Context: an optimization exercise on an open-source flow, tuned for small area. The choices shown serve that exercise and are no tape-out recipe. Function was checked by simulation only, so behaviour that the tests miss may differ from the original. The series may have gaps, and a smaller design here may also do less where the tests do not look. In runs 6 to 9 the design's own scripts or RTL, not TritonCTS, make the clock network. The flow treats the clock pin as an ideal source. Dropping or thinning the clock tree relies on that and would not hold on a real chip. Power and IR drop assume default switching activity.

==> design/flow/run.sh <==
#!/bin/bash
# synth_recipe.tcl (not shown) runs the flow's synth.tcl, then flattens the netlist and writes it again
# the make line also repeats each setting of config.mk as NAME=value (left out here)
make -C /OpenROAD-flow-scripts/flow DESIGN_CONFIG=/design/flow/config.mk WORK_HOME=/design/flow/orfs CLKGATE_MAP_FILE= SYNTH_SCRIPT=/design/flow/synth_recipe.tcl finish
==> design/flow/config.mk <==
export PLATFORM = sky130hd
export DESIGN_NAME = uart_top
export DESIGN_NICKNAME = uart_top
export VERILOG_FILES = /design/flow/design.v
export SDC_FILE = /design/flow/constraint.sdc
export NUM_CORES = 4
export LEC_CHECK = 0
export CAP_MARGIN = 20
export CORE_MARGIN = 2
export CORE_UTILIZATION = 40
export SLEW_MARGIN = 20
==> design/flow/constraint.sdc <==
create_clock -name core_clock -period 20.0 [get_ports {clk}]
set_input_delay 4.0000 -clock core_clock [delete_from_list [all_inputs] [get_ports {clk}]]
set_output_delay 4.0000 -clock core_clock [all_outputs]
set_load 0.01 [all_outputs]
==> design/flow/design.v <==
module uart_rx#(
	parameter CLK_FRE 	= 50,
	parameter UART_RATE = 115200
	) (
	input 				clk,    
	input 				rst_n,
	output 	 			recv_en,	
	output reg 	[ 7:0] 	recv_data,	
	input 				rx_pin 
);
parameter  RATE_CNT = (CLK_FRE * 1000_000 / UART_RATE) - 1;
reg [10:0] clk_cnt;
localparam WAIT = 2'd0, START = 2'd1, RECV = 2'd2, STOP = 2'd3;
reg [1:0] state;
assign recv_en = clk_cnt == RATE_CNT * 3 / 2;
reg [ 7:0] recv_data_r;
reg [ 2:0] recv_cnt;
always@(posedge clk)
	if(!rst_n)begin
		state 		<= WAIT;
		clk_cnt 	<= 0;
		recv_data 	<= 0;
	end
	else
	case(state)
		WAIT:
			if(!rx_pin)begin 
				recv_cnt <= 'd0;
				state <= START;
			end
		START:begin 
			if(clk_cnt == RATE_CNT / 2)begin 
				clk_cnt <= 0;
				state <= RECV;
			end
			else
				clk_cnt <= clk_cnt + 1;
		end
		RECV:begin 
			if(clk_cnt == RATE_CNT)begin 
				clk_cnt <= 0;
				recv_data_r[recv_cnt] <= rx_pin;
				recv_cnt <= recv_cnt + 1;
				state <= (recv_cnt == 7 )?STOP : RECV ;
			end
			else
				clk_cnt <= clk_cnt + 1;
		end
		STOP:begin 
			recv_data <= recv_data_r;
			if(clk_cnt == RATE_CNT * 3 / 2)begin 
				clk_cnt <= 0;
				state <= WAIT;
			end
			else 
				clk_cnt <= clk_cnt + 1;
		end
	endcase
endmodule
module uart_tx#(
	parameter CLK_FRE 	= 50,
	parameter UART_RATE = 115200
	) (
	input 				clk,    
	input 				rst_n,
	input 				send_en ,	
	output 	 			send_busy ,	
	input 		[ 7:0] 	send_data ,	
	output reg 			tx_pin
);
parameter  RATE_CNT = (CLK_FRE * 1000_000 / UART_RATE) - 1;
reg [10:0] clk_cnt;
localparam WAIT = 2'd0, START = 2'd1, SEND = 2'd2, STOP = 2'd3;
reg [1:0] state;
assign send_busy = state != WAIT;
reg [ 7:0] send_data_r;
reg [ 2:0] send_cnt;
always@(posedge clk)
	if(!rst_n)begin
		state 	<= WAIT;
		clk_cnt <= 0;
		tx_pin 	<= 1;
	end
	else
	case(state)
		WAIT:
			if(send_en)begin 
				send_data_r <= send_data;
				send_cnt <= 'd0;
				state <= START;
			end
		START:begin 
			tx_pin <= 0;
			if(clk_cnt == RATE_CNT)begin 
				clk_cnt <= 0;
				state <= SEND;
			end
			else
				clk_cnt <= clk_cnt + 1;
		end
		SEND:begin 
			tx_pin <= send_data_r[send_cnt];
			if(clk_cnt == RATE_CNT)begin 
				clk_cnt <= 0;
				send_cnt <= send_cnt + 1;
				state <= (send_cnt == 7 )?STOP : SEND ;
			end
			else
				clk_cnt <= clk_cnt + 1;
		end
		STOP:begin 
			tx_pin <= 1;
			if(clk_cnt == RATE_CNT)begin 
				clk_cnt <= 0;
				state <= WAIT;
			end
			else
				clk_cnt <= clk_cnt + 1;
		end
	endcase
endmodule
module uart_top (
	input 		clk,    
	input 		rst_n,
	input 		uart_rx,
	output		uart_tx
);
parameter CLK_FRE 		= 50;
parameter UART_RATE 	= 115200;
localparam SEND = 2'd0, WAIT = 2'd1;
reg [1:0] state;
reg  [31:0] wait_cnt;
reg  [ 7:0] send_cnt;
reg  [ 7:0] send_data;
reg  	    send_en;
wire [ 7:0] recv_data;
wire 		recv_en;
wire 		send_busy;
parameter 	ENG_NUM  = 9; 
parameter 	CHE_NUM  = 2; 
parameter 	DATA_NUM = CHE_NUM * 3 + ENG_NUM;  
wire [ DATA_NUM * 8 - 1:0] char_data = {8'hE4,8'hBD,8'hA0,8'hE5,8'hA5,8'hBD,"  World","\r\n"};
wire [ 7:0] char_byte = (send_cnt < DATA_NUM) ? char_data[ (DATA_NUM - 1 - send_cnt) * 8 +: 8] : 8'h00;
always@(posedge clk)
	if(!rst_n)begin
		state 		<= SEND;
		wait_cnt 	<= 0;
		send_cnt 	<= 0;
		send_en 	<= 'b0;
	end
	else
	case(state)
		SEND:begin  
			if(send_cnt == DATA_NUM + 1)begin 
				send_en 	<= 'b0;
				send_cnt 	<=  0;
				state 		<= WAIT;
			end
			else if(!send_busy)begin
				send_en 	<= 'b1;
				send_data 	<= char_byte;
				send_cnt 	<= send_cnt + 1;
			end
		end
		WAIT: 
			if(wait_cnt == CLK_FRE * 1000_000)begin 
				wait_cnt <= 0;
				state <= SEND;
			end
			else begin
				send_en <= recv_en;
				send_data <= recv_data;
				wait_cnt <= wait_cnt + 1;
			end
	endcase
uart_tx #(
	.CLK_FRE 	(CLK_FRE 	),
	.UART_RATE 	(UART_RATE 	)
	)uart_tx_m0(
	.clk 		(clk 		),
	.rst_n 		(rst_n 		),
	.send_en 	(send_en 	),
	.send_busy 	(send_busy 	),
	.send_data 	(send_data 	),
	.tx_pin 	(uart_tx 	)
	);
uart_rx #(
	.CLK_FRE 	(CLK_FRE 	),
	.UART_RATE 	(UART_RATE 	)
	)uart_rx_m0(
	.clk 		(clk 		),
	.rst_n 		(rst_n 		),
	.recv_en 	(recv_en 	),
	.recv_data 	(recv_data 	),
	.rx_pin 	(uart_rx 	)
	);
endmodule
==> run_1/pdn.png <==
Pins as bars on the die edge.
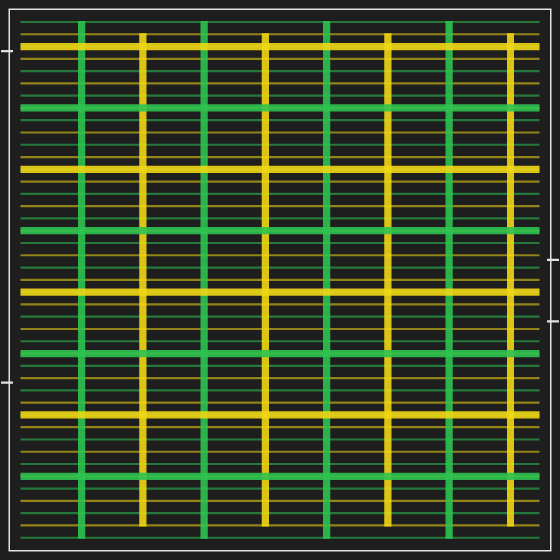
Key: VDD = yellow; VSS = green
8 straps on met4. 4 signal pins sit on the boundary. The core has 42 rows. 43 met1 rails follow the rows.
Floorplan Core Area: 0.01314 mm2
die extent in x: 119.6 um
Peak VDD IR: 0.00006832 V
Die Y: 119.6 um

==> run_1/cell_classes.png <==
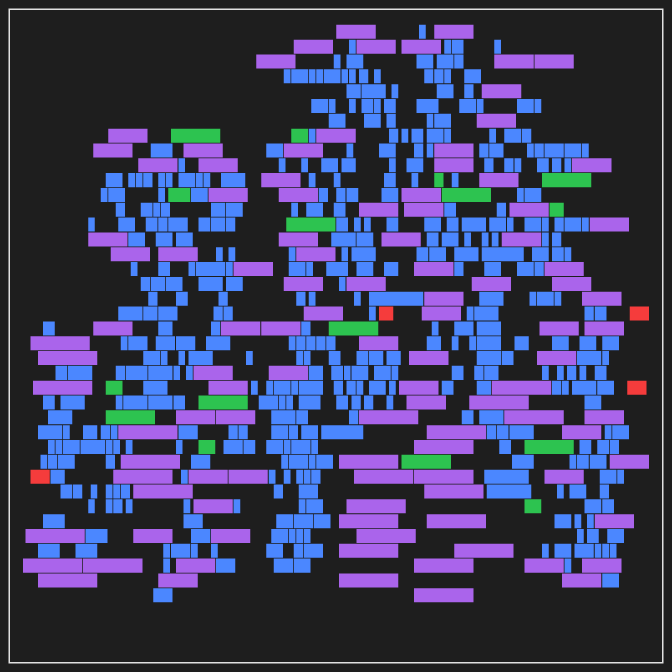
Key: other buffers and delay cells = red [cells 4, share of their area 0.67%]; flip-flops = purple [cells 107, share of their area 44%]; all other logic = blue [cells 420, share of their area 50%]; clock drivers and dummy loads = green [cells 16, share of their area 5.1%]
Seq area share: 42.13%
core occupancy in the finished layout: 44.12%

==> run_1/clock_map.png <==
The bar under the picture is 20 um long.
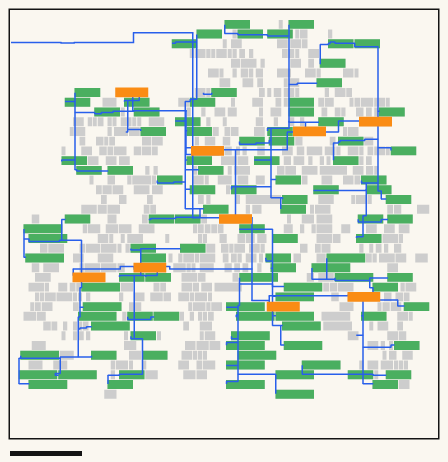
Key: cells driving clock nets = orange [count 9]; flip-flops = green [count 107]; clock wires = blue [length 1250 um]
There are 10 routed clock nets.
Post-Route Skew: 7.817 ps
source-to-sink clock delay at the later pin of the worst-skew pair: 350 ps
clock network power share: 27.8%
Clock Power: 168 uW

==> run_1/metal_stack.png <==
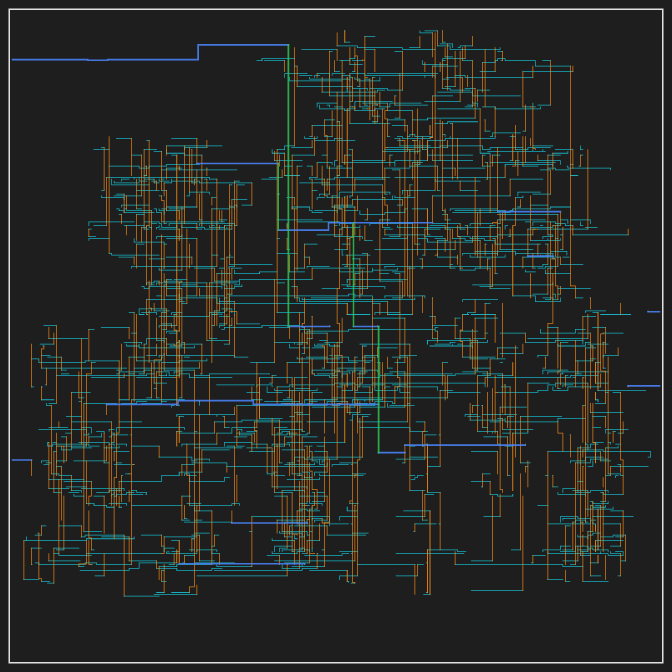
Key: met4 = green [wire length 106 um]; met2 = orange [wire length 4260 um]; met3 = blue [wire length 253 um]; met1 = cyan [wire length 4600 um]
via total after detailed routing: 3672
wire per inst: 12.76 um
Routed WL: 9.225 mm

==> summary.txt, run 1 <==
Run status:
- The run finished with no timing, DRC or antenna violations.

Finish:
- Relative to the synthesized area, the layout overhead comes to 8.425%.
- The biggest area consumer among cell classes is multi-input combinational cells.
- The fill cell total of the finished layout is 1277.
- The library cell used most frequently in the layout, excluding fill and tap cells, is sky130_fd_sc_hd__nor2_1.
- The fraction of standard cell area in multi-input logic is 46.90%.
- With fillers left out, the area of the finished cells amounts to 0.005797 mm2.
- For this run, the number of standard cells in the final layout without fillers is 723.
- Of the cells placed in the final design, the portion with a size suffix greater than 1 is 7.678%.
- Leaving out fill and tap cells, the most frequent cells in the layout are sky130_fd_sc_hd__nor2_1, sky130_fd_sc_hd__dfxtp_1, sky130_fd_sc_hd__nand2_1, sky130_fd_sc_hd__xnor2_1, sky130_fd_sc_hd__edfxtp_1.
- There are 107 flip-flops and latches.
- Clock tree buffers and inverters occupy 4.900% of the routed design's cell area.
- The number of multi-input combinational cells in the layout is 395.

Global routing:
- Global routing consumed, on the met3 layer, 4.183% of the routing resources.
- The number of global-route vias before repair came to 3500.
- Summed over all layers, the global routing overflow is 0.
- The most used routing layer is met2.
- Entering global routing, the biggest net connects 32 pins.

Placed design:
- Routability-driven placement finished with a final weighted congestion of 0.7963.
- The worst slack at placement is 13690 ps.
- The number of input and output port buffers inserted is 3.

Logic synthesis:
- A synthesized cell averages 9.810 um2.
- The count of flip-flops with a built-in enable after synthesis is 30.
- The cell area after synthesis is 0.005346 mm2.
- The synthesized net count is 575.
- In this run, synthesis produced a sequential element count of 107.
- Summing the areas of all xor and xnor instances in the mapped netlist gives 9.010% of the synthesized area.
- The largest family of logic cells by synthesized area is simple AND/OR/NAND/NOR gates.
- The synthesized-area fraction occupied by and/or/nand/nor cells is 23.50%.
- Yosys instantiated no cell more often than sky130_fd_sc_hd__nor2_1.
- By count the netlist is led by sky130_fd_sc_hd__nor2_1, sky130_fd_sc_hd__dfxtp_1, sky130_fd_sc_hd__nand2_1.
- Ranked by total cell area, the synthesized netlist is headed by sky130_fd_sc_hd__dfxtp_1, sky130_fd_sc_hd__edfxtp_1, sky130_fd_sc_hd__ha_1, sky130_fd_sc_hd__nor2_1, sky130_fd_sc_hd__xnor2_1.
- The arithmetic-cell share of the synthesized area counting full adders, half adders and majority gates is 6.693%.

Critical path:
- The worst setup path is of the in -> reg kind.
- The setup slack on the worst flop-to-flop path is 17510 ps.
- The type of destination of the critical path is a register.

Clocking:
- The largest buffer count on any clock path is 2.
- The number of cells upsized or downsized after cts is 0.
- The number of clock sinks seen by CTS is 107.
- Clock-pin slew was measured on the worst setup and hold paths at 70 ps.
- For this design, the CTS-stage hold fixing added 0 buffers.
- TritonCTS built the clock tree.
- The number of H-tree levels is 3.

Power and ir drop:
- The power of the sequential group is 282 uW.
- Cell internal power was estimated by the tool at 416.3 uW.

Timing:
- The number of pins with negative max-slew slack in the final report came to 0.
- Setup violations remaining at the end of the flow were counted as 0.
- The minimum clock period is 5943 ps.
- The achievable clock frequency is 168.3 MHz.
- The aggregate negative setup slack is 0 ps.

Worst hold path:
- The type of the worst min-delay path is reg -> reg.

Die:
- The total number of placement rows is 42.
- 4 I/O pins were placed.

Drt:
- Signal routing reaches up to met4.
- After detailed routing, the wire length on met1 is 4.602 mm.

Run:
- The tool flagged a number of max-cap violations equal to 0.
-- run 1: final timing paths --
| path | to | depth (start not counted) |
|---|---|---|
| hold reg to reg | uart_tx_m0.send_data_r[1]$_DFFE_PP_ | 0 |
| hold / removal | uart_tx_m0.send_data_r[1]$_DFFE_PP_ | 0 |
| setup / recovery | send_data[1]$_DFFE_PP_ | 3 |
| setup reg to reg | send_data[1]$_DFFE_PP_ | 6 |
-- run 1: worst max-delay path, cell delays in order --
cell and delay [ps]:
sky130_fd_sc_hd__clkdlybuf4s50_1 900, sky130_fd_sc_hd__o21ai_0 390, sky130_fd_sc_hd__a21oi_1 640
-- run 1: flip-flops by register name, summed over array words and instances, names as in the netlist --
register and cells:
uart_rx_m0.recv_data 8, send_en 1, uart_rx_m0.state 2, state 1, uart_tx_m0.send_data_r 8, uart_tx_m0.send_cnt 3
uart_rx_m0.recv_cnt 3, send_cnt 8, uart_tx_m0.state 2, send_data 8, uart_tx_m0.clk_cnt 11, uart_rx_m0.clk_cnt 11
wait_cnt 32, uart_tx_m0.tx_pin 1, uart_rx_m0.recv_data_r 8
==> run_1/final_worst_path.png <==
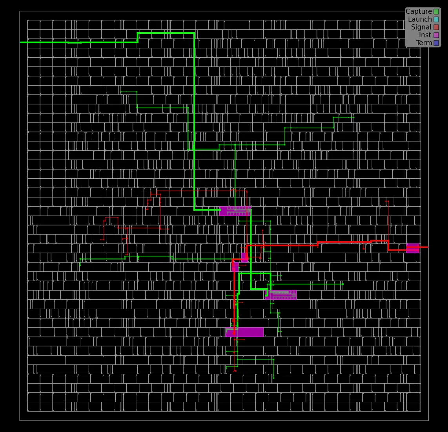

## Run 2: what changed since run 1
==> design/flow/design.v (replaced) <==
module uart_rx (
	input 				clk,
	input 				rst_n,
	input 				hold,
	output 	 			recv_en,
	output reg 	[ 7:0] 	data_r,
	input 				rx_pin
);
localparam [8:0] T = 9'hb6, XS = 9'h4d, XP2 = 9'h9b;
localparam [3:0] PW = 4'd2, PS = 4'd7, PP1 = 4'd0, PP2 = 4'd1;
reg [8:0] rt;
reg [3:0] rp;
wire is_w = rp == PW;
wire hit  = rt == T;
assign recv_en = hit && rp == PP2;
always @(posedge clk) begin
	if (is_w)
		rt <= XS;
	else if (hit)
		rt <= (rp == PP1) ? XP2 : 9'd0;
	else
		rt <= {rt[7:0], ~(rt[8] ^ rt[4])};
	if (hit && rp[3] && !hold)
		data_r <= {rx_pin, data_r[7:1]};
	if (!rst_n)
		rp <= PW;
	else if (is_w) begin
		if (!rx_pin)
			rp <= PS;
	end else if (hit)
		rp <= rp + 4'd1;
end
endmodule
module uart_tx (
	input 				clk,
	input 				rst_n,
	input 				send_en,
	output 	 			send_busy,
	input 		[ 7:0] 	send_data,
	output reg 			tx_pin
);
localparam [8:0] T = 9'hb6;
localparam [3:0] PW = 4'd1, PS = 4'd7;
reg [8:0] tt;
reg [3:0] ph;
reg [7:0] data_r;
wire is_w = ph == PW;
wire hit  = tt == T;
assign send_busy = !is_w;
always @(posedge clk) begin
	tt <= (is_w || hit) ? 9'd0 : {tt[7:0], ~(tt[8] ^ tt[4])};
	if (is_w && send_en)
		data_r <= send_data;
	if (!rst_n) begin
		ph 		<= PW;
		tx_pin 	<= 1'b1;
	end else begin
		if (is_w) begin
			if (send_en)
				ph <= PS;
		end else if (hit)
			ph <= ph + 4'd1;
		tx_pin <= ph[3] ? data_r[ph[2:0]] : !ph[2];
	end
end
endmodule
module uart_top (
	input 		clk,
	input 		rst_n,
	input 		uart_rx,
	output		uart_tx
);
localparam [25:0] WEND = 26'h32fa021;
reg  [ 4:0] cnt;
reg  [25:0] wcnt;
reg  	    send_en;
wire [ 7:0] recv_data;
wire 		recv_en;
wire 		send_busy;
wire in_wait = cnt == 5'd17;
wire wend    = wcnt == WEND;
reg  [ 7:0] char_byte;
always @(*)
	case (cnt)
		5'd1:    char_byte = 8'hE4;
		5'd2:    char_byte = 8'hBD;
		5'd3:    char_byte = 8'hA0;
		5'd4:    char_byte = 8'hE5;
		5'd5:    char_byte = 8'hA5;
		5'd6:    char_byte = 8'hBD;
		5'd7:    char_byte = " ";
		5'd8:    char_byte = " ";
		5'd9:    char_byte = "W";
		5'd10:   char_byte = "o";
		5'd11:   char_byte = "r";
		5'd12:   char_byte = "l";
		5'd13:   char_byte = "d";
		5'd14:   char_byte = "\r";
		5'd15:   char_byte = "\n";
		default: char_byte = recv_data;
	endcase
always @(posedge clk) begin
	wcnt <= (in_wait && !wend) ? {wcnt[24:0], ~(wcnt[25] ^ wcnt[5] ^ wcnt[1] ^ wcnt[0])} : 26'd0;
	if (!rst_n) begin
		cnt 	<= 5'd0;
		send_en <= 1'b0;
	end else if (in_wait) begin
		if (wend)
			cnt <= 5'd0;
		else
			send_en <= recv_en;
	end else if (cnt == 5'd16) begin
		cnt 	<= 5'd17;
		send_en <= 1'b0;
	end else if (!send_busy) begin
		cnt 	<= cnt + 5'd1;
		send_en <= 1'b1;
	end
end
uart_tx uart_tx_m0 (
	.clk 		(clk 		),
	.rst_n 		(rst_n 		),
	.send_en 	(send_en 	),
	.send_busy 	(send_busy 	),
	.send_data 	(char_byte 	),
	.tx_pin 	(uart_tx 	)
);
uart_rx uart_rx_m0 (
	.clk 		(clk 		),
	.rst_n 		(rst_n 		),
	.hold 		(cnt == 5'd0),
	.recv_en 	(recv_en 	),
	.data_r 	(recv_data 	),
	.rx_pin 	(uart_rx 	)
);
endmodule
==> run_2/final_worst_path.png <==
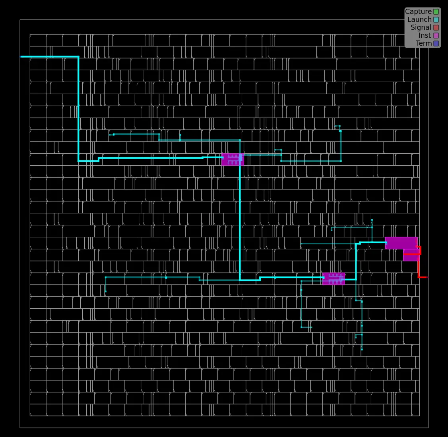
fin worst setup slack: 14830 ps
Setup Total Neg Slack: 0 ps
core occupancy in the finished layout: 44.69%
time the worst path needs with I/O delays and setup: 5170 ps
count of placed standard cells in the final layout, fillers left out: 393

==> run_2/clock_map.png <==
The bar under the picture is 20 um long.
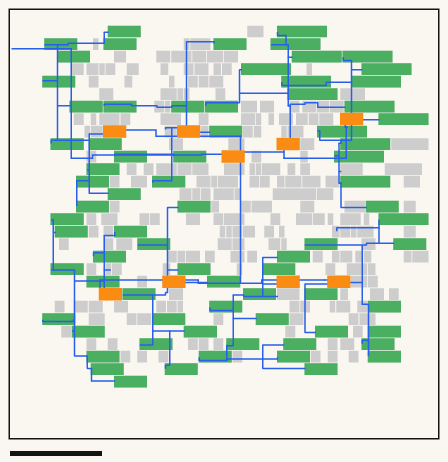
Key: flip-flops = green [count 75]; cells driving clock nets = orange [count 9]; clock wires = blue [length 891 um]
There are 10 routed clock nets.
source-to-sink clock delay at the later pin of the worst-skew pair: 340 ps
Post-Route Skew: 5.453 ps

==> run 2 against run 1 <==
Effect of this change: still clean on timing, DRC and antenna; critical endpoint is now uart_tx; non-clock buffer count shrank 1; clock power shrank 37%; final area down 40%; count of clock-buffer cells in the layout rose by 3; critical path type is now reg -> out; first-iteration DRC count down 62%; sequential share of layout area up 6.0 points; global-route usage about the same; die area is 39% lower; routed wire length down 40%.
==> summary.txt, run 2 <==
Global routing:
- The number of global-route vias before repair is 1991.
- In the global route stage, overall resource usage came out at 13.84%.
- Summed over all layers, the global routing overflow is 0.
- Entering global routing, the biggest net connects 28 pins.
- The initial antenna violation count is 0.

Critical path:
- STA classifies the critical path endpoint as a primary output.
- The capture point of the worst path is uart_tx.
- The family with the most delay on the worst path is buffers and inverters.
- The total number of cells along the worst setup path is 1.
- The buffer and inverter count on the worst path is 1.
- In this run the register-to-register setup slack is 17520 ps.
- STA classifies the critical path startpoint as a register.
- The destination of the worst register-to-register timing path is uart_tx_m0.data_r[3]$_DFFE_PP_.
- Measured in cells, the most critical reg-to-reg path has a length of 6.
- The largest single stage delay on the critical path is 520 ps.
- Walking the worst path, the cells encountered are clkdlybuf4s50_1.
- The type of the setup path with the least slack is reg -> out.
- On the critical path, the stage with the largest delay is an instance of sky130_fd_sc_hd__clkdlybuf4s50_1.

Power and ir drop:
- The largest voltage drop on the vdd net is 0.00004846 V.
- Dividing total power by cell area gives a power density of 109.0 mW/mm2.
- Summed over all cells, the static leakage comes to 1.344 nW.

Drt:
- After detailed routing, the total wire length is 5.506 mm.
- The detailed router placed 2051 vias in this run.
- The first TritonRoute pass finished after 4 iterations.
- The routed wirelength normalized by instance count is 14.01 um.
- The first routing iteration left 67 violations.

Finish:
- The number of flip-flops in the largest register is 26.
- The area growth from synthesis to layout is 8.790%.
- The share of layout cells above drive strength 1 is 11.34%.
- The register with the most flip-flops in the final layout is wcnt.
- The largest registers in the layout are wcnt (26), uart_rx_m0.rt (9), uart_tx_m0.tt (9).
- The fill cell total of the finished layout is 717.
- Registers take 0.001662 mm2.
- The most common library cell in the layout ignoring fill and taps is sky130_fd_sc_hd__dfxtp_1.
- In the layout the commonest cells are sky130_fd_sc_hd__dfxtp_1, sky130_fd_sc_hd__and2_1, sky130_fd_sc_hd__edfxtp_1, sky130_fd_sc_hd__and3_1, sky130_fd_sc_hd__nand2_1.

Logic synthesis:
- The number of nets in the synthesized netlist is 299.
- A synthesized cell averages 11.14 um2.
- By area the synthesized netlist is led by sky130_fd_sc_hd__dfxtp_1, sky130_fd_sc_hd__edfxtp_1, sky130_fd_sc_hd__and2_1, sky130_fd_sc_hd__ha_1, sky130_fd_sc_hd__and3_1.
- The yosys synthesis warning count is 3.
- Of the total synthesized cell area, the portion taken by AND, OR, NAND and NOR gates is 23.37%.
- Counting instances in the post-synthesis netlist gives the leading cell types as sky130_fd_sc_hd__dfxtp_1, sky130_fd_sc_hd__and2_1, sky130_fd_sc_hd__edfxtp_1.
- By instance count, the leading cell after synthesis is sky130_fd_sc_hd__dfxtp_1.
- The synthesized design contains 75 register bits.
- Synthesis produced a netlist whose cell count is 285.
- The cell area after synthesis is 0.003174 mm2.
- The count of flip-flops with a built-in enable after synthesis is 16.
- The synthesized netlist devotes 4.336% of its cell area to adder and majority cells.
- Of the total synthesized cell area, the portion taken by XOR and XNOR cells is 2.759%.
- By area, the combinational part of the netlist is dominated by simple AND/OR/NAND/NOR gates.

Clocking:
- CTS built an H-tree with a depth of 3.
- Counting every sink on the clock net gives 75.
- After clock tree synthesis, the repair step resized 0 gates.
- The clock tree root buffer cell is sky130_fd_sc_hd__clkbuf_8.
- The largest buffer count on any clock path is 2.
- The clock tree from TritonCTS is done.
- The total clock buffers created by CTS is 9.
- The number of hold buffers added after cts is 0.
- The number of setup buffers added after CTS is 0.
- The clock slew seen by the registers of the worst setup and hold paths is 70 ps.

Timing:
- The final hold violation count is 0.
- The tightest hold margin is 445.3 ps.
- Setup repair after global routing left no endpoint under its margin.
- The achievable clock frequency is 193.4 MHz.
- The number of pins with negative max-slew slack in the final report is 0.
- The final setup violation count is 0.
- In this run the tightest slew margin relative to its limit is 45.72%.

Worst hold path:
- Counting instances, the worst hold path has a depth of 1.
- The hold-critical path endpoint is uart_tx_m0.tt[2]$_SDFF_PP0_.
- The type of the worst min-delay path is reg -> reg.

Placed design:
- The worst slack at placement is 14680 ps.
- Routability-driven placement finished with a final weighted congestion of 0.8100.
- Port buffering added 3 buffers.

Die:
- The die is 93.08 um tall.
- The boundary pin count is 4.
- Measured along the x axis, the die boundary spans 93.08 um.

Run status:
- The flow ran to the end and the layout has no timing, DRC or antenna violations.

Run:
- The max-cap violation count is 0.
==> run_2/cell_classes.png <==
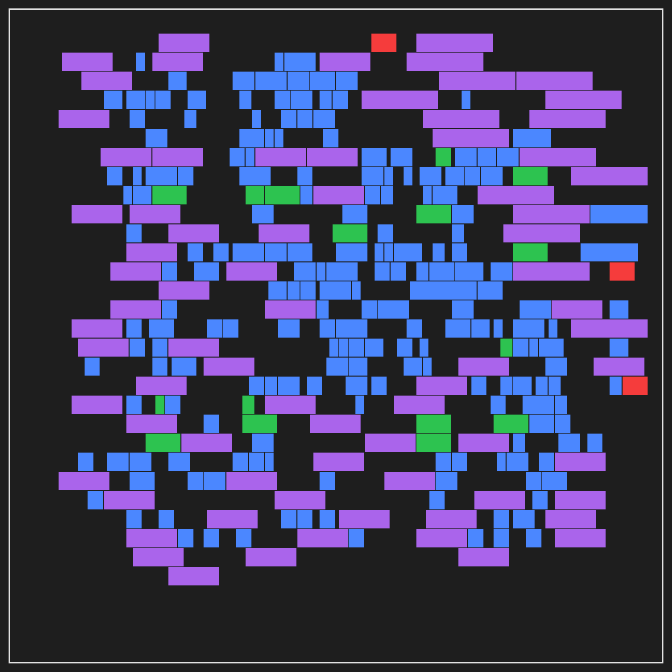
Key: all other logic = blue [cells 197, share of their area 44%]; clock drivers and dummy loads = green [cells 16, share of their area 5.4%]; flip-flops = purple [cells 75, share of their area 50%]; other buffers and delay cells = red [cells 3, share of their area 0.90%]
Row Count: 32
Finished Cell Area: 0.003453 mm2
Floorplan Core Area: 0.007727 mm2
Seq area share: 48.12%

-- run 2: layer usage --
| metal | part of all wire (%) | up-vias | GRT usage, % | routed length, um |
|---|---|---|---|---|
| met5 | 0 | - | 0 | 0 |
| met2 | 45 | 32 | 21.50 | 2458 |
| met4 | 1.4 | 0 | 3.676 | 77 |
| li1 | - | 1033 | - | - |
| met3 | 3.6 | 9 | 5.318 | 196 |
| met1 | 50 | 977 | 18.11 | 2774 |
-- run 2: final cells by class --
type	instances	area share, %
tap	102	3.696
sequential	75	48.12
multi-input combinational	187	40.98
clock inverter	4	0.6884
clock buffer	12	4.493
timing repair buffer	3	0.8696
inverter	10	1.159
-- run 2: power breakdown --
| part | leakage (nW) | switching, mW | internal (mW) | total [mW] |
|---|---|---|---|---|
| combinational | 0.624 | 0.0449 | 0.0412 | 0.0860 |
| clock | 0.0927 | 0.0533 | 0.0515 | 0.105 |
| sequential | 0.627 | 0.0113 | 0.174 | 0.186 |
| total | 1.34 | 0.109 | 0.267 | 0.377 |
==> run_2/final_congestion.png <==
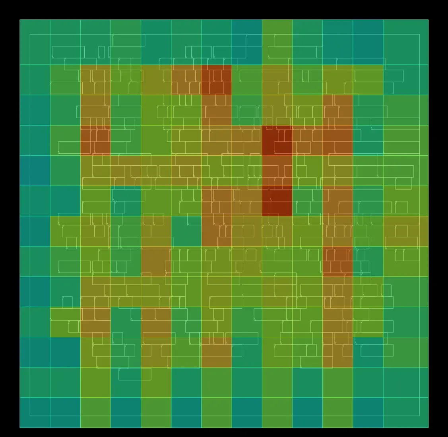

## Run 3: what changed since run 2
==> design/flow/design.v (replaced) <==
module uart_rx (
	input 				clk,
	input 				rst_n,
	input 				hold,
	output 	 			recv_en,
	output reg 	[ 7:0] 	data_r,
	input 				rx_pin
);
localparam [8:0] T = 9'd42, XS = 9'd250, T2 = 9'd190;
localparam [3:0] PW = 4'd2, PS = 4'd7, PP2 = 4'd1;
reg [8:0] rt;
reg [3:0] rp;
wire is_w  = rp == PW;
wire is_p2 = rp == PP2;
wire hit   = rt == T;
wire hit2  = rt == T2;
assign recv_en = is_p2 && hit2;
always @(posedge clk) begin
	rt <= is_w ? XS : {rt[7:0], rt[8] ^ rt[4] ^ hit};
	if (hit && rp[3] && !hold)
		data_r <= {rx_pin, data_r[7:1]};
	if (!rst_n)
		rp <= PW;
	else if (is_w) begin
		if (!rx_pin)
			rp <= PS;
	end else if (is_p2 ? hit2 : hit)
		rp <= rp + 4'd1;
end
endmodule
module uart_tx (
	input 				clk,
	input 				rst_n,
	input 				send_en,
	output 	 			send_busy,
	input 		[ 7:0] 	send_data,
	output reg 			tx_pin
);
localparam [8:0] T = 9'd42, S0 = 9'd85;
localparam [3:0] PW = 4'd1, PS = 4'd7;
reg [8:0] tt;
reg [3:0] ph;
reg [7:0] data_r;
wire is_w = ph == PW;
wire hit  = tt == T;
assign send_busy = !is_w;
always @(posedge clk) begin
	tt <= is_w ? S0 : {tt[7:0], tt[8] ^ tt[4] ^ hit};
	if (is_w && send_en)
		data_r <= send_data;
	if (!rst_n) begin
		ph 		<= PW;
		tx_pin 	<= 1'b1;
	end else begin
		if (is_w) begin
			if (send_en)
				ph <= PS;
		end else if (hit)
			ph <= ph + 4'd1;
		tx_pin <= ph[3] ? data_r[ph[2:0]] : !ph[2];
	end
end
endmodule
module uart_top (
	input 		clk,
	input 		rst_n,
	input 		uart_rx,
	output		uart_tx
);
localparam [25:0] WEND = 26'h32fa021;
reg  [ 4:0] cnt;
reg  [25:0] wcnt;
reg  	    send_en;
wire [ 7:0] recv_data;
wire 		recv_en;
wire 		send_busy;
wire in_wait = cnt[4] && cnt[0];	 
wire wend    = wcnt == WEND;
reg  [ 7:0] char_byte;
always @(*)
	case (cnt[3:0])
		4'd1:    char_byte = 8'hE4;
		4'd2:    char_byte = 8'hBD;
		4'd3:    char_byte = 8'hA0;
		4'd4:    char_byte = 8'hE5;
		4'd5:    char_byte = 8'hA5;
		4'd6:    char_byte = 8'hBD;
		4'd7:    char_byte = " ";
		4'd8:    char_byte = " ";
		4'd9:    char_byte = "W";
		4'd10:   char_byte = "o";
		4'd11:   char_byte = "r";
		4'd12:   char_byte = "l";
		4'd13:   char_byte = "d";
		4'd14:   char_byte = "\r";
		4'd15:   char_byte = "\n";
		default: char_byte = recv_data;
	endcase
wire [ 7:0] send_data = cnt[4] ? recv_data : char_byte;
always @(posedge clk) begin
	wcnt <= {wcnt[24:0], in_wait && !(wcnt[25] ^ wcnt[5] ^ wcnt[1] ^ wcnt[0])};
	if (!rst_n) begin
		cnt 	<= 5'd0;
		send_en <= 1'b0;
	end else if (in_wait) begin
		if (wend)
			cnt <= 5'd0;
		else
			send_en <= recv_en;
	end else if (cnt[4]) begin	 
		cnt 	<= 5'd17;
		send_en <= 1'b0;
	end else if (!send_busy) begin
		cnt 	<= cnt + 5'd1;
		send_en <= 1'b1;
	end
end
uart_tx uart_tx_m0 (
	.clk 		(clk 		),
	.rst_n 		(rst_n 		),
	.send_en 	(send_en 	),
	.send_busy 	(send_busy 	),
	.send_data 	(send_data 	),
	.tx_pin 	(uart_tx 	)
);
uart_rx uart_rx_m0 (
	.clk 		(clk 		),
	.rst_n 		(rst_n 		),
	.hold 		(cnt == 5'd0),
	.recv_en 	(recv_en 	),
	.data_r 	(recv_data 	),
	.rx_pin 	(uart_rx 	)
);
endmodule
--- a/design/flow/config.mk
+++ b/design/flow/config.mk
@@ -7,5 +7,10 @@
 export LEC_CHECK = 0
 export CAP_MARGIN = 20
 export CORE_MARGIN = 2
-export CORE_UTILIZATION = 40
+export CORE_UTILIZATION = 75
+export CTS_BUF_LIST = sky130_fd_sc_hd__clkbuf_4
+export CTS_CLUSTER_DIAMETER = 100
+export CTS_CLUSTER_SIZE = 40
+export HOLD_SLACK_MARGIN = 0
+export PLACE_DENSITY = 0.85
 export SLEW_MARGIN = 20
==> run_3/final_congestion.png <==
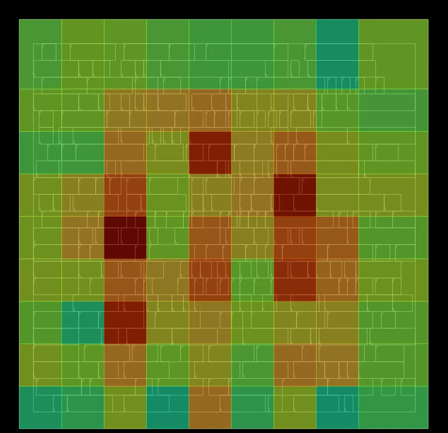
core occupancy in the finished layout: 83.57%
met3 Use GR: 6.081%
wire per inst: 15.62 um

==> run_3/metal_stack.png <==
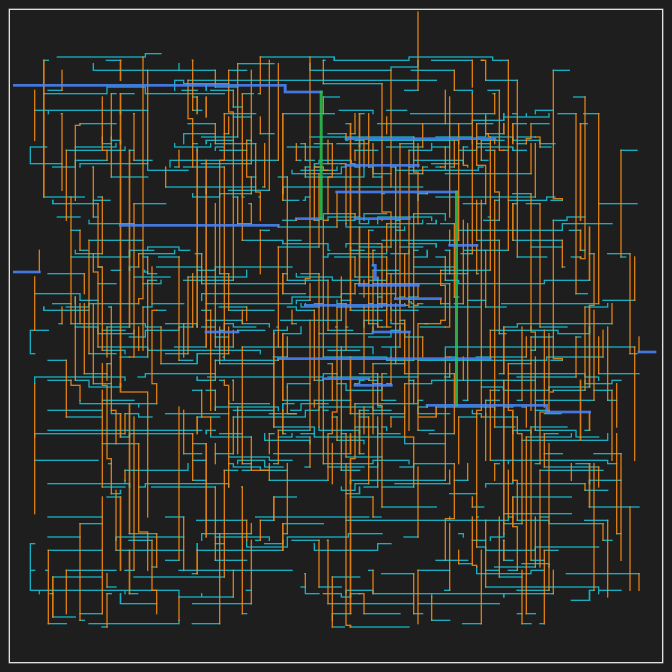
Key: met3 = blue [wire length 174 um]; met4 = green [wire length 34.7 um]; met1 = cyan [wire length 2270 um]; met2 = orange [wire length 2520 um]
Routed WL: 4.997 mm
via total after detailed routing: 1881
GRT Resource Usage Total: 26.17%

==> run 3 against run 2 <==
Effect of this change: still clean; count of clock-buffer cells in the layout down 1; sequential cell count unchanged; critical path depth unchanged; critical path type unchanged.
==> summary.txt, run 3 <==
Global routing:
- The remaining global-route overflow is 0.
- For met1 alone, demand over resource in global routing was 33.78%.
- The pin count of the biggest net entering global routing is 20.
- The initial antenna violation count was 0.
- In this run the most used layer during global routing was met2.
- The met2 global-route usage is 43.63%.

Finish:
- The register with the most flip-flops in the layout has 26 of them.
- Leaving out filler cells and counting taps, the final layout contains 320.
- The library cell used most frequently in the layout, excluding fill and tap cells, is sky130_fd_sc_hd__dfxtp_1.
- With fillers left out, the area of the finished cells amounts to 0.003105 mm2.
- The share of layout cells above drive strength 1 is 13.60%.

Run status:
- The flow ran to the end and the layout has no timing, DRC or antenna violations.

Critical path:
- The setup slack on the worst flop-to-flop path is 17350 ps.
- STA classifies the critical path startpoint as a register.
- The depth of the worst register-to-register path is 7.
- In this run the number of cells on the critical path is 1.
- The cell at the slowest stage of the critical path is sky130_fd_sc_hd__clkdlybuf4s50_1.
- The number of buffers and inverters on the critical path is 1.
- The type of destination of the critical path is a primary output.
- The type of the setup path with the least slack is reg -> out.
- The family with the most delay on the worst path is buffers and inverters.
- Traced cell by cell, the critical path runs through clkdlybuf4s50_1.
- The destination of the worst register-to-register timing path is uart_tx_m0.data_r[6]$_DFFE_PP_.
- The delay of the slowest cell on the worst path is 520 ps.

Power and ir drop:
- Per report_power, the Sequential row totals 187 uW.
- The internal power summed over all cells is 240.3 uW.
- The switching power is 92.65 uW.
- For this design the static power due to leakage is 1.169 nW.
- The largest voltage drop on the vdd net is 0.00007975 V.
- The largest power group is sequential cells.
- In this run switching power makes up 27.83% of total power.
- In this run, the combinational gates consume 17.1% of the power.
- The cell area power density is 107.2 mW/mm2.

Drt:
- The number of iterations in the first detailed-routing pass is 4.
- The met2 wire length is 2.515 mm.
- The length of routed met3 wiring is 174 um.
- The topmost layer with routed signal wires is met4.
- The detailed router put a total of 2.273 mm of wire on met1.

Timing:
- The minimum clock period is 5238 ps.
- The relative slew slack is 36.74%.
- Setup slack on the critical path of the routed design comes to 14760 ps.
- The final setup violation count is 0.
- The aggregate negative setup slack is 0 ps.
- Setup repair after global routing left no endpoint under its margin.
- The tightest hold margin is 349.5 ps.
- The final hold violation count came to 0.
- Timing would allow up to 190.9 MHz.
- The number of pins with negative max-slew slack in the final report is 0.

Clocking:
- After clock tree synthesis, the setup repair step added 0 buffers.
- The number of H-tree levels is 3.
- In this run, post-CTS hold repair placed 0 buffers.
- The tree built by TritonCTS fans out to 75 sinks.
- TritonCTS created 9 clock buffers.
- Clock tree synthesis selected as its root buffer the cell sky130_fd_sc_hd__clkbuf_4.

Logic synthesis:
- A synthesized cell averages 11.10 um2.
- After synthesis, the cell types taking the most area are sky130_fd_sc_hd__dfxtp_1, sky130_fd_sc_hd__edfxtp_1, sky130_fd_sc_hd__ha_1, sky130_fd_sc_hd__nor2_1, sky130_fd_sc_hd__or2_2.
- The most numerous cell in the Yosys netlist is sky130_fd_sc_hd__dfxtp_1.
- The yosys synthesis warning count is 3.
- The synthesized net count is 277.
- The register bit count reported by yosys is 75.
- The number of instances in the synthesized netlist is 264.

Die:
- The boundary pin count is 4.
- The overall die height is 66.51 um.
- The total number of placement rows is 22.
- Measured along the x axis, the die boundary spans 66.51 um.

Worst hold path:
- The hold-critical path endpoint is wcnt[16]$_DFF_P_.
- Along the worst hold path, the cell count comes to 0.
- The type of the worst min-delay path is reg -> reg.

Run:
- The max-cap violation count is 0.

Placed design:
- Routability-driven placement finished with a final weighted congestion of 0.8035.
==> run_3/clock_map.png <==
The bar under the picture is 20 um long.
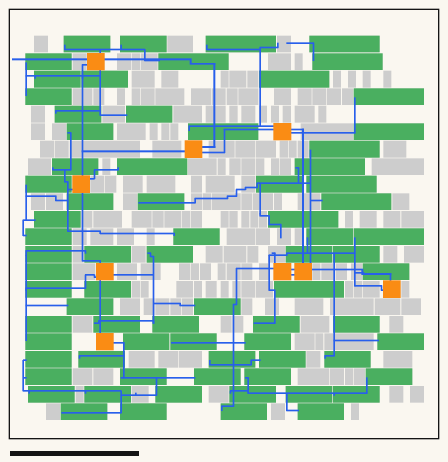
Key: clock wires = blue [length 736 um]; cells driving clock nets = orange [count 9]; flip-flops = green [count 75]
There are 10 routed clock nets.
source-to-sink clock delay at the later pin of the worst-skew pair: 390 ps
clock network power share: 26.8%
Clock Power: 89.4 uW

==> run 3: changes by cell type after synthesis, moves of 4 or more <==
cell	previous run	this run
sky130_fd_sc_hd__nor2_1	6	21
sky130_fd_sc_hd__inv_1	9	13
sky130_fd_sc_hd__and2_1	39	0
sky130_fd_sc_hd__a21oi_1	3	11
sky130_fd_sc_hd__o21ai_0	2	8
sky130_fd_sc_hd__or2_2	2	10
sky130_fd_sc_hd__nor2b_1	1	8
sky130_fd_sc_hd__and3_1	12	3
==> run 3: final cells by class <==
cell class,instances,area [um2],share of cell area (%)
inverters,13,48.80,1.571
clock inverters,5,51.30,1.652
well taps,48,60.06,1.934
flip-flops and latches,75,1662,53.51
clock buffers,11,82.58,2.659
multi-input cells,164,1164,37.47
repair buffers,4,37.54,1.209
==> run 3: logic make-up after synthesis <==
| family | after synthesis | synth area share, % |
|---|---|---|
| AOI/OAI and AO/OA | 48 | 10.89 |
| xor gates and xnor gates | 5 | 1.495 |
| adders and majority gates | 10 | 4.270 |
| buffers and inverters | 25 | 3.587 |
| DFF | 75 | 56.70 |
| muxes | 7 | 3.288 |
| and+or+nand+nor | 94 | 19.77 |
==> run_3/cell_classes.png <==
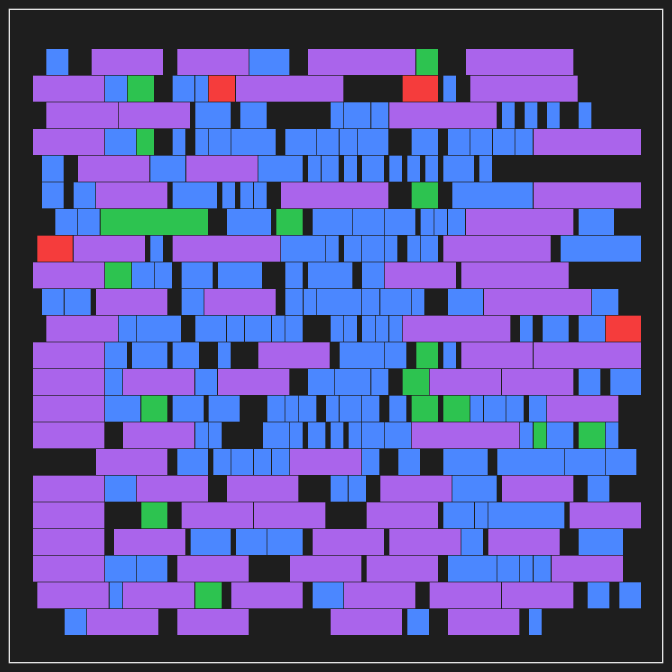

## Run 4: what changed since run 3
==> design/flow/config.mk (replaced) <==
export PLATFORM = sky130hd
export DESIGN_NAME = uart_top
export DESIGN_NICKNAME = uart_top
export VERILOG_FILES = /design/flow/design.v
export SDC_FILE = /design/flow/constraint.sdc
export NUM_CORES = 4
export LEC_CHECK = 0
export CAP_MARGIN = 20
export CORE_MARGIN = 2
export CORE_UTILIZATION = 40
export SLEW_MARGIN = 20
==> run_4/cell_classes.png <==
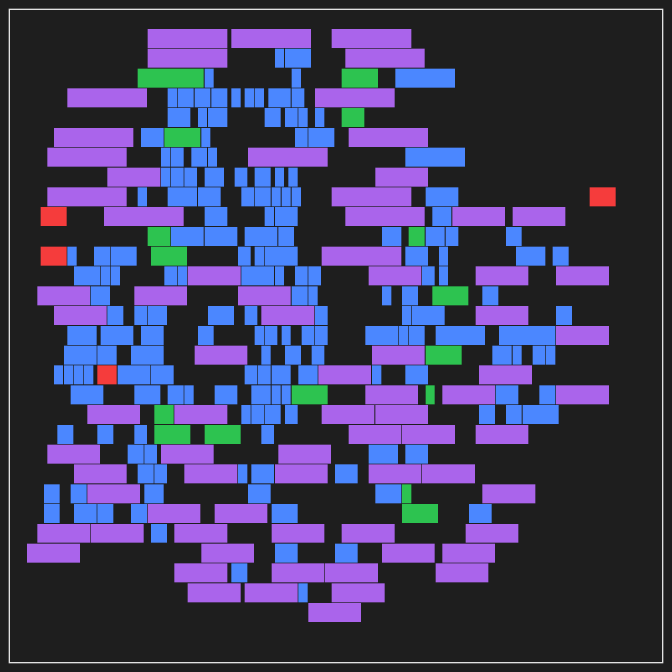
Key: clock drivers and dummy loads = green [cells 16, share of their area 6.1%]; other buffers and delay cells = red [cells 4, share of their area 1.2%]; flip-flops = purple [cells 75, share of their area 54%]; all other logic = blue [cells 177, share of their area 39%]
Floorplan Core Area: 0.007176 mm2
Finished Cell Area: 0.003223 mm2

==> run_4/final_worst_path.png <==
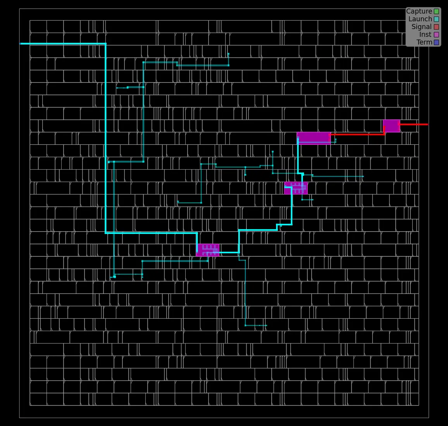
core occupancy in the finished layout: 44.92%
fin worst setup slack: 14810 ps
time the worst path needs with I/O delays and setup: 5193 ps
count of placed standard cells in the final layout, fillers left out: 371

==> run_4/final_congestion.png <==
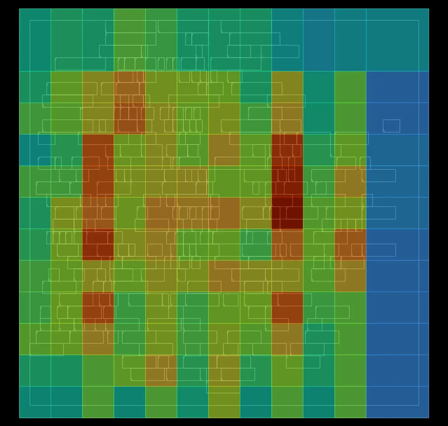
routing usage on met2: 19.52%
met3 Use GR: 4.479%

==> run 4 against run 3 <==
Effect of this change: worst hold slack better by 1.1 ps; sequential power about the same; global-route usage down 12 points; setup slack better by 45 ps; combinational power down 1%; maximum frequency up 0.88%; first-iteration DRC count down 13%; final area up 3.8%; clock power up 21%; synthesized cell count unchanged; clock skew down 2.3 ps; critical endpoint unchanged.
==> summary.txt, run 4 <==
Run status:
- The flow ran to the end and the layout has no timing, DRC or antenna violations.

Die:
- The total number of tap cells is 99.
- The total number of placement rows is 31.
- In this run the vertical extent of the chip is 89.59 um.
- The die width is 89.59 um.
- The boundary pin count is 4.

Power and ir drop:
- The combinational share of power is 16.0%.
- The cell area power density is 108.6 mW/mm2.
- In this run switching power makes up 27.69% of total power.
- The share of total power in sequential cells is 53.1%.
- The internal power summed over all cells is 253.0 uW.
- The largest voltage drop on the vdd net is 0.00005418 V.
- The switching power is 96.91 uW.
- The leakage power total is 1.182 nW.

Global routing:
- The initial antenna violation count is 0.
- Global routing used 18.09% of the available met1 tracks.
- Entering global routing, the biggest net connects 20 pins.
- The number of global-route vias before repair is 1746.
- The most used routing layer is met2.
- After global routing the overflow that remains totals 0.

Finish:
- Registers take 0.001662 mm2.
- In the final layout, non-clock buffers account for 1.165% of the cell area.
- In the final layout, the registers with the most flip-flops are wcnt (26), uart_rx_m0.rt (9), uart_tx_m0.tt (9).
- The library cell used most frequently in the layout, excluding fill and tap cells, is sky130_fd_sc_hd__dfxtp_1.
- The top register by number of flip-flops is wcnt.
- The post-route netlist has 13.24% of its cells at a drive strength greater than 1.
- The count of clock buffers in the final design is 12.
- The register with the most flip-flops in the layout has 26 of them.
- The synthesis-to-layout area growth is 9.991%.
- The fraction of standard cell area in multi-input logic is 36.10%.
- The layout has 13 inverters outside the clock class.
- The count of plain and timing-repair buffers in the layout is 4.
- In the finished design the tool counted flip-flops and latches totalling 75.
- The clock network takes up 5.823% of total cell area after layout.
- In the final layout, flip-flops and latches take up 51.55% of the cell area.
- In the final design, more cell area goes to sequential cells than to any other class.

Clocking:
- After clock tree synthesis, the clock-pin slew on the worst setup and hold paths is 80 ps.
- The later pin in the worst-skew pair is clocked with a latency of 340 ps.
- The clock tree root buffer cell is sky130_fd_sc_hd__clkbuf_8.
- CTS built an H-tree with a depth of 3.
- The number of hold buffers added after CTS was 0.
- The number of clock sinks seen by CTS is 75.
- TritonCTS built the clock tree.
- The number of cells upsized or downsized after cts is 0.
- The number of setup buffers added after CTS is 0.
- The largest buffer count on any clock path is 2.

Critical path:
- The destination of the worst register-to-register timing path is uart_tx_m0.data_r[6]$_DFFE_PP_.
- STA classifies the critical path endpoint as a primary output.
- The cell family contributing the most delay on the critical path is buffers and inverters.
- The total number of cells along the worst setup path is 1.
- The delay of the slowest cell on the worst path is 530 ps.
- The buffer and inverter count on the worst path is 1.
- The type of the setup path with the least slack is reg -> out.

Timing:
- The final setup violation count is 0.
- The setup clock skew after layout is 8.336 ps.
- After routing, the total negative slack on setup checks comes to 0 ps.
- Setup repair after global routing left no endpoint under its margin.
- Hold is met by 350.6 ps.
- The final hold violation count is 0.
- The number of pins with negative max-slew slack in the final report is 0.
- For this run, the top clock speed supported by timing is 192.6 MHz.
- Measured against its own limit, the worst slew margin works out to 38.15%.

Logic synthesis:
- The arithmetic-cell share of the synthesized area counting full adders, half adders and majority gates is 4.270%.
- The cell area after synthesis is 0.002930 mm2.
- Yosys attributes the largest share of cell area to sky130_fd_sc_hd__dfxtp_1, sky130_fd_sc_hd__edfxtp_1, sky130_fd_sc_hd__ha_1, sky130_fd_sc_hd__nor2_1, sky130_fd_sc_hd__or2_2.
- The yosys synthesis warning count is 3.
- The synthesized netlist devotes 1.494% of its cell area to XOR and XNOR gates.
- A synthesized cell averages 11.10 um2.
- The most numerous cell in the Yosys netlist is sky130_fd_sc_hd__dfxtp_1.
- The synthesized netlist devotes 10.89% of its cell area to compound gates.
- The synthesized design contains 75 register bits.
- The count of flip-flops with a built-in enable after synthesis is 16.
- Measured against the total synthesized area, the mux share comes to 3.288%.
- The largest family of logic cells by synthesized area is simple AND/OR/NAND/NOR gates.
- The synthesized netlist devotes 19.77% of its cell area to simple gates.
- In the synthesized netlist, the number of instances is 264.

Placed design:
- Before CTS, the worst setup slack after placement is 14600 ps.
- The last weighted congestion value of the routability-driven placer is 0.7853.
- Buffers placed on the I/O ports in this run total 3.

Worst hold path:
- The worst hold path terminates at wcnt[21]$_DFF_P_.
- The worst hold path passes through 0 cells.
- The type of the worst min-delay path is reg -> reg.

Drt:
- The routed wirelength normalized by instance count is 12.73 um.
- After the first detailed-routing iteration, the DRC count stood at 109.
- The met2 wire length is 2.112 mm.
- The number of iterations in the first detailed-routing pass is 4.
- The total vias in the final route is 1866.
- Detailed routing placed a total of 162 um of wire on met3.
- The final layout contains routed wiring with a total length of 4.723 mm.
## run 4: cell families (layout without fill, tap and decap cells)
logic type	count (synthesis)	after routing
simple gates	94	94
flops	75	75
compound gates	48	48
buf+inv	25	33
fa+ha+maj	10	10
mux	7	7
xor+xnor	5	5
## run 4: how the worst max path moves through the flow
stage                                       from                             to  slack, ps
CTS                 uart_tx_m0.tx_pin$_SDFF_PN1_                        uart_tx      14780
global placement                           rst_n  uart_rx_m0.rp[2]$_SDFFE_PN0P_      14640
finish              uart_tx_m0.tx_pin$_SDFF_PN1_                        uart_tx      14810
detailed placement                         rst_n  uart_rx_m0.rp[2]$_SDFFE_PN0P_      14600
floorplan                                  rst_n  uart_rx_m0.rp[2]$_SDFFE_PN0P_      15390
global route        uart_tx_m0.tx_pin$_SDFF_PN1_                        uart_tx      14740
## run 4: power by group through the flow
stage	clock, mW	combinational, mW	sequential, mW
after floorplan	0	0.0471	0.185
after global placement	0	0.0563	0.189
after detailed placement	0	0.0563	0.189
after CTS	0.112	0.0567	0.186
after global routing	0.119	0.0643	0.189
final	0.108	0.0560	0.186
==> run_4/metal_stack.png <==
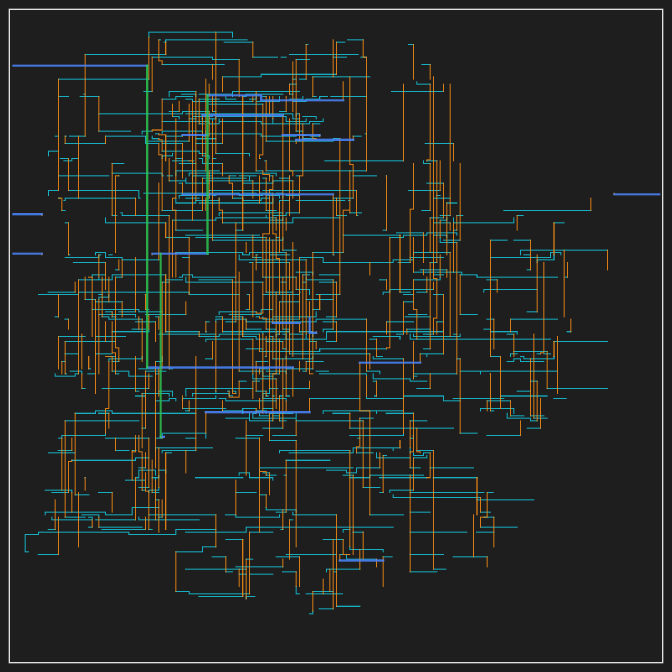

==> run 5: a larger rewrite; changed files in full <==
removed: design/flow/run.sh
==> design/flow/design.v <==
module uart_rx (
	input 				clk,
	input 				rst_n,
	input 				hold,
	output 	 			recv_en,
	output reg 	[ 7:0] 	data_r,
	input 				rx_pin
);
localparam [8:0] T = 9'd42, XS = 9'd250, T2 = 9'd190;
localparam [3:0] PW = 4'd2, PS = 4'd7, PP2 = 4'd1;
reg [8:0] rt;
reg [3:0] rp;
wire is_w  = rp == PW;
wire is_p2 = rp == PP2;
wire hit   = rt == T;
wire hit2  = rt == T2;
assign recv_en = is_p2 && hit2;
always @(posedge clk) begin
	rt <= is_w ? XS : {rt[7:0], rt[8] ^ rt[4] ^ hit};
	if (hit && rp[3] && !hold)
		data_r[rp[2:0]] <= rx_pin;
	if (!rst_n)
		rp <= PW;
	else if (is_w) begin
		if (!rx_pin)
			rp <= PS;
	end else if (is_p2 ? hit2 : hit)
		rp <= rp + 4'd1;
end
endmodule
module uart_tx (
	input 				clk,
	input 				rst_n,
	input 				send_en,
	output 	 			send_busy,
	input 				send_rom,
	input 		[ 4:0] 	gcnt,
	input 		[ 7:0] 	rx_buf,
	output reg 			tx_pin
);
localparam [8:0] T = 9'd42, S0 = 9'd85;
localparam [3:0] PW = 4'd1, PS = 4'd7;
reg [8:0] tt;
reg [3:0] ph;
reg       rom_r;
wire is_w  = ph == PW;
wire hit   = tt == T;
wire first = tt == S0;
assign send_busy = !is_w;
reg [7:0] gbyte;
always @(*)
	case (gcnt[3:0])
		4'd2:    gbyte = 8'hE4;
		4'd3:    gbyte = 8'hBD;
		4'd4:    gbyte = 8'hA0;
		4'd5:    gbyte = 8'hE5;
		4'd6:    gbyte = 8'hA5;
		4'd7:    gbyte = 8'hBD;
		4'd8:    gbyte = " ";
		4'd9:    gbyte = " ";
		4'd10:   gbyte = "W";
		4'd11:   gbyte = "o";
		4'd12:   gbyte = "r";
		4'd13:   gbyte = "l";
		4'd14:   gbyte = "d";
		4'd15:   gbyte = "\r";
		default: gbyte = gcnt[4] ? "\n" : rx_buf;
	endcase
wire [7:0] byte_now = rom_r ? gbyte : rx_buf;
always @(posedge clk) begin
	tt <= is_w ? S0 : {tt[7:0], tt[8] ^ tt[4] ^ hit};
	if (is_w && send_en)
		rom_r <= send_rom;
	if (!rst_n) begin
		ph 		<= PW;
		tx_pin 	<= 1'b1;
	end else begin
		if (is_w) begin
			if (send_en)
				ph <= PS;
		end else if (hit)
			ph <= ph + 4'd1;
		if (first)
			tx_pin <= ph[3] ? byte_now[ph[2:0]] : !ph[2];
	end
end
endmodule
module uart_top (
	input 		clk,
	input 		rst_n,
	input 		uart_rx,
	output		uart_tx
);
localparam [25:0] WEND = 26'h32fa021;
reg  [ 4:0] cnt;
reg  [25:0] wcnt;
reg  	    send_en;
wire [ 7:0] recv_data;
wire 		recv_en;
wire 		send_busy;
wire in_wait = cnt[4] && cnt[0];	 
wire wend    = wcnt == WEND;
always @(posedge clk) begin
	wcnt <= {wcnt[24:0], in_wait && !(wcnt[25] ^ wcnt[5] ^ wcnt[1] ^ wcnt[0])};
	if (!rst_n) begin
		cnt 	<= 5'd0;
		send_en <= 1'b0;
	end else if (in_wait) begin
		if (wend)
			cnt <= 5'd0;
		else
			send_en <= recv_en;
	end else if (cnt[4]) begin	 
		cnt 	<= 5'd17;
		send_en <= 1'b0;
	end else if (!send_busy) begin
		cnt 	<= cnt + 5'd1;
		send_en <= 1'b1;
	end
end
uart_tx uart_tx_m0 (
	.clk 		(clk 		),
	.rst_n 		(rst_n 		),
	.send_en 	(send_en 	),
	.send_busy 	(send_busy 	),
	.send_rom 	(cnt[3:0] != 4'd0 && !cnt[4]),
	.gcnt 		(cnt 		),
	.rx_buf 	(recv_data 	),
	.tx_pin 	(uart_tx 	)
);
uart_rx uart_rx_m0 (
	.clk 		(clk 		),
	.rst_n 		(rst_n 		),
	.hold 		(cnt[4:1] == 4'd0),
	.recv_en 	(recv_en 	),
	.data_r 	(recv_data 	),
	.rx_pin 	(uart_rx 	)
);
endmodule
==> design/flow/flow/run.sh <==
#!/bin/bash
# Own flow: the standard layout (standard.sh), with the synthesis's ABC
# mapping done by flow/area.abc (an area-oriented mapping) instead of ORFS's
# speed script. Registers, their names and cell types are those of the
# standard synthesis (dfflibmap runs before ABC and is unchanged).
set -euo pipefail
HERE=$(pwd)
cat > "$HERE/own_synth.tcl" <<EOT
proc synth {args} { yosys synth -nofsm -noshare {*}\$args }
proc abc {args} {
  set i [lsearch -exact \$args -script]
  if {\$i >= 0} { lset args [expr {\$i + 1}] {$HERE/flow/area.abc} }
  yosys abc {*}\$args
}
source \$::env(SCRIPTS_DIR)/synth.tcl
# left out here: clear keep_hierarchy, flatten, clean up
yosys rename -hide {w:*\$func\$*}
write_verilog -noattr -nohex -nodec \$::env(RESULTS_DIR)/1_2_yosys.v
EOT
bash standard.sh SYNTH_SCRIPT="$HERE/own_synth.tcl" ADDER_MAP_FILE= finish > "$HERE/standard.log" 2>&1
==> design/flow/flow/area.abc <==
strash
dch
amap
==> design/flow/standard.sh <==
#!/bin/bash
# synth_recipe.tcl (not shown) runs the flow's synth.tcl, then flattens the netlist and writes it again
# the make line also repeats each setting of config.mk as NAME=value (left out here)
make -C /OpenROAD-flow-scripts/flow DESIGN_CONFIG=/design/flow/config.mk WORK_HOME=/design/flow/orfs CLKGATE_MAP_FILE= SYNTH_SCRIPT=/design/flow/synth_recipe.tcl "${@:-finish}"
==> design/flow/config.mk <==
export PLATFORM = sky130hd
export DESIGN_NAME = uart_top
export DESIGN_NICKNAME = uart_top
export VERILOG_FILES = /design/flow/design.v
export SDC_FILE = /design/flow/constraint.sdc
export NUM_CORES = 4
export LEC_CHECK = 0
export CAP_MARGIN = 20
export CORE_MARGIN = 2
export CORE_UTILIZATION = 75
export CTS_BUF_LIST = sky130_fd_sc_hd__clkbuf_4
export CTS_CLUSTER_DIAMETER = 100
export CTS_CLUSTER_SIZE = 40
export HOLD_SLACK_MARGIN = 0
export PLACE_DENSITY = 0.85
export SLEW_MARGIN = 20
==> run_5/metal_stack.png <==
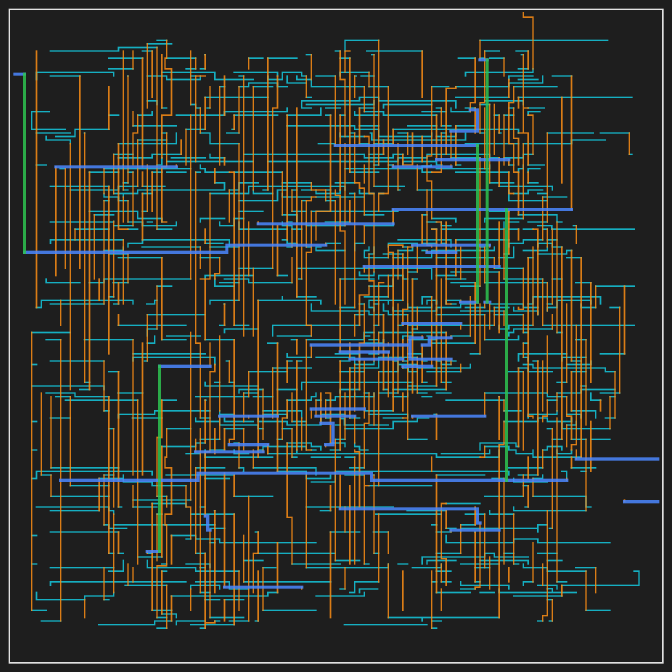
Key: met1 = cyan [wire length 2080 um]; met2 = orange [wire length 2380 um]; met3 = blue [wire length 297 um]; met4 = green [wire length 98.6 um]
Routed WL: 4.862 mm
wire per inst: 13.47 um
GRT Resource Usage Total: 29.78%

==> run_5/cell_classes.png <==
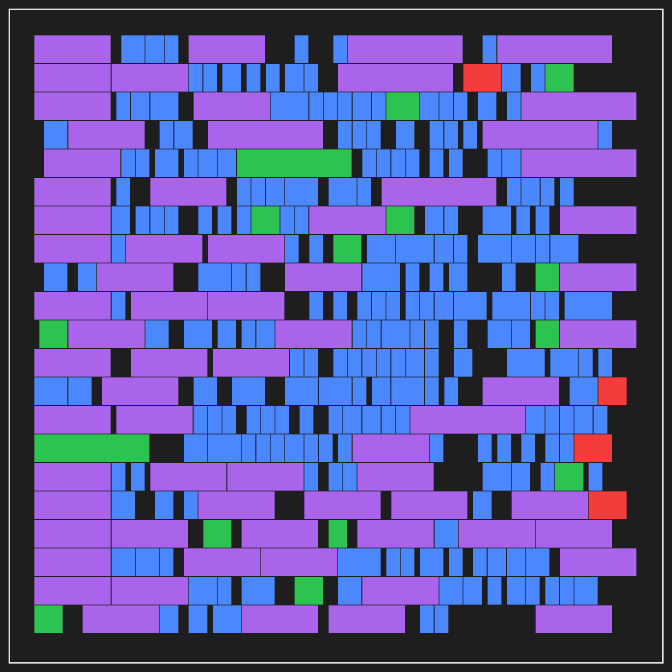
Key: clock drivers and dummy loads = green [cells 15, share of their area 5.6%]; flip-flops = purple [cells 68, share of their area 53%]; all other logic = blue [cells 228, share of their area 40%]; other buffers and delay cells = red [cells 4, share of their area 1.4%]
Seq area share: 51.79%
core occupancy in the finished layout: 85.33%
Row Count: 21

==> run 5 against run 4 <==
Effect of this change: maximum frequency shrank 1.9%; sequential cell count down 7; worst hold slack worse by 13 ps; final cell count decreased by 2.7%; synthesized cell count rose by 12%; register-to-register slack improved by 240 ps; critical endpoint unchanged; count of clock-buffer cells in the layout down 3; clock skew rose by 9.6 ps; global-route usage is 16 points higher; non-clock buffer count unchanged; die area is 52% lower.
==> summary.txt, run 5 <==
Global routing:
- The remaining global-route overflow is 0.
- The initial antenna violation count is 0.
- The met2 global-route usage is 48.37%.
- The number of global-route vias before repair is 2083.

Placed design:
- The number of input and output port buffers inserted is 3.
- Timing analysis after detailed placement gives a worst setup slack of 14510 ps.
- Routability-driven placement finished with a final weighted congestion of 0.9120.

Finish:
- More flip-flops sit in one register than any other, and that register is wcnt.
- The finished cells cover 0.002803 mm2.
- Of the cells placed in the final design, the portion with a size suffix greater than 1 is 5.714%.
- Registers take 0.001451 mm2.
- Leaving out fill and tap cells, the most frequent cells in the layout are sky130_fd_sc_hd__nor2_1, sky130_fd_sc_hd__dfxtp_1, sky130_fd_sc_hd__clkinv_1, sky130_fd_sc_hd__nand2_1, sky130_fd_sc_hd__a21oi_1.
- The combined area of the multi-input logic cells is 933.4 um2.
- After filler insertion, the fill cell instance count of the layout stands at 193.
- The number of cells in the finished layout apart from fillers is 361.
- The library cell used most frequently in the layout, excluding fill and tap cells, is sky130_fd_sc_hd__nor2_1.

Drt:
- The met2 wire length is 2.384 mm.
- The topmost layer with routed signal wires is met4.
- The first routing iteration left 186 violations.

Worst hold path:
- The hold path depth is 0.
- The worst hold path terminates at wcnt[11]$_DFF_P_.
- The type of the worst min-delay path is reg -> reg.

Clocking:
- The cell sitting at the root of the clock tree is a sky130_fd_sc_hd__clkbuf_4.
- The number of H-tree levels is 3.
- After clock tree synthesis, the clock-pin slew on the worst setup and hold paths is 120 ps.
- Clock tree synthesis inserted a total of 9 buffers.
- The clock tree from TritonCTS is done.
- The later pin in the worst-skew pair is clocked with a latency of 420 ps.
- Once the clock tree was built, the setup fixing pass inserted 0 buffers.

Power and ir drop:
- Combinational logic burns 27.0% of the power.
- Internal power comes to 249.5 uW.
- The cell area power density is 135.2 mW/mm2.
- Sequential cells account for 47.0% of the total power.
- Power attributed to the clock group is 98.3 uW.
- The power of the sequential group is 178 uW.

Critical path:
- The worst setup path is captured at a primary output.
- Walking the worst path, the cells encountered are clkdlybuf4s50_1.
- The setup slack on the worst flop-to-flop path is 17510 ps.
- The delay of the slowest cell on the worst path is 530 ps.
- The slowest stage of the critical path belongs to the cell sky130_fd_sc_hd__clkdlybuf4s50_1.
- Counting cells, the worst reg-to-reg path comes to 15.

Logic synthesis:
- After synthesis, the most frequently instantiated cells are sky130_fd_sc_hd__nor2_1, sky130_fd_sc_hd__dfxtp_1, sky130_fd_sc_hd__clkinv_1.
- Summing the areas of all compound-gate instances in the mapped netlist gives 14.62% of the synthesized area.
- The register bit count reported by yosys is 68.
- Summing the areas of all fa, ha and maj instances in the mapped netlist gives 0% of the synthesized area.
- sky130_fd_sc_hd__nor2_1 is the most common cell in the netlist.
- The largest family of logic cells by synthesized area is simple AND/OR/NAND/NOR gates.
- The cell area after synthesis is 0.002542 mm2.
- The synthesized-area fraction occupied by xor and xnor cells is 0%.
- The count of flip-flops with a built-in enable after synthesis is 9.
- Averaged over all synthesized cells, the footprint is 8.589 um2.
- The multiplexer fraction of the synthesized cell area is 0%.

Timing:
- The achievable clock frequency is 188.9 MHz.
- Between clock sinks in the finished design, the worst skew comes to 17.93 ps.
- Setup repair after global routing left no endpoint under its margin.
- The aggregate negative setup slack is 0 ps.
- The number of pins with negative max-slew slack in the final report is 0.
- The relative slew slack is 57.18%.

Run:
- Across the run, the number of max-cap violations was 0.

Run status:
- The run finished with no timing, DRC or antenna violations.

Die:
- The die is 62.23 um tall.
- The placeable core region is 0.003284 mm2.
- The die width is 62.23 um.
==> run_5/final_worst_path.png <==
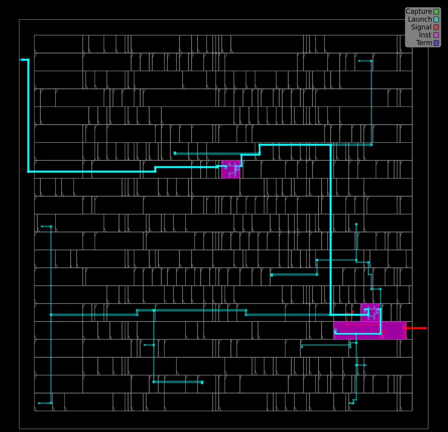
fin worst setup slack: 14710 ps
time the worst path needs with I/O delays and setup: 5294 ps

## run 5: cell types whose count changed in the layout (fill, tap and decap cells not counted), sizes merged, moves of 4 or more
cell / delta
ha: -10
nand2: +9
edfxtp: -7
nor2: +48
a21oi: +6
nor3b: -5
mux2i: -4
inv: -12
clkinv: +45
nor2b: -9
## run 5: logic make-up after synthesis
family          count (synthesis)
compound gates                 57
buf+inv                        45
flops                          68
simple gates                  126
## run 5: stage by stage
step | hold WS (ps) | util [%]
finish | 337.9 | 85.33
global route | 332.6 | 85.33
CTS | 341.7 | 85.18
detailed placement | 333.8 | 80.50
global placement | 332.5 | 80.50
floorplan | 322.4 | -
## run 5: how the worst max path moves through the flow
stage | to | slack (ps)
floorplan | cnt[3]$_SDFFE_PN0P_ | 15270
global placement | cnt[3]$_SDFFE_PN0P_ | 14600
detailed placement | cnt[3]$_SDFFE_PN0P_ | 14510
CTS | uart_tx | 14680
global route | uart_tx | 14660
finish | uart_tx | 14710
## run 5: area by class of cell
type                    instances  area share, %
flip-flops and latches         68          51.79
multi-input cells             183          33.30
inverters                      45          6.027
clock inverters                 6          3.080
clock buffers                   9          2.411
well taps                      46          2.054
repair buffers                  4          1.339
==> run_5/final_congestion.png <==
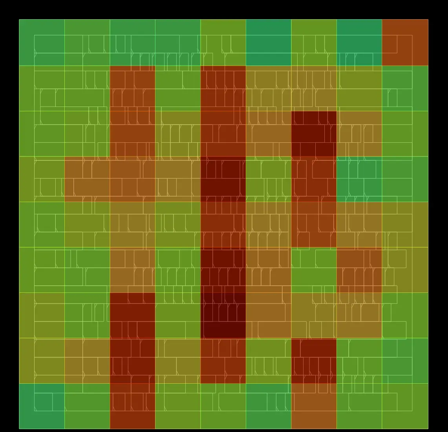

--- run 6 (changed files replaced; the others as in run 5) ---
==> design/flow/design.v <==
module uart_rx (
	input 				clk,
	input 				rst_n,
	input 				hold,
	output 	 			recv_en,
	output reg 	[ 7:0] 	data_r,
	input 				rx_pin
);
localparam [8:0] T = 9'd42, XS = 9'd250, T2 = 9'd190;
localparam [3:0] PW = 4'd2, PS = 4'd7, PP2 = 4'd1;
reg [8:0] rt;
reg [3:0] rp;
wire is_w  = rp == PW;
wire is_p2 = rp == PP2;
wire hit   = rt == T;
wire hit2  = rt == T2;
assign recv_en = is_p2 && hit2;
always @(posedge clk) begin
	rt <= is_w ? XS : {rt[7:0], rt[8] ^ rt[4] ^ hit};
	if (hit && rp[3] && !hold)
		data_r[rp[2:0]] <= rx_pin;
	if (!rst_n)
		rp <= PW;
	else if (is_w) begin
		if (!rx_pin)
			rp <= PS;
	end else if (is_p2 ? hit2 : hit)
		rp <= rp + 4'd1;
end
endmodule
module uart_tx (
	input 				clk,
	input 				rst_n,
	input 				send_en,
	output 	 			send_busy,
	input 				rom,
	input 		[ 7:0] 	gbyte,
	input 		[ 7:0] 	rx_buf,
	output reg 			tx_pin
);
localparam [8:0] T = 9'd42, S0 = 9'd85;
localparam [3:0] PW = 4'd1, PS = 4'd7;
reg [8:0] tt;
reg [3:0] ph;
wire is_w  = ph == PW;
wire hit   = tt == T;
wire first = tt == S0;
assign send_busy = !is_w;
wire [7:0] byte_now = rom ? gbyte : rx_buf;
always @(posedge clk) begin
	tt <= is_w ? S0 : {tt[7:0], tt[8] ^ tt[4] ^ hit};
	if (!rst_n) begin
		ph 		<= PW;
		tx_pin 	<= 1'b1;
	end else begin
		if (is_w) begin
			if (send_en)
				ph <= PS;
		end else if (hit)
			ph <= ph + 4'd1;
		if (first)
			tx_pin <= ph[3] ? byte_now[ph[2:0]] : !ph[2];
	end
end
endmodule
module uart_top (
	input 		clk,
	input 		rst_n,
	input 		uart_rx,
	output		uart_tx
);
localparam [25:0] WEND = 26'h32fa021;
localparam [3:0] CA = 4'd15, CB = 4'd14, CI13 = 4'd7;
reg 		m;
reg  [ 3:0] c;
reg  [25:0] wcnt;
reg  	    send_en;
wire [ 7:0] recv_data;
wire 		recv_en;
wire 		send_busy;
wire ab      = c == CA || c == CB;
wire is_e    = m && c[0];
wire is_w    = m && !c[1];
wire in_wait = m && !is_e;
wire wend    = wcnt == WEND;
wire step    = is_e || (!send_busy && !is_w);
wire rom     = m ^ !ab;
reg fb;
always @(*)
	case (c)
		4'd0:	fb = 1'b1;
		4'd1:	fb = 1'b1;
		4'd2:	fb = 1'b1;
		4'd3:	fb = 1'b1;
		4'd4:	fb = 1'b0;
		4'd5:	fb = 1'b1;
		4'd6:	fb = 1'b1;
		4'd7:	fb = 1'b1;
		4'd8:	fb = 1'b0;
		4'd9:	fb = 1'b0;
		4'd10:	fb = 1'b0;
		4'd11:	fb = 1'b0;
		4'd12:	fb = 1'b1;
		4'd13:	fb = 1'b0;
		4'd14:	fb = 1'b0;
		4'd15:	fb = 1'b0;
	endcase
reg  [ 7:0] gbyte;
always @(*)
	case (c)
		4'd12:	gbyte = 8'hE4;
		4'd9:	gbyte = 8'hBD;
		4'd2:	gbyte = 8'hA0;
		4'd5:	gbyte = 8'hE5;
		4'd11:	gbyte = 8'hA5;
		4'd6:	gbyte = 8'hBD;
		4'd13:	gbyte = " ";
		4'd10:	gbyte = " ";
		4'd4:	gbyte = "W";
		4'd8:	gbyte = "o";
		4'd0:	gbyte = "r";
		4'd1:	gbyte = "l";
		4'd3:	gbyte = "d";
		4'd7:	gbyte = "\r";
		default:	gbyte = "\n";
	endcase
always @(posedge clk) begin
	wcnt <= {wcnt[24:0], in_wait && !(wcnt[25] ^ wcnt[5] ^ wcnt[1] ^ wcnt[0])};
	if (!rst_n) begin
		m 		<= 1'b0;
		c 		<= CA;
		send_en <= 1'b0;
	end else begin
		if (is_w && wend) begin
			m 	<= 1'b0;
			c 	<= CA;
		end else if (step) begin
			c 	<= {c[2:0], fb};
			if (!m && c == CI13)
				m <= 1'b1;
		end
		if (in_wait) begin
			if (!wend)
				send_en <= recv_en;
		end else if (is_e)
			send_en <= 1'b0;
		else if (!send_busy)
			send_en <= 1'b1;
	end
end
uart_tx uart_tx_m0 (
	.clk 		(clk 		),
	.rst_n 		(rst_n 		),
	.send_en 	(send_en 	),
	.send_busy 	(send_busy 	),
	.rom 		(rom 		),
	.gbyte 		(gbyte 		),
	.rx_buf 	(recv_data 	),
	.tx_pin 	(uart_tx 	)
);
uart_rx uart_rx_m0 (
	.clk 		(clk 		),
	.rst_n 		(rst_n 		),
	.hold 		(!m && ab 	),
	.recv_en 	(recv_en 	),
	.data_r 	(recv_data 	),
	.rx_pin 	(uart_rx 	)
);
endmodule
==> design/flow/flow/run.sh <==
#!/bin/bash
# Own flow: the standard layout (standard.sh) with these changes.
#  1. Synthesis: ABC maps the logic with flow/area.abc (area-oriented) in
#     place of ORFS's speed script, and ORFS's adder mapping is off. The
#     registers, their names and cell types are the standard synthesis's
#     (dfflibmap runs before ABC and is unchanged).
#  2. Clock tree: flow/cts1.tcl in place of ORFS's CTS step: the clock port
#     drives four clock buffers, each driving the registers near it.
set -euo pipefail
HERE=$(pwd)
RES="$HERE/orfs/results/sky130hd/uart_top/base"
cat > "$HERE/own_synth.tcl" <<EOT
proc synth {args} { yosys synth -nofsm -noshare {*}\$args }
proc abc {args} {
  set i [lsearch -exact \$args -script]
  if {\$i >= 0} { lset args [expr {\$i + 1}] {$HERE/flow/area.abc} }
  yosys abc {*}\$args
}
source \$::env(SCRIPTS_DIR)/synth.tcl
# left out here: clear keep_hierarchy, flatten, clean up
yosys rename -hide {w:*\$func\$*}
write_verilog -noattr -nohex -nodec \$::env(RESULTS_DIR)/1_2_yosys.v
EOT
ARGS=(SYNTH_SCRIPT="$HERE/own_synth.tcl" ADDER_MAP_FILE= BUFFER_PORTS_ARGS="-buffer_cell sky130_fd_sc_hd__buf_1")
bash standard.sh "${ARGS[@]}" place > "$HERE/orfs_to_place.log" 2>&1
RES="$RES" CTS_GROUPS=4 CTS_BUF=sky130_fd_sc_hd__clkbuf_8 \
  openroad -no_init -exit "$HERE/flow/cts1.tcl" > "$HERE/cts1.log" 2>&1
cp "$RES/4_1_cts.odb" "$RES/4_cts.odb"
bash standard.sh "${ARGS[@]}" finish > "$HERE/orfs_finish.log" 2>&1
test -s "$HERE/out/final.def"
==> design/flow/flow/area.abc <==
strash
&get -n
&deepsyn -T 60
&put
dch -f
amap
==> design/flow/flow/cts1.tcl <==
# Clock tree of one level: the clock port drives CTS_GROUPS clock buffers
# (CTS_BUF), each placed at the centre of a group of nearby registers and
# driving their clock pins. The groups come from splitting the registers at
# the median of the wider side of their bounding box, again and again.
# Replaces ORFS's 4_1_cts step: reads 3_place.odb/.sdc, writes 4_1_cts.odb
# and 4_cts.sdc.
set res $::env(RES)
set plat $::env(FLOW_HOME)/platforms/sky130hd
read_liberty $plat/lib/sky130_fd_sc_hd__tt_025C_1v80.lib
read_db $res/3_place.odb
read_sdc $res/3_place.sdc
source $plat/setRC.tcl

set block [ord::get_db_block]
set clk [$block findNet clk]
$clk setSigType CLOCK

proc centre {it} {
  set b [[$it getInst] getBBox]
  return [list [expr {([$b xMin] + [$b xMax]) / 2}] [expr {([$b yMin] + [$b yMax]) / 2}]]
}
proc split_group {g} {
  set xs {}; set ys {}
  foreach it $g { lassign [centre $it] x y; lappend xs $x; lappend ys $y }
  set dx [expr {[tcl::mathfunc::max {*}$xs] - [tcl::mathfunc::min {*}$xs]}]
  set dy [expr {[tcl::mathfunc::max {*}$ys] - [tcl::mathfunc::min {*}$ys]}]
  set k [expr {$dx >= $dy ? 0 : 1}]
  set keyed {}
  foreach it $g { lappend keyed [list [lindex [centre $it] $k] $it] }
  set sorted {}
  foreach p [lsort -integer -index 0 $keyed] { lappend sorted [lindex $p 1] }
  set h [expr {[llength $sorted] / 2}]
  return [list [lrange $sorted 0 [expr {$h - 1}]] [lrange $sorted $h end]]
}

set groups [list [$clk getITerms]]
while {[llength $groups] < $::env(CTS_GROUPS)} {
  # split the largest group
  set big 0
  for {set i 1} {$i < [llength $groups]} {incr i} {
    if {[llength [lindex $groups $i]] > [llength [lindex $groups $big]]} { set big $i }
  }
  set halves [split_group [lindex $groups $big]]
  set groups [lreplace $groups $big $big {*}$halves]
}

set master [[ord::get_db] findMaster $::env(CTS_BUF)]
set i 0
foreach g $groups {
  set sx 0; set sy 0
  foreach it $g { lassign [centre $it] x y; incr sx $x; incr sy $y }
  set n [llength $g]
  set buf [odb::dbInst_create $block $master clkbuf_0_$i]
  set net [odb::dbNet_create $block clknet_0_$i]
  $net setSigType CLOCK
  foreach it $g { $it disconnect; $it connect $net }
  [$buf findITerm A] connect $clk
  [$buf findITerm X] connect $net
  $buf setLocation [expr {$sx / $n}] [expr {$sy / $n}]
  $buf setPlacementStatus PLACED
  puts "clock buffer $i ($::env(CTS_BUF)) drives $n registers"
  incr i
}

detailed_placement
check_placement -verbose
set_propagated_clock [all_clocks]
estimate_parasitics -placement
report_clock_skew
repair_timing -hold -hold_margin 0 -verbose
detailed_placement
check_placement -verbose
report_worst_slack -min
report_worst_slack -max
write_db $res/4_1_cts.odb
write_sdc -no_timestamp $res/4_cts.sdc
==> design/flow/config.mk <==
export PLATFORM = sky130hd
export DESIGN_NAME = uart_top
export DESIGN_NICKNAME = uart_top
export VERILOG_FILES = /design/flow/design.v
export SDC_FILE = /design/flow/constraint.sdc
export NUM_CORES = 4
export LEC_CHECK = 0
export CAP_MARGIN = 0
export CORE_AREA = 2.3 2.72 57.5 59.84
export DIE_AREA = 0 0 59.8 62.56
export GPL_TIMING_DRIVEN = 0
export HOLD_SLACK_MARGIN = 0
export PLACE_DENSITY = 0.88
export SLEW_MARGIN = 0
==> run_6/final_congestion.png <==
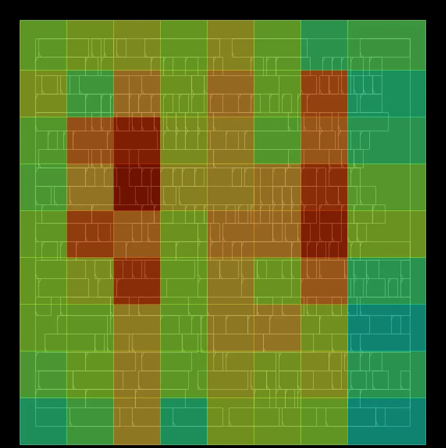
core occupancy in the finished layout: 79.60%
met1 Track Usage GR: 36.70%

==> run_6/metal_stack.png <==
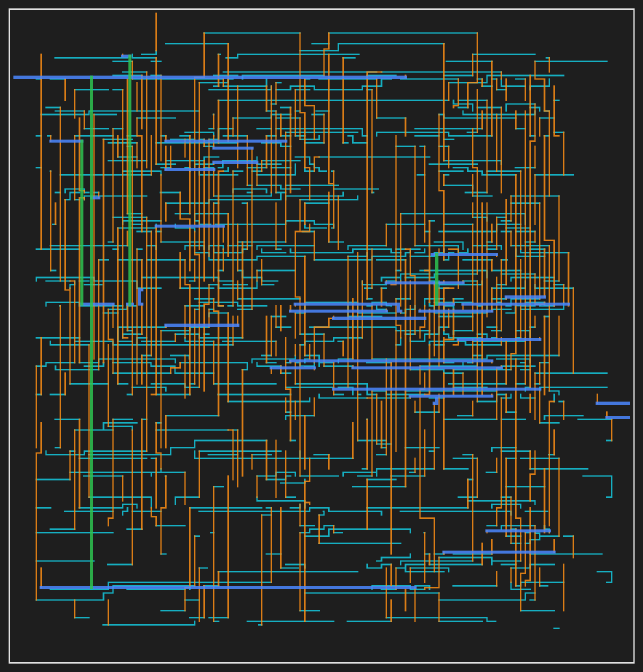
Key: met4 = green [wire length 93.2 um]; met1 = cyan [wire length 1960 um]; met3 = blue [wire length 280 um]; met2 = orange [wire length 2200 um]
wire per inst: 14.81 um
GRT Resource Usage Total: 26.52%
Routed WL: 4.532 mm

==> run 6 against run 5 <==
Effect of this change: first-iteration DRC count decreased by 4.8%; final area fell by 10%; register-to-register slack got worse by 80 ps; area after synthesis fell by 5.6%; power decreased by 35%; via count fell by 9.8%; final cell count fell by 15%; sequential cell count down 1; global-route usage fell by 3.3 points; synthesized cell count is 10% lower; die area fell by 3.4%; setup slack improved by 360 ps; critical endpoint is now c[2]$_SDFFE_PP1P_.
==> summary.txt, run 6 <==
Placed design:
- At the placement stage, the worst setup path has a slack of 14880 ps.
- The last weighted congestion value of the routability-driven placer is 0.9481.
- In this run the tool buffered the top-level ports with 3 buffer cells.
- In this run, placement finished with an instance count of 302.

Timing:
- The final setup violation count is 0.
- The final hold violation count was 0.
- The number of pins with negative max-slew slack in the final report is 0.
- Setup repair after global routing left no endpoint under its margin.
- The relative slew slack is 32.00%.
- The clock period could shrink to 4932 ps.
- Once routing completed, OpenROAD measured the worst setup slack at 15070 ps.
- The tightest hold margin is 343.0 ps.
- The aggregate negative setup slack is 0 ps.
- Timing would allow up to 202.8 MHz.
- The setup clock skew after layout is 23.57 ps.
- For the pin with the worst max-slew slack, the measured transition is 1012 ps.

Critical path:
- The capture point of the worst path is c[2]$_SDFFE_PP1P_.
- The setup slack on the worst flop-to-flop path is 17430 ps.
- In this run the number of cells on the critical path is 4.
- The type of the setup path with the least slack is in -> reg.
- The destination of the worst register-to-register timing path is c[2]$_SDFFE_PP1P_.
- The buffer and inverter count on the worst path is 1.
- The number of cells on the worst reg-to-reg path is 6.
- The delay of the slowest cell on the worst path is 330 ps.
- In this run the worst path has a maximum fanout of 7.
- The signal on the critical path passes through buf_1 -> o31ai_1 -> or2_0 -> o22a_1.
- The cell at the slowest stage of the critical path is sky130_fd_sc_hd__or2_0.
- On the critical path the largest part of the delay comes from compound AO/OA/AOI/OAI gates.
- The timing startpoint of the critical path is rst_n.
- The type of destination of the critical path is a register.
- The required time of the worst setup path is 20060 ps.
- The kind of start point of the critical path is an input pin.

Drt:
- The wire length on met1 is 1.956 mm.
- The length of routed met3 wiring is 279 um.
- After the first detailed-routing iteration, the DRC count stood at 177.
- The first TritonRoute pass finished after 4 iterations.
- Detailed routing placed a total of 2.203 mm of wire on met2.
- The detailed router placed 1862 vias in this run.
- The topmost layer with routed signal wires is met4.

Die:
- The total number of placement rows is 21.
- The total number of tap cells is 34.
- For this configuration, the core starts out at a cell density of 76.15%.
- The boundary pin count is 4.
- The die width is 59.80 um.
- The overall die height is 62.56 um.

Clocking:
- The clock slew seen by the registers of the worst setup and hold paths is 100 ps.
- For the worst-skew pair, the clock arrives at the later sink with an insertion delay of 170 ps.

Logic synthesis:
- The yosys synthesis warning count is 3.
- The count of flip-flops with a built-in enable after synthesis is 8.
- The number of instances in the synthesized netlist is 265.
- The synthesized design contains 67 register bits.
- Yosys attributes the largest share of cell area to sky130_fd_sc_hd__dfxtp_1, sky130_fd_sc_hd__edfxtp_1, sky130_fd_sc_hd__nor2_1, sky130_fd_sc_hd__clkinv_1, sky130_fd_sc_hd__nor3_1.
- The commonest cells after synthesis are sky130_fd_sc_hd__dfxtp_1, sky130_fd_sc_hd__nor2_1, sky130_fd_sc_hd__clkinv_1.
- The post-synthesis average cell area is 9.061 um2.
- The synthesized net count is 268.
- The async set or reset register ratio after synthesis is 0%.
- The most numerous cell in the Yosys netlist is sky130_fd_sc_hd__dfxtp_1.
- The top flip-flop cell by instance count after synthesis is sky130_fd_sc_hd__dfxtp_1.
- The cell area after synthesis is 0.002401 mm2.

Worst hold path:
- The hold-critical path endpoint is wcnt[5]$_DFF_P_.
- The type of the worst min-delay path is reg -> reg.
- The hold path depth is 0.

Finish:
- The number of cells in the finished layout apart from fillers is 306.
- In the layout the commonest cells are sky130_fd_sc_hd__dfxtp_1, sky130_fd_sc_hd__nor2_1, sky130_fd_sc_hd__clkinv_1, sky130_fd_sc_hd__nor3_1.
- The multi-input combinational cells in the finished layout cover a total of 859.6 um2.
- In the final layout, the share of cells above drive strength 1 is 1.471%.
- The fraction of standard cell area in multi-input logic is 34.25%.
- The fill cell total of the finished layout is 220.
- The top register by number of flip-flops is wcnt.
- The library cell used most frequently in the layout, excluding fill and tap cells, is sky130_fd_sc_hd__dfxtp_1.
- The sequential cell area is 0.001421 mm2.
- The area growth from synthesis to layout is 4.534%.
- The number of signal-net inverters in the final layout is 32.
- The count of multi-input combinational gates is 166.
- The net count of the finished layout is 277.
- The design has 67 sequential cells.
- In the final design, more cell area goes to sequential cells than to any other class.
- The largest registers in the layout are wcnt (26), uart_rx_m0.rt (9), uart_tx_m0.tt (9).
- The number of flip-flops in the largest register is 26.

Power and ir drop:
- Summed over all nets, the switching power comes to 65.59 uW.
- Net switching is 26.67% of the power.
- The leakage power total is 0.8746 nW.
- IR analysis of the VDD net gives a maximum drop of 0.0001014 V.
- The power share of the clock group is 20.5%.
- The internal power summed over all cells is 180.4 uW.
- For this design the ratio of total power to cell area is 98.00 mW/mm2.
- Per report_power, the combinational group accounts for 15.9% of the total.
- The share of total power in sequential cells is 63.6%.

Run status:
- The flow ran to the end and the layout has no timing, DRC or antenna violations.

Run:
- Across the run, the number of max-cap violations was 0.

Global routing:
- The most used routing layer is met2.
- Entering global routing, the biggest net connects 18 pins.
- The number of global-route vias before repair is 1731.
- In the global route stage, met2 resource usage came out at 44.70%.
- The met3 capacity usage during global routing is 2.484%.
- The remaining global-route overflow is 0.
- The initial antenna violation count is 0.
==> run_6/cell_classes.png <==
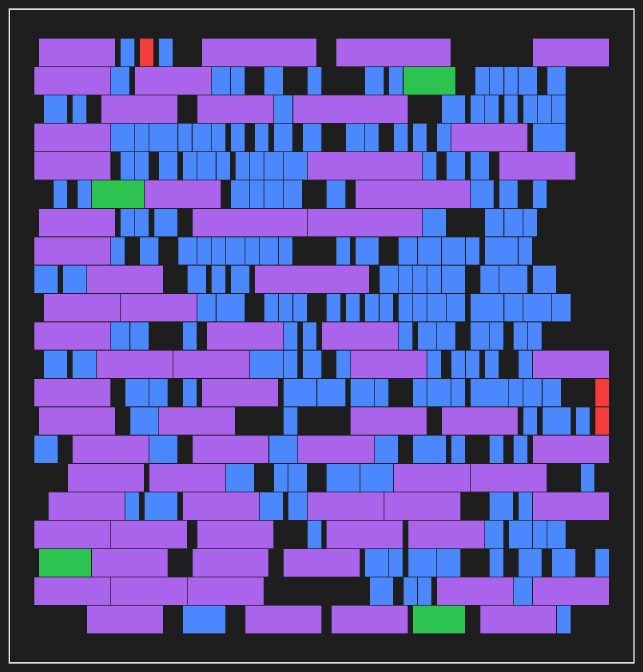
Key: other buffers and delay cells = red [cells 3, share of their area 0.46%]; all other logic = blue [cells 198, share of their area 40%]; flip-flops = purple [cells 67, share of their area 58%]; cells driving clock nets = green [cells 4, share of their area 2.2%]
Finished Cell Area: 0.002510 mm2
Floorplan Core Area: 0.003153 mm2
Seq area share: 56.63%

run 6: cell count changes after synthesis, moves of 3 or more:
cell | previous run | this run
sky130_fd_sc_hd__nand2_1 | 24 | 12
sky130_fd_sc_hd__nor2b_1 | 0 | 3
sky130_fd_sc_hd__clkinv_1 | 45 | 32
sky130_fd_sc_hd__o22a_1 | 0 | 3
sky130_fd_sc_hd__or4_1 | 2 | 5
sky130_fd_sc_hd__a21oi_1 | 17 | 12
sky130_fd_sc_hd__nand3_1 | 3 | 8
sky130_fd_sc_hd__nor2_1 | 69 | 52
sky130_fd_sc_hd__a31oi_1 | 1 | 4
sky130_fd_sc_hd__a211oi_1 | 6 | 2
sky130_fd_sc_hd__nor3_1 | 8 | 19
run 6: cells by family (layout without fill, tap and decap cells):
kind of cell / count (synthesis) / in the layout / share of synthesized area [%]
compound gates: 46 / 46 / 11.99
buf+inv: 32 / 39 / 5.003
simple gates: 120 / 120 / 23.81
flops: 67 / 67 / 59.20
run 6: power groups by stage:
stage	clock network (mW)	registers, mW	logic [mW]
after global routing	0.0556	0.158	0.0449
after detailed placement	0	0.160	0.0379
final	0.0505	0.156	0.0390
after global placement	0	0.159	0.0368
after floorplan	0	0.157	0.0297
==> run_6/clock_map.png <==
The bar under the picture is 20 um long.
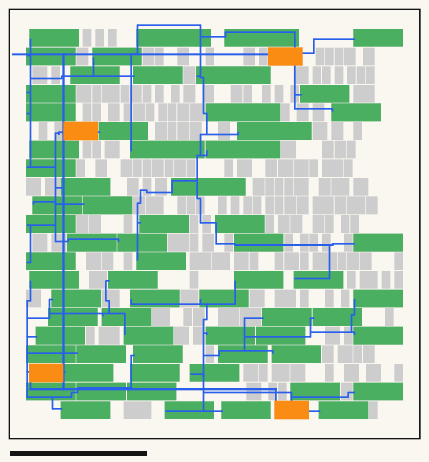

## Run 7: what changed since run 6
--- a/design/flow/design.v
+++ b/design/flow/design.v
@@ -8,17 +8,21 @@
 );
 localparam [8:0] T = 9'd42, XS = 9'd250, T2 = 9'd190;
 localparam [3:0] PW = 4'd2, PS = 4'd7, PP2 = 4'd1;
-reg [8:0] rt;
+reg [8:0] rq;		 
+localparam [8:0] POL = 9'b010101010;
+wire [8:0] rt = rq ^ POL;
 reg [3:0] rp;
+integer i;
 wire is_w  = rp == PW;
 wire is_p2 = rp == PP2;
 wire hit   = rt == T;
 wire hit2  = rt == T2;
 assign recv_en = is_p2 && hit2;
 always @(posedge clk) begin
-	rt <= is_w ? XS : {rt[7:0], rt[8] ^ rt[4] ^ hit};
-	if (hit && rp[3] && !hold)
-		data_r[rp[2:0]] <= rx_pin;
+	rq <= POL ^ (is_w ? XS : {rt[7:0], rt[8] ^ rt[4] ^ hit});
+	for (i = 0; i < 8; i = i + 1)
+		if (hit && rp == 4'd8 + i && !hold)
+			data_r[i] <= rx_pin;
 	if (!rst_n)
 		rp <= PW;
 	else if (is_w) begin
@@ -40,7 +44,9 @@
 );
 localparam [8:0] T = 9'd42, S0 = 9'd85;
 localparam [3:0] PW = 4'd1, PS = 4'd7;
-reg [8:0] tt;
+reg [8:0] tq;		 
+localparam [8:0] POL = 9'b101010101;
+wire [8:0] tt = tq ^ POL;
 reg [3:0] ph;
 wire is_w  = ph == PW;
 wire hit   = tt == T;
@@ -48,7 +54,7 @@
 assign send_busy = !is_w;
 wire [7:0] byte_now = rom ? gbyte : rx_buf;
 always @(posedge clk) begin
-	tt <= is_w ? S0 : {tt[7:0], tt[8] ^ tt[4] ^ hit};
+	tq <= POL ^ (is_w ? S0 : {tt[7:0], tt[8] ^ tt[4] ^ hit});
 	if (!rst_n) begin
 		ph 		<= PW;
 		tx_pin 	<= 1'b1;
==> run_7/clock_map.png <==
The bar under the picture is 20 um long.
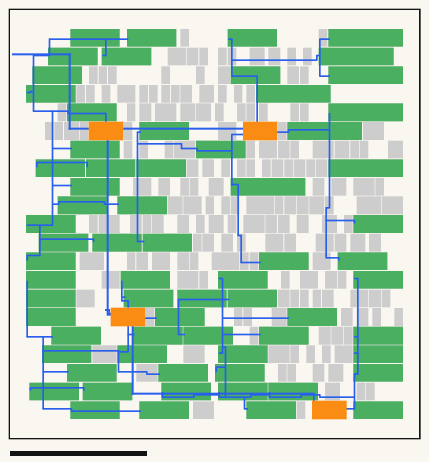
Key: cells driving clock nets = orange [count 4]; flip-flops = green [count 67]; clock wires = blue [length 554 um]
There are 5 routed clock nets.
clock network power share: 15.2%
Clock Power: 48.9 uW
source-to-sink clock delay at the later pin of the worst-skew pair: 160 ps

==> run_7/final_congestion.png <==
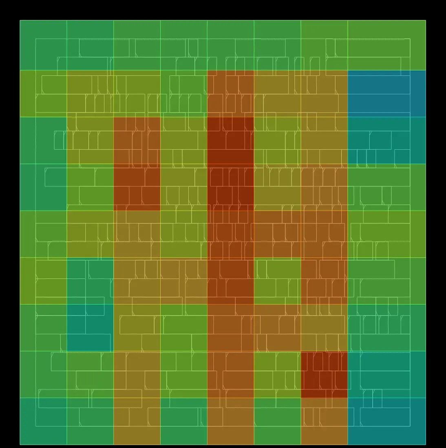
met3 Use GR: 1.656%
grt peak-use layer: met2
GRT Resource Usage Total: 22.60%
met1 Track Usage GR: 33.01%

==> run 7 against run 6 <==
Effect of this change: setup slack lost 230 ps; still clean; core utilization decreased by 2.5 points; via count fell by 8.4%; final area fell by 3.1%; sequential cell count unchanged; first-iteration DRC count down 20%; register-to-register slack got worse by 370 ps; worst hold slack improved by 6.1 ps.
==> summary.txt, run 7 <==
Logic synthesis:
- In the post-synthesis netlist, the biggest area contributors are sky130_fd_sc_hd__dfxtp_1, sky130_fd_sc_hd__edfxtp_1, sky130_fd_sc_hd__nor2_1, sky130_fd_sc_hd__nor3_1, sky130_fd_sc_hd__clkinv_1.
- The number of instances in the synthesized netlist is 243.
- During synthesis, Yosys emitted a total of 3 warnings.
- The count of flip-flops with a built-in enable after synthesis is 8.
- The synthesized net count is 246.
- The number of distinct library cells after synthesis is 33.
- The async set or reset register ratio after synthesis is 0%.
- The cell accounting for the most synthesized area is sky130_fd_sc_hd__dfxtp_1.
- The top flip-flop cell by instance count after synthesis is sky130_fd_sc_hd__dfxtp_1.
- The cell area after synthesis is 0.002318 mm2.
- Of the synthesized area, sequential elements account for 61.31%.
- The top cell type by area accounts for 50.94% of the synthesized area.
- The commonest cells after synthesis are sky130_fd_sc_hd__dfxtp_1, sky130_fd_sc_hd__nor2_1, sky130_fd_sc_hd__clkinv_1.
- The post-synthesis average cell area is 9.541 um2.
- The most numerous cell in the Yosys netlist is sky130_fd_sc_hd__dfxtp_1.
- After synthesis the netlist holds a flip-flop and latch count of 67.

Finish:
- Cells fill 77.14% of the core in the end.
- The library cells used most frequently in the layout, excluding fill and tap cells, are sky130_fd_sc_hd__dfxtp_1, sky130_fd_sc_hd__nor2_1, sky130_fd_sc_hd__clkinv_1, sky130_fd_sc_hd__nand2_1, sky130_fd_sc_hd__nor3_1.
- The register with the most flip-flops in the layout has 26 of them.
- Registers take 0.001421 mm2.
- In the layout the tool counted multi-input logic cells amounting to 157.
- The fraction of standard cell area in multi-input logic is 34.16%.
- After routing the design area is 0.002432 mm2.
- The fill cell total of the finished layout is 220.
- The largest registers in the layout are wcnt (26), uart_rx_m0.rq (9), uart_tx_m0.tq (9).
- Leaving out fill and tap cells, the most frequent cell in the layout is sky130_fd_sc_hd__dfxtp_1.
- The biggest area consumer among cell classes is sequential cells.
- The design has 67 sequential cells.
- The register with the most flip-flops in the final layout is wcnt.
- Summing all multi-input logic gate instances after layout gives 830.8 um2.
- The number of antenna repair diodes is 0.
- After layout, the inverter instance count without clock inverters stands at 19.
- The synthesis-to-layout area growth is 4.911%.
- At the end of the flow, the number of nets in the layout was 255.
- Registers represent a cell area share of 58.44%.
- Of the cells placed in the final design, the portion with a size suffix greater than 1 is 2.000%.
- The count of cells in the finished layout, fillers not included, comes to 284.

Power and ir drop:
- The switching share of power is 32.89%.
- The share of total power dissipated in combinational logic is 25.5%.
- Summed over all cells, the static leakage comes to 0.8418 nW.
- The cell area power density is 132.4 mW/mm2.
- The internal power summed over all cells is 216.2 uW.
- The share of total power in sequential cells is 59.3%.
- For this design the total switching power over the nets is 105.9 uW.
- The largest power group is sequential cells.
- The power in combinational cells is 82.1 uW.
- The power of the sequential group is 191 uW.
- The overall power of the completed layout is 322.2 uW.

Critical path:
- The required time of the worst setup path is 20070 ps.
- The worst setup path is launched from an input pin.
- Counting both buffers and inverters, the worst setup path holds a total of 1.
- The family with the most delay on the worst path is compound AO/OA/AOI/OAI gates.
- By startpoint and endpoint, the worst setup path is classified as in -> reg.
- The cell at the slowest stage of the critical path is sky130_fd_sc_hd__a311oi_1.
- The type of destination of the critical path is a register.
- Of all nets on the critical path, the largest fanout is 9.
- Traced cell by cell, the critical path runs through buf_1 -> nor2_1 -> a311oi_1 -> nor2_1 -> nand2_1 -> nor2_1 -> a211oi_1.
- The delay of the slowest cell on the worst path is 300 ps.
- The most used cell along the critical path is sky130_fd_sc_hd__nor2_1.

Die:
- The die outline area is 0.003741 mm2.
- Tap insertion was completed with 34 tapcells.
- The placeable core region is 0.003153 mm2.
- The total number of placement rows is 21.
- Once the floorplan was initialized, standard cells occupied 73.53% of the core.
- In this run the count of I/O pins placed on the die edge is 4.

Drt:
- In the routed design, unresolved DRC markers number 0.
- The DRC violation total after the first TritonRoute iteration is 142.
- The routed wirelength normalized by instance count is 14.11 um.
- The number of iterations in the first detailed-routing pass is 4.
- Across all layers, the routed design uses 1705 vias.
- After detailed routing, the number of vias per cell comes to 6.004.
- The post-detailed-routing wire length is 4.006 mm.

Global routing:
- The first global-routing pass estimated 6.879 mm of wire.
- The remaining global-route overflow is 0.
- The initial antenna violation count is 0.
- Entering global routing, the biggest net connects 18 pins.
- The number of global-route vias before repair is 1568.

Timing:
- The tightest hold margin is 349.1 ps.
- Setup repair after global routing left no endpoint under its margin.
- The worst pin sits at a relative slew slack of 40.23%.
- The worst setup margin is 14840 ps.
- The clock period could shrink to 5161 ps.
- The setup clock skew after layout is 16.72 ps.
- Setup violations remaining at the end of the flow were counted as 0.
- The number of pins with negative max-slew slack in the final report is 0.
- The final critical path takes up 25.81% of the cycle.
- The achievable clock frequency is 193.8 MHz.
- The aggregate negative setup slack is 0 ps.
- The final hold violation count is 0.
- The transition time at the pin with the least slew margin is 891.7 ps.

Worst hold path:
- The type of the worst min-delay path is reg -> reg.

Run status:
- The flow ran to the end and the layout has no timing, DRC or antenna violations.

Placed design:
- The last weighted congestion value of the routability-driven placer is 0.8608.
- The detailed-placement wirelength estimate is 2.944 mm.
- The standard cell area after detailed placement is 0.002372 mm2.
- Timing analysis after detailed placement gives a worst setup slack of 14670 ps.
- Input and output buffers added on the ports amount to 3.
- The instance count after placement with tap cells included is 280.

Clocking:
- After clock tree synthesis, the clock-pin slew on the worst setup and hold paths is 90 ps.

Run:
- The max-cap violation count is 0.
==> run_7/pdn.png <==
Pins as bars on the die edge.
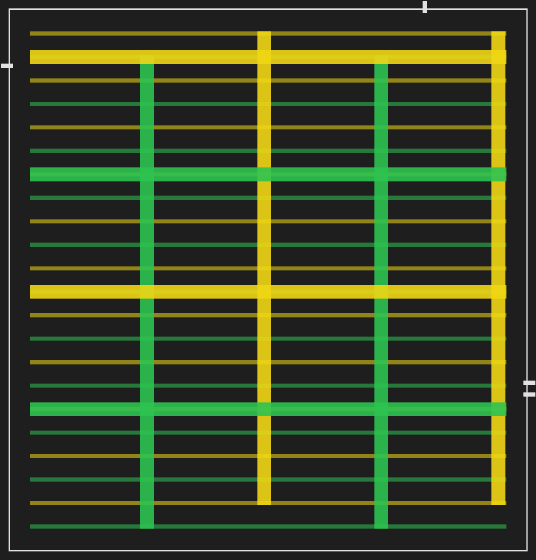
Key: VSS = green; VDD = yellow
4 straps on met5. 4 signal pins sit on the boundary. 4 straps on met4.
Peak VDD IR: 0.00008255 V
die extent in x: 59.80 um
Die Y: 62.56 um

run 7: cell count changes after synthesis, sizes merged, moves of 4 or more:
cell / before / now
clkinv: 32 / 19
nand2: 12 / 18
or2: 9 / 3
nand3: 8 / 4
nor3: 19 / 15
run 7: routing by layer:
| layer | global-route usage [%] | part of all wire, % |
|---|---|---|
| met1 | 33.01 | 47 |
| met2 | 37.91 | 48 |
| met3 | 1.656 | 4.1 |
| met4 | 2.222 | 1.2 |
| met5 | 0 | 0 |
run 7: path summary, 6_finish.rpt:
check / startpoint / to / slack [ps] / cells past startpoint
setup / recovery: uart_rx / uart_rx_m0.rp[3]$_SDFFE_PN0P_ / 14840 / 7
hold reg to reg: wcnt[21]$_DFF_P_ / wcnt[22]$_DFF_P_ / 350 / 0
hold / removal: wcnt[21]$_DFF_P_ / wcnt[22]$_DFF_P_ / 350 / 0
setup reg to reg: uart_tx_m0.ph[0]$_SDFFE_PN1P_ / c[0]$_SDFFE_PP1P_ / 17060 / 8
run 7: logic make-up (layout without fill, tap and decap cells):
family                 Yosys count  in the layout  share of synthesized area, %
buffers and inverters           19             26                         3.076
and+or+nand+nor                113            113                         22.99
AOI/OAI and AO/OA               44             44                         12.63
DFF                             67             67                         61.31
==> run_7/cell_classes.png <==
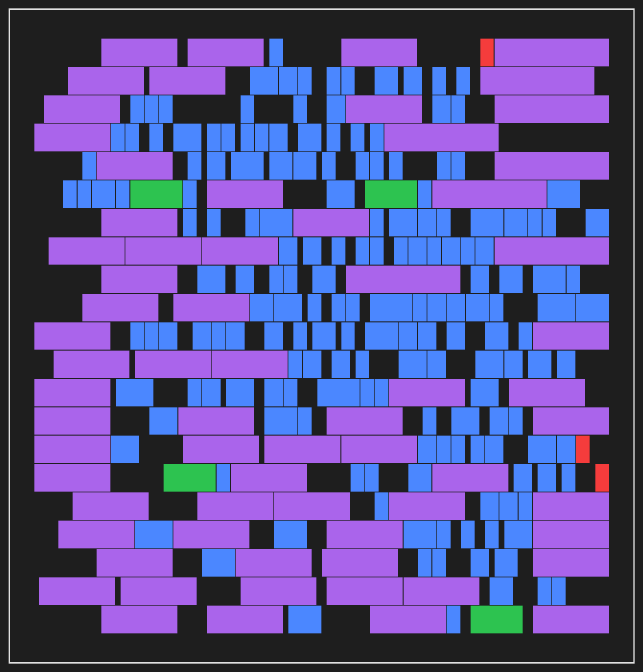

## Run 8: what changed since run 7
--- a/design/flow/design.v
+++ b/design/flow/design.v
@@ -75,7 +75,7 @@
 	input 		uart_rx,
 	output		uart_tx
 );
-localparam [25:0] WEND = 26'h32fa021;
+localparam [25:0] WEND = 26'h29e558a;
 localparam [3:0] CA = 4'd15, CB = 4'd14, CI13 = 4'd7;
 reg 		m;
 reg  [ 3:0] c;
@@ -131,7 +131,7 @@
 		default:	gbyte = "\n";
 	endcase
 always @(posedge clk) begin
-	wcnt <= {wcnt[24:0], in_wait && !(wcnt[25] ^ wcnt[5] ^ wcnt[1] ^ wcnt[0])};
+	wcnt <= {wcnt[24:0], in_wait && !(wcnt[25] ^ wcnt[4])};
 	if (!rst_n) begin
 		m 		<= 1'b0;
 		c 		<= CA;
--- a/design/flow/flow/run.sh
+++ b/design/flow/flow/run.sh
@@ -5,7 +5,8 @@
 #     registers, their names and cell types are the standard synthesis's
 #     (dfflibmap runs before ABC and is unchanged).
 #  2. Clock tree: flow/cts1.tcl in place of ORFS's CTS step: the clock port
-#     drives four clock buffers, each driving the registers near it.
+#     drives one inverter, which drives two inverters, each driving the
+#     registers in its half of the layout (two inversions: no polarity change).
 set -euo pipefail
 HERE=$(pwd)
 RES="$HERE/orfs/results/sky130hd/uart_top/base"
@@ -23,7 +24,7 @@
 EOT
 ARGS=(SYNTH_SCRIPT="$HERE/own_synth.tcl" ADDER_MAP_FILE= BUFFER_PORTS_ARGS="-buffer_cell sky130_fd_sc_hd__buf_1")
 bash standard.sh "${ARGS[@]}" place > "$HERE/orfs_to_place.log" 2>&1
-RES="$RES" CTS_GROUPS=4 CTS_BUF=sky130_fd_sc_hd__clkbuf_8 \
+RES="$RES" CTS_GROUPS=2 CTS_BUF=sky130_fd_sc_hd__inv_12 CTS_ROOT=sky130_fd_sc_hd__inv_2 \
   openroad -no_init -exit "$HERE/flow/cts1.tcl" > "$HERE/cts1.log" 2>&1
 cp "$RES/4_1_cts.odb" "$RES/4_cts.odb"
 bash standard.sh "${ARGS[@]}" finish > "$HERE/orfs_finish.log" 2>&1
--- a/design/flow/flow/cts1.tcl
+++ b/design/flow/flow/cts1.tcl
@@ -1,6 +1,6 @@
-# Clock tree of one level: the clock port drives CTS_GROUPS clock buffers
-# (CTS_BUF), each placed at the centre of a group of nearby registers and
-# driving their clock pins. The groups come from splitting the registers at
+# Clock tree: the clock port drives CTS_GROUPS clock cells (CTS_BUF), or one
+# CTS_ROOT cell that drives them; each CTS_BUF cell is placed at the centre
+# of a group of nearby registers and drives their clock pins. The groups come from splitting the registers at
 # the median of the wider side of their bounding box, again and again.
 # Replaces ORFS's 4_1_cts step: reads 3_place.odb/.sdc, writes 4_1_cts.odb
 # and 4_cts.sdc.
@@ -44,6 +44,35 @@
   set groups [lreplace $groups $big $big {*}$halves]
 }
 
+proc out_pin {inst} {
+  foreach it [$inst getITerms] {
+    if {[$it isOutputSignal]} { return $it }
+  }
+  error "no output on [$inst getName]"
+}
+proc in_pin {inst} {
+  foreach it [$inst getITerms] {
+    if {[$it isInputSignal]} { return $it }
+  }
+  error "no input on [$inst getName]"
+}
+
+# With CTS_ROOT set, the clock port drives one CTS_ROOT cell at the centre of
+# all registers, which drives the group cells; two inverting cells in a row
+# (CTS_ROOT and CTS_BUF both inverters) keep the clock's polarity.
+set feed $clk
+if {[info exists ::env(CTS_ROOT)] && $::env(CTS_ROOT) ne ""} {
+  set sx 0; set sy 0; set n 0
+  foreach g $groups { foreach it $g { lassign [centre $it] x y; incr sx $x; incr sy $y; incr n } }
+  set root [odb::dbInst_create $block [[ord::get_db] findMaster $::env(CTS_ROOT)] clkroot_0]
+  set feed [odb::dbNet_create $block clknet_root]
+  $feed setSigType CLOCK
+  [in_pin $root] connect $clk
+  [out_pin $root] connect $feed
+  $root setLocation [expr {$sx / $n}] [expr {$sy / $n}]
+  $root setPlacementStatus PLACED
+}
+
 set master [[ord::get_db] findMaster $::env(CTS_BUF)]
 set i 0
 foreach g $groups {
@@ -54,8 +83,8 @@
   set net [odb::dbNet_create $block clknet_0_$i]
   $net setSigType CLOCK
   foreach it $g { $it disconnect; $it connect $net }
-  [$buf findITerm A] connect $clk
-  [$buf findITerm X] connect $net
+  [in_pin $buf] connect $feed
+  [out_pin $buf] connect $net
   $buf setLocation [expr {$sx / $n}] [expr {$sy / $n}]
   $buf setPlacementStatus PLACED
   puts "clock buffer $i ($::env(CTS_BUF)) drives $n registers"
==> run_8/cell_classes.png <==
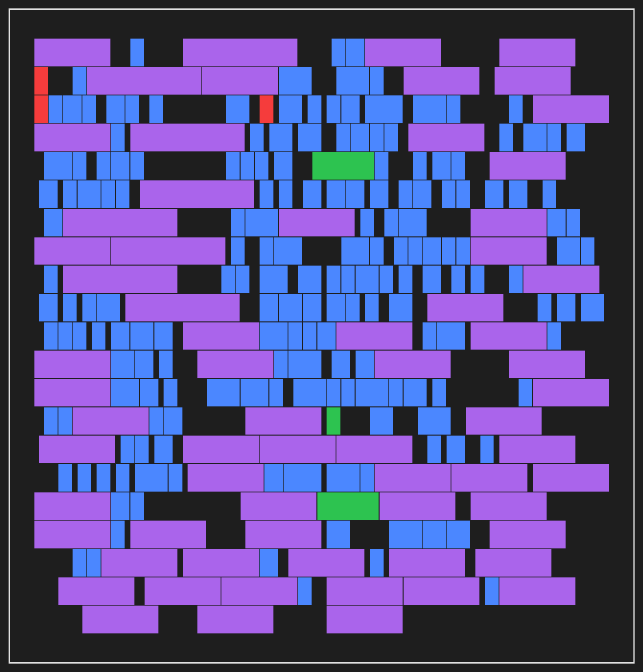
Key: flip-flops = purple [cells 67, share of their area 60%]; other buffers and delay cells = red [cells 3, share of their area 0.48%]; all other logic = blue [cells 183, share of their area 38%]; cells driving clock nets = green [cells 3, share of their area 1.5%]
Seq area share: 59.14%
Finished Cell Area: 0.002404 mm2
core occupancy in the finished layout: 76.23%

==> run_8/final_worst_path.png <==
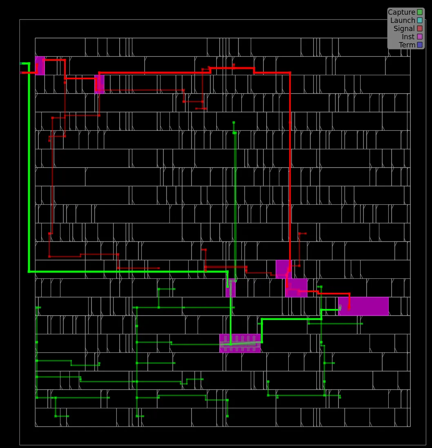
count of placed standard cells in the final layout, fillers left out: 290
time the worst path needs with I/O delays and setup: 5039 ps
fin worst setup slack: 14960 ps

==> run_8/pdn.png <==
Pins as bars on the die edge.
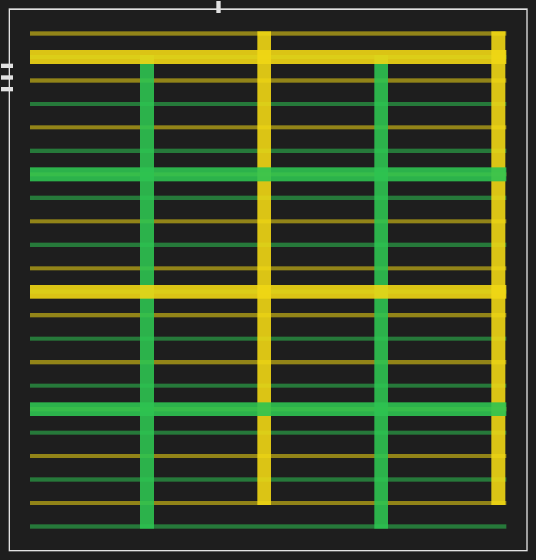
Key: VSS = green; VDD = yellow
4 straps on met4. The core has 21 rows.
Peak VDD IR: 0.00006619 V

==> run 8 against run 7 <==
Effect of this change: setup slack improved by 120 ps; maximum frequency is 2.4% higher; global-route usage increased by 0.97 points; sequential share of layout area grew 0.70 points; first-iteration DRC count fell by 38%; die area did not move; synthesized cell count is 2.9% higher; final area decreased by 1.2%; clock skew is 4.7 ps lower; critical path type unchanged; highest routed layer unchanged.
==> summary.txt, run 8 <==
Critical path:
- In this run the worst path has a maximum fanout of 6.
- The startpoint of the most critical register-to-register path is uart_tx_m0.ph[1]$_SDFFE_PN0P_.
- The destination of the worst register-to-register timing path is c[0]$_SDFFE_PP1P_.
- The endpoint arrival time on the critical path is 5140 ps.
- The signal on the critical path passes through buf_1 -> clkinv_1 -> a31oi_1 -> o221ai_1.
- The depth of the worst register-to-register path is 9.
- The required time of the worst setup path is 20100 ps.
- The setup path with the least slack is of type in -> reg.
- In this design, the stage delay of the slowest critical-path cell is 420 ps.
- STA classifies the critical path startpoint as an input pin.
- The setup slack on the worst flop-to-flop path is 17450 ps.
- The cell at the slowest stage of the critical path is sky130_fd_sc_hd__a31oi_1.
- The type of destination of the critical path is a register.

Timing:
- For the final routed database, the setup TNS stands at 0 ps.
- The setup clock skew after layout is 12.06 ps.
- The number of pins with negative max-slew slack in the final report is 0.
- For this run, the top clock speed supported by timing is 198.4 MHz.
- The final hold violation count is 0.
- The tightest hold margin is 354.3 ps.
- The final period utilization is 25.20%.
- The final setup violation count is 0.
- The transition time at the pin with the least slew margin is 904.3 ps.
- The worst pin sits at a relative slew slack of 39.38%.
- Setup repair after global routing left no endpoint under its margin.

Logic synthesis:
- The number of instances in the synthesized netlist is 250.
- A synthesized cell averages 9.234 um2.
- Counting flops with an async set or reset pin after synthesis yields a share of 0%.
- For this run, the leading register cell type out of synthesis is sky130_fd_sc_hd__dfxtp_1.
- The number of distinct library cells after synthesis is 26.
- The cell area after synthesis is 0.002308 mm2.
- The commonest cells after synthesis are sky130_fd_sc_hd__dfxtp_1, sky130_fd_sc_hd__nor2_1, sky130_fd_sc_hd__clkinv_1.
- The share of synthesized area in the top cell type comes to 51.17%.
- The yosys synthesis warning count is 3.
- The register bit count reported by yosys is 67.
- Yosys mapped a number of flops with a built-in enable equal to 8.
- After synthesis, the cell types taking the most area are sky130_fd_sc_hd__dfxtp_1, sky130_fd_sc_hd__edfxtp_1, sky130_fd_sc_hd__nor2_1, sky130_fd_sc_hd__clkinv_1, sky130_fd_sc_hd__nor3_1.
- The most numerous cell in the Yosys netlist is sky130_fd_sc_hd__dfxtp_1.
- Counting every net in the synthesized netlist gives 253.
- The cell accounting for the most synthesized area is sky130_fd_sc_hd__dfxtp_1.
- The sequential share of the synthesized area is 61.57%.

Power and ir drop:
- The power of the sequential group is 183 uW.
- The power in combinational cells is 81.7 uW.
- The power attributed to the clock group is 46.5 uW.
- The power share of the clock group is 15.0%.
- Sequential cells account for 58.7% of the total power.
- The analysis attributes to net switching a power of 115.5 uW.
- Total power for the finished layout comes to 310.8 uW.
- The internal power summed over all cells is 195.3 uW.
- The group that draws the most power in this run is sequential cells.
- In this run switching power makes up 37.16% of total power.
- In this run the power density over the cells is 129.3 mW/mm2.
- The leakage power total is 0.8731 nW.
- The combinational share of power is 26.3%.

Run:
- The tool flagged a number of max-cap violations equal to 0.

Drt:
- In the routed layout, each cell is associated on average with a via count of 6.031.
- The routed wirelength normalized by instance count is 14.28 um.
- The first detailed-routing pass ran for 4 iterations.
- The routed layout has 1749 vias.
- The final layout contains routed wiring with a total length of 4.140 mm.
- The number of nets with antenna violations after routing is 0.
- The DRC violation count after routing is 0.
- The DRC violation total after the first TritonRoute iteration is 88.

Finish:
- The number of antenna repair diodes is 0.
- The library cells used most frequently in the layout, excluding fill and tap cells, are sky130_fd_sc_hd__dfxtp_1, sky130_fd_sc_hd__nor2_1, sky130_fd_sc_hd__clkinv_1, sky130_fd_sc_hd__nand2_1, sky130_fd_sc_hd__nor3_1.
- The multi-input combinational cells in the finished layout cover a total of 787.0 um2.
- In the final layout, the registers with the most flip-flops are wcnt (26), uart_rx_m0.rq (9), uart_tx_m0.tq (9).
- The final net count is 261.
- Registers take 0.001421 mm2.
- The share of layout cells above drive strength 1 is 1.563%.
- The register with the most flip-flops in the layout has 26 of them.
- The filler cells instantiated in the layout total 228.
- The register with the most flip-flops in the final layout is wcnt.
- The most common library cell in the layout ignoring fill and taps is sky130_fd_sc_hd__dfxtp_1.
- Compared with the post-synthesis result, the final layout area differs by 4.119%.

Clocking:
- After clock tree synthesis, the clock-pin slew on the worst setup and hold paths is 120 ps.
- The latest clock arrival within the worst-skew pair is 250 ps.

Placed design:
- Input and output buffers added on the ports amount to 3.
- OpenSTA, run right after detailed placement, puts the worst setup slack at 14720 ps.
- The detailed-placement wirelength estimate is 3.028 mm.
- The standard cell area after detailed placement is 0.002367 mm2.
- After detailed placement, the design holds a cell count of 287.
- The last weighted congestion value of the routability-driven placer is 0.9213.

Global routing:
- After global routing the overflow that remains totals 0.
- The initial antenna violation count is 0.
- The global router's overall resource usage is 23.56%.
- The number of global-route vias before repair was 1706.
- The met3 capacity usage during global routing is 2.484%.
- The first global-routing pass estimated 7.120 mm of wire.
- The layer flagged by global routing as most heavily used is met2.
- The met1 routing resource usage after global routing is 32.51%.
- In the global route stage, met2 resource usage came out at 38.45%.
- The pin count of the biggest net entering global routing is 35.

Worst hold path:
- The hold path depth is 0.
- The type of the worst min-delay path is reg -> reg.
- The worst hold path terminates at wcnt[23]$_DFF_P_.
- The startpoint of the most critical hold path is wcnt[22]$_DFF_P_.

Die:
- The total area inside the core boundary comes to 0.003153 mm2.
- The initial core utilization is 73.21%.
- The overall die height is 62.56 um.
- The die width is 59.80 um.
- The boundary pin count is 4.
- The floorplan has 21 rows.
- The die outline area is 0.003741 mm2.

Run status:
- The flow ran to the end and the layout has no timing, DRC or antenna violations.
==> run 8: how the worst max path moves through the flow <==
stage / from / to / slack, ps
2_1_floorplan: uart_rx / uart_rx_m0.rp[2]$_SDFFE_PN0P_ / 15200
3_3_place_gp: rst_n / c[1]$_SDFFE_PP1P_ / 14740
3_5_place_dp: rst_n / c[1]$_SDFFE_PP1P_ / 14720
5_1_grt: rst_n / c[1]$_SDFFE_PP1P_ / 14760
6_report: rst_n / c[1]$_SDFFE_PP1P_ / 14960
==> run 8: worst max-delay path, delay by kind of cell <==
family                 cells  cell delay [ps]
buffers and inverters      2              520
AOI/OAI and AO/OA          2              620
==> run 8: routing by layer <==
metal / vias to the layer above / wire [um]
met5: - / 0
met4: 0 / 107
met3: 10 / 171
met2: 52 / 2042
met1: 803 / 1818
li1: 884 / -
==> run 8: cell type report <==
type	instances	share of cell area [%]
repair buffers	3	0.4685
well taps	34	1.770
multi-input cells	155	32.74
inverters	31	5.882
flip-flops and latches	67	59.14
==> run 8: cells by family (layout without fill, tap and decap cells) <==
group	after synthesis	after routing	synth area share [%]
AND/OR/NAND/NOR	115	115	22.22
buffers and inverters	28	34	4.553
AO/OA/AOI/OAI	40	40	11.65
flip-flops	67	67	61.57
==> run_8/final_congestion.png <==
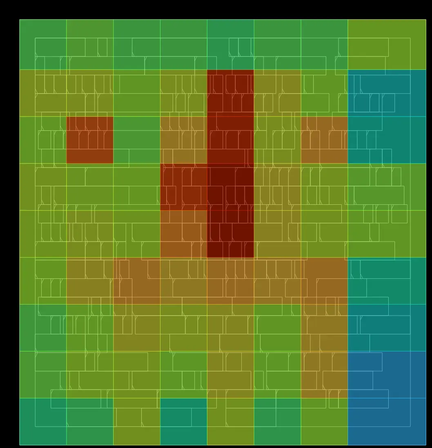

## Run 9: what changed since run 8
--- a/design/flow/design.v
+++ b/design/flow/design.v
@@ -11,12 +11,14 @@
 reg [8:0] rq;		 
 localparam [8:0] POL = 9'b010101010;
 wire [8:0] rt = rq ^ POL;
-reg [3:0] rp;
+reg [3:0] rpq;		 
+localparam [3:0] RPOL = 4'd8;
+wire [3:0] rp = rpq ^ RPOL;
 integer i;
 wire is_w  = rp == PW;
 wire is_p2 = rp == PP2;
-wire hit   = rt == T;
-wire hit2  = rt == T2;
+wire hit   = rt[7:0] == T[7:0];
+wire hit2  = {rt[7:5], rt[3:0]} == {T2[7:5], T2[3:0]};
 assign recv_en = is_p2 && hit2;
 always @(posedge clk) begin
 	rq <= POL ^ (is_w ? XS : {rt[7:0], rt[8] ^ rt[4] ^ hit});
@@ -24,12 +26,12 @@
 		if (hit && rp == 4'd8 + i && !hold)
 			data_r[i] <= rx_pin;
 	if (!rst_n)
-		rp <= PW;
+		rpq <= PW ^ RPOL;
 	else if (is_w) begin
 		if (!rx_pin)
-			rp <= PS;
+			rpq <= PS ^ RPOL;
 	end else if (is_p2 ? hit2 : hit)
-		rp <= rp + 4'd1;
+		rpq <= RPOL ^ (rp + 4'd1);
 end
 endmodule
 module uart_tx (
@@ -47,23 +49,25 @@
 reg [8:0] tq;		 
 localparam [8:0] POL = 9'b101010101;
 wire [8:0] tt = tq ^ POL;
-reg [3:0] ph;
+reg [3:0] pq;		 
+localparam [3:0] PPOL = 4'd8;
+wire [3:0] ph = pq ^ PPOL;
 wire is_w  = ph == PW;
-wire hit   = tt == T;
-wire first = tt == S0;
+wire hit   = tt[7:0] == T[7:0];
+wire first = {tt[8], tt[6:0]} == {S0[8], S0[6:0]};
 assign send_busy = !is_w;
 wire [7:0] byte_now = rom ? gbyte : rx_buf;
 always @(posedge clk) begin
 	tq <= POL ^ (is_w ? S0 : {tt[7:0], tt[8] ^ tt[4] ^ hit});
 	if (!rst_n) begin
-		ph 		<= PW;
+		pq 		<= PW ^ PPOL;
 		tx_pin 	<= 1'b1;
 	end else begin
 		if (is_w) begin
 			if (send_en)
-				ph <= PS;
+				pq <= PS ^ PPOL;
 		end else if (hit)
-			ph <= ph + 4'd1;
+			pq <= PPOL ^ (ph + 4'd1);
 		if (first)
 			tx_pin <= ph[3] ? byte_now[ph[2:0]] : !ph[2];
 	end
--- a/design/flow/flow/run.sh
+++ b/design/flow/flow/run.sh
@@ -1,7 +1,8 @@
 #!/bin/bash
 # Own flow: the standard layout (standard.sh) with these changes.
-#  1. Synthesis: ABC maps the logic with flow/area.abc (area-oriented) in
-#     place of ORFS's speed script, and ORFS's adder mapping is off. The
+#  1. Synthesis: ABC maps the logic with flow/area1..8.abc (area-oriented
+#     scripts with different seeds; the smallest result is kept) in place of
+#     ORFS's speed script, and ORFS's adder mapping is off. The
 #     registers, their names and cell types are the standard synthesis's
 #     (dfflibmap runs before ABC and is unchanged).
 #  2. Clock tree: flow/cts1.tcl in place of ORFS's CTS step: the clock port
@@ -13,9 +14,25 @@
 cat > "$HERE/own_synth.tcl" <<EOT
 proc synth {args} { yosys synth -nofsm -noshare {*}\$args }
 proc abc {args} {
+  # Map with each of flow/area1..8.abc (the same script with different
+  # random seeds) and keep the smallest result.
   set i [lsearch -exact \$args -script]
-  if {\$i >= 0} { lset args [expr {\$i + 1}] {$HERE/flow/area.abc} }
-  yosys abc {*}\$args
+  set lib [lindex \$::env(LIB_FILES) 0]
+  yosys design -save abc_in
+  set best 1e18
+  foreach k {1 2 3 4 5 6 7 8} {
+    yosys design -load abc_in
+    lset args [expr {\$i + 1}] "$HERE/flow/area\$k.abc"
+    yosys abc {*}\$args
+    yosys tee -q -o {$HERE/abc_try.txt} stat -liberty \$lib
+    set f [open {$HERE/abc_try.txt}]
+    regexp {Chip area for [^:]*: ([0-9.]+)} [read \$f] -> area
+    close \$f
+    puts "ABC try \$k: area \$area"
+    if {\$area < \$best} { set best \$area; yosys design -save abc_best }
+  }
+  yosys design -load abc_best
+  puts "ABC kept area \$best"
 }
 source \$::env(SCRIPTS_DIR)/synth.tcl
 # left out here: clear keep_hierarchy, flatten, clean up
==> design/flow/flow/area1.abc (new file) <==
strash
&get -n
&deepsyn -T 30 -S 1
&put
dch -f
amap
==> design/flow/flow/area2.abc (new file) <==
strash
&get -n
&deepsyn -T 30 -S 2
&put
dch -f
amap
==> design/flow/flow/area3.abc (new file) <==
strash
&get -n
&deepsyn -T 30 -S 3
&put
dch -f
amap
==> design/flow/flow/area4.abc (new file) <==
strash
&get -n
&deepsyn -T 30 -S 4
&put
dch -f
amap
==> design/flow/flow/area5.abc (new file) <==
strash
&get -n
&deepsyn -T 30 -S 5
&put
dch -f
amap
==> design/flow/flow/area6.abc (new file) <==
strash
&get -n
&deepsyn -T 30 -S 6
&put
dch -f
amap
==> design/flow/flow/area7.abc (new file) <==
strash
&get -n
&deepsyn -T 30 -S 7
&put
dch -f
amap
==> design/flow/flow/area8.abc (new file) <==
strash
&get -n
&deepsyn -T 30 -S 8
&put
dch -f
amap
removed: design/flow/flow/area.abc
==> run_9/final_congestion.png <==
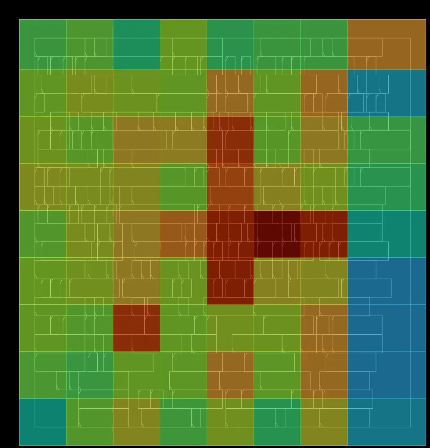
met1 Track Usage GR: 35.36%
GRT Resource Usage Total: 23.88%

==> run_9/pdn.png <==
Pins as bars on the die edge.
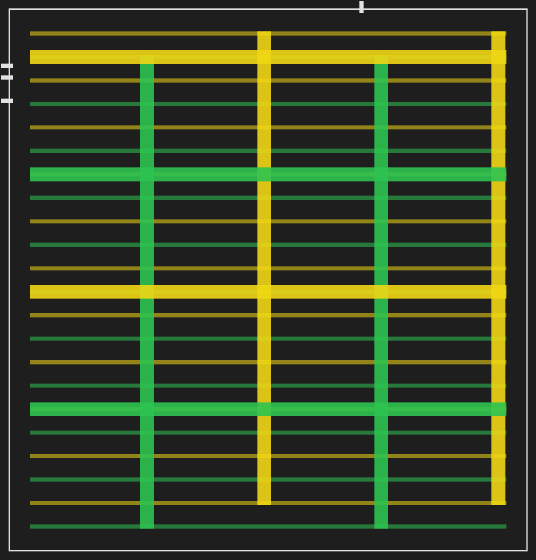
Key: VSS = green; VDD = yellow
22 met1 rails follow the rows. 4 straps on met5. 4 signal pins sit on the boundary.
Peak VDD IR: 0.00007531 V

==> run 9 against run 8 <==
Effect of this change: still clean on timing, DRC and antenna; clock skew is 1.6 ps lower; area after synthesis shrank 0.54%; final cell count decreased by 3.1%; setup slack improved by 40 ps; routed wire length shrank 2.4%; clock power decreased by 1%; core utilization down 0.56 points; via count shrank 2.8%; sequential power rose by 4%; sequential share of layout area rose by 0.43 points; combinational power up 9.3%; first-iteration DRC count is 42% higher; highest routed layer unchanged.
==> summary.txt, run 9 <==
Run status:
- The run finished with no timing, DRC or antenna violations.

Critical path:
- At the worst endpoint, the required time is 20160 ps.
- The largest driver fanout on the critical path is 9.
- The timing startpoint of the critical path is uart_rx.
- The most used cell along the critical path is sky130_fd_sc_hd__nor2_1.
- For this run, the slowest stage of the critical path takes 210 ps.
- The startpoint of the most critical register-to-register path is c[2]$_SDFFE_PP1P_.
- The type of destination of the critical path is a register.
- The total number of cells along the worst setup path is 9.
- The kind of start point of the critical path is an input pin.
- The depth of the worst register-to-register path is 11.
- Traced cell by cell, the critical path runs through buf_1 -> nor2_1 -> a31oi_1 -> nor2_1 -> nand2_1 -> nor2_1 -> a21oi_1 -> nor2_1 -> nor2_1.
- The worst register-to-register path ends at uart_tx_m0.tx_pin$_SDFFE_PN1N_.
- The family with the most delay on the worst path is simple AND/OR/NAND/NOR gates.

Finish:
- The net count of the finished layout is 252.
- The repair_antennas step left the layout with diodes totalling 0.
- Leaving out fill and tap cells, the most frequent cell in the layout is sky130_fd_sc_hd__dfxtp_1.
- Summing all multi-input logic gate instances after layout gives 780.7 um2.
- Leaving out fill and tap cells, the most frequent cells in the layout are sky130_fd_sc_hd__dfxtp_1, sky130_fd_sc_hd__nor2_1, sky130_fd_sc_hd__clkinv_1, sky130_fd_sc_hd__nand2_1.
- The post-route netlist has 1.215% of its cells at a drive strength greater than 1.
- Summing all flip-flop and latch instances after layout gives 0.001421 mm2.

Power and ir drop:
- The cell area power density is 136.4 mW/mm2.
- The analysis attributes to cell leakage a power of 0.8360 nW.

Drt:
- The number of iterations in the first detailed-routing pass is 5.
- The average vias per placed instance is 6.050.
- The DRC violation count after routing is 0.
- The count of nets left with antenna violations once routing finished came out at 0.

Worst hold path:
- The hold-critical path endpoint is wcnt[4]$_DFF_P_.

Die:
- The floorplan has 21 rows.
- The die is 59.80 um wide.
- The initial core utilization is 72.82%.
- The floorplan step defined a core boundary enclosing 0.003153 mm2.

Timing:
- The transition time at the pin with the least slew margin is 854.0 ps.
- The final hold violation count is 0.
- Setup repair after global routing left no endpoint under its margin.
- Static timing analysis puts the maximum clock frequency at 200.0 MHz.
- The minimum clock period is 4999 ps.
- The worst setup margin is 15000 ps.
- In the final timing run, aggregate negative setup slack is 0 ps.
- The number of pins with negative max-slew slack in the final report is 0.

Run:
- The max-cap violation count is 0.

Placed design:
- At the placement stage, the worst setup path has a slack of 14720 ps.
- The number of input and output port buffers inserted is 3.
- Detailed placement finished with a half-perimeter wire length of 2.989 mm.

Logic synthesis:
- The sequential share of the synthesized area is 61.91%.
- The number of instances in the synthesized netlist is 241.
- Summing the areas of all compound-gate instances in the mapped netlist gives 13.46% of the synthesized area.
- Sorting the synthesized cells by area gives the leading types as sky130_fd_sc_hd__dfxtp_1, sky130_fd_sc_hd__edfxtp_1, sky130_fd_sc_hd__nor2_1, sky130_fd_sc_hd__clkinv_1, sky130_fd_sc_hd__nor3_1.
- In the synthesized netlist the async set-or-reset flop fraction comes to 0%.
- The largest family of logic cells by synthesized area is simple AND/OR/NAND/NOR gates.
- The arithmetic-cell share of the synthesized area counting full adders, half adders and majority gates is 0%.
- Counting flops with a built-in enable in the synthesized netlist gives 8.
- The cell accounting for the most synthesized area is sky130_fd_sc_hd__dfxtp_1.
- The synthesized net count is 244.
- The most numerous cell in the Yosys netlist is sky130_fd_sc_hd__dfxtp_1.
- The synthesized-area fraction occupied by xor and xnor cells is 0%.
- Multiplexer cells account for 0% of the synthesized area.
- The top flip-flop cell by instance count after synthesis is sky130_fd_sc_hd__dfxtp_1.

Global routing:
- The pin count of the biggest net entering global routing is 35.
- The remaining global-route overflow is 0.
- The first global-routing pass estimated 7.258 mm of wire.

Clocking:
- After clock tree synthesis, the clock-pin slew on the worst setup and hold paths is 120 ps.
==> run_9/metal_stack.png <==
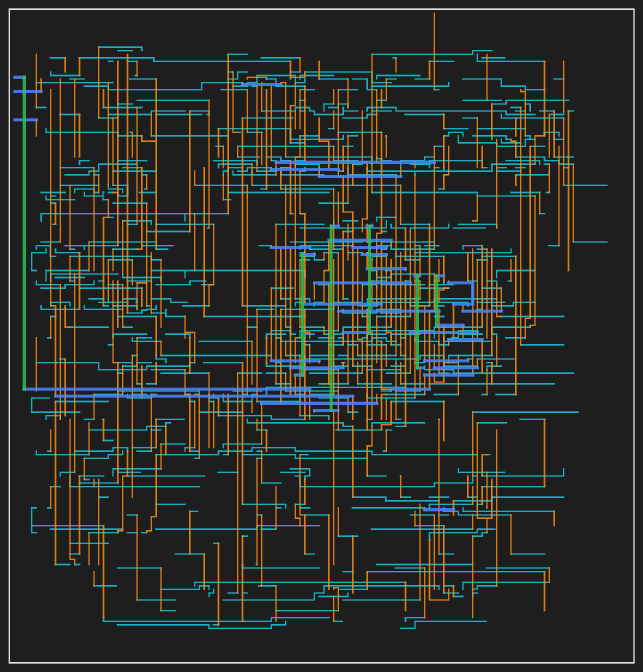
Key: met1 = cyan [wire length 1880 um]; met4 = green [wire length 83.0 um]; met2 = orange [wire length 1870 um]; met3 = blue [wire length 210 um]
via total after detailed routing: 1700
Routed WL: 4.040 mm
wire per inst: 14.38 um

## run 9: cell families after synthesis
group,Yosys count
AOI/OAI and AO/OA,45
DFF,67
and+or+nand+nor,104
buffers and inverters,25
## run 9: where the power goes
group	total, mW	internal (mW)	leakage (nW)	switching [mW]
clock network	0.0460	0.00552	0.0188	0.0405
logic	0.0893	0.0326	0.261	0.0566
registers	0.190	0.167	0.556	0.0233
total	0.325	0.205	0.836	0.120
## run 9: metrics by stage
stage	area, um2	std cells	total power [mW]	utilization [%]	hold WS [ps]
5_1_grt	2386	281	0.3461	75.67	363.1
2_1_floorplan	2296	241	0.2543	-	322.4
3_3_place_gp	2350	278	0.2751	74.52	326.2
6_report	2386	281	0.3254	75.67	356.4
3_5_place_dp	2350	278	0.2796	74.52	334.0
## run 9: cell type report
type	count	share of cell area (%)
Inverter	28	5.454
Multi-Input combinational cell	149	32.72
Sequential cell	67	59.57
Tap cell	34	1.783
Timing Repair Buffer	3	0.4719
## run 9: layer usage
metal	global-route usage, %	up-vias	part of all wire [%]
li1	-	863	-
met4	5.278	0	2.0
met2	38.45	68	46
met5	0	-	0
met1	35.36	756	46
met3	1.449	13	5.2

Check on run 9: ideal ports give 15.000 ns setup slack; a clkbuf_16 on the clock port and buf_2 on the inputs give 15.011 ns; moving port delays by the midpoint clock arrival (0.276 ns) as well gives 14.734 ns.
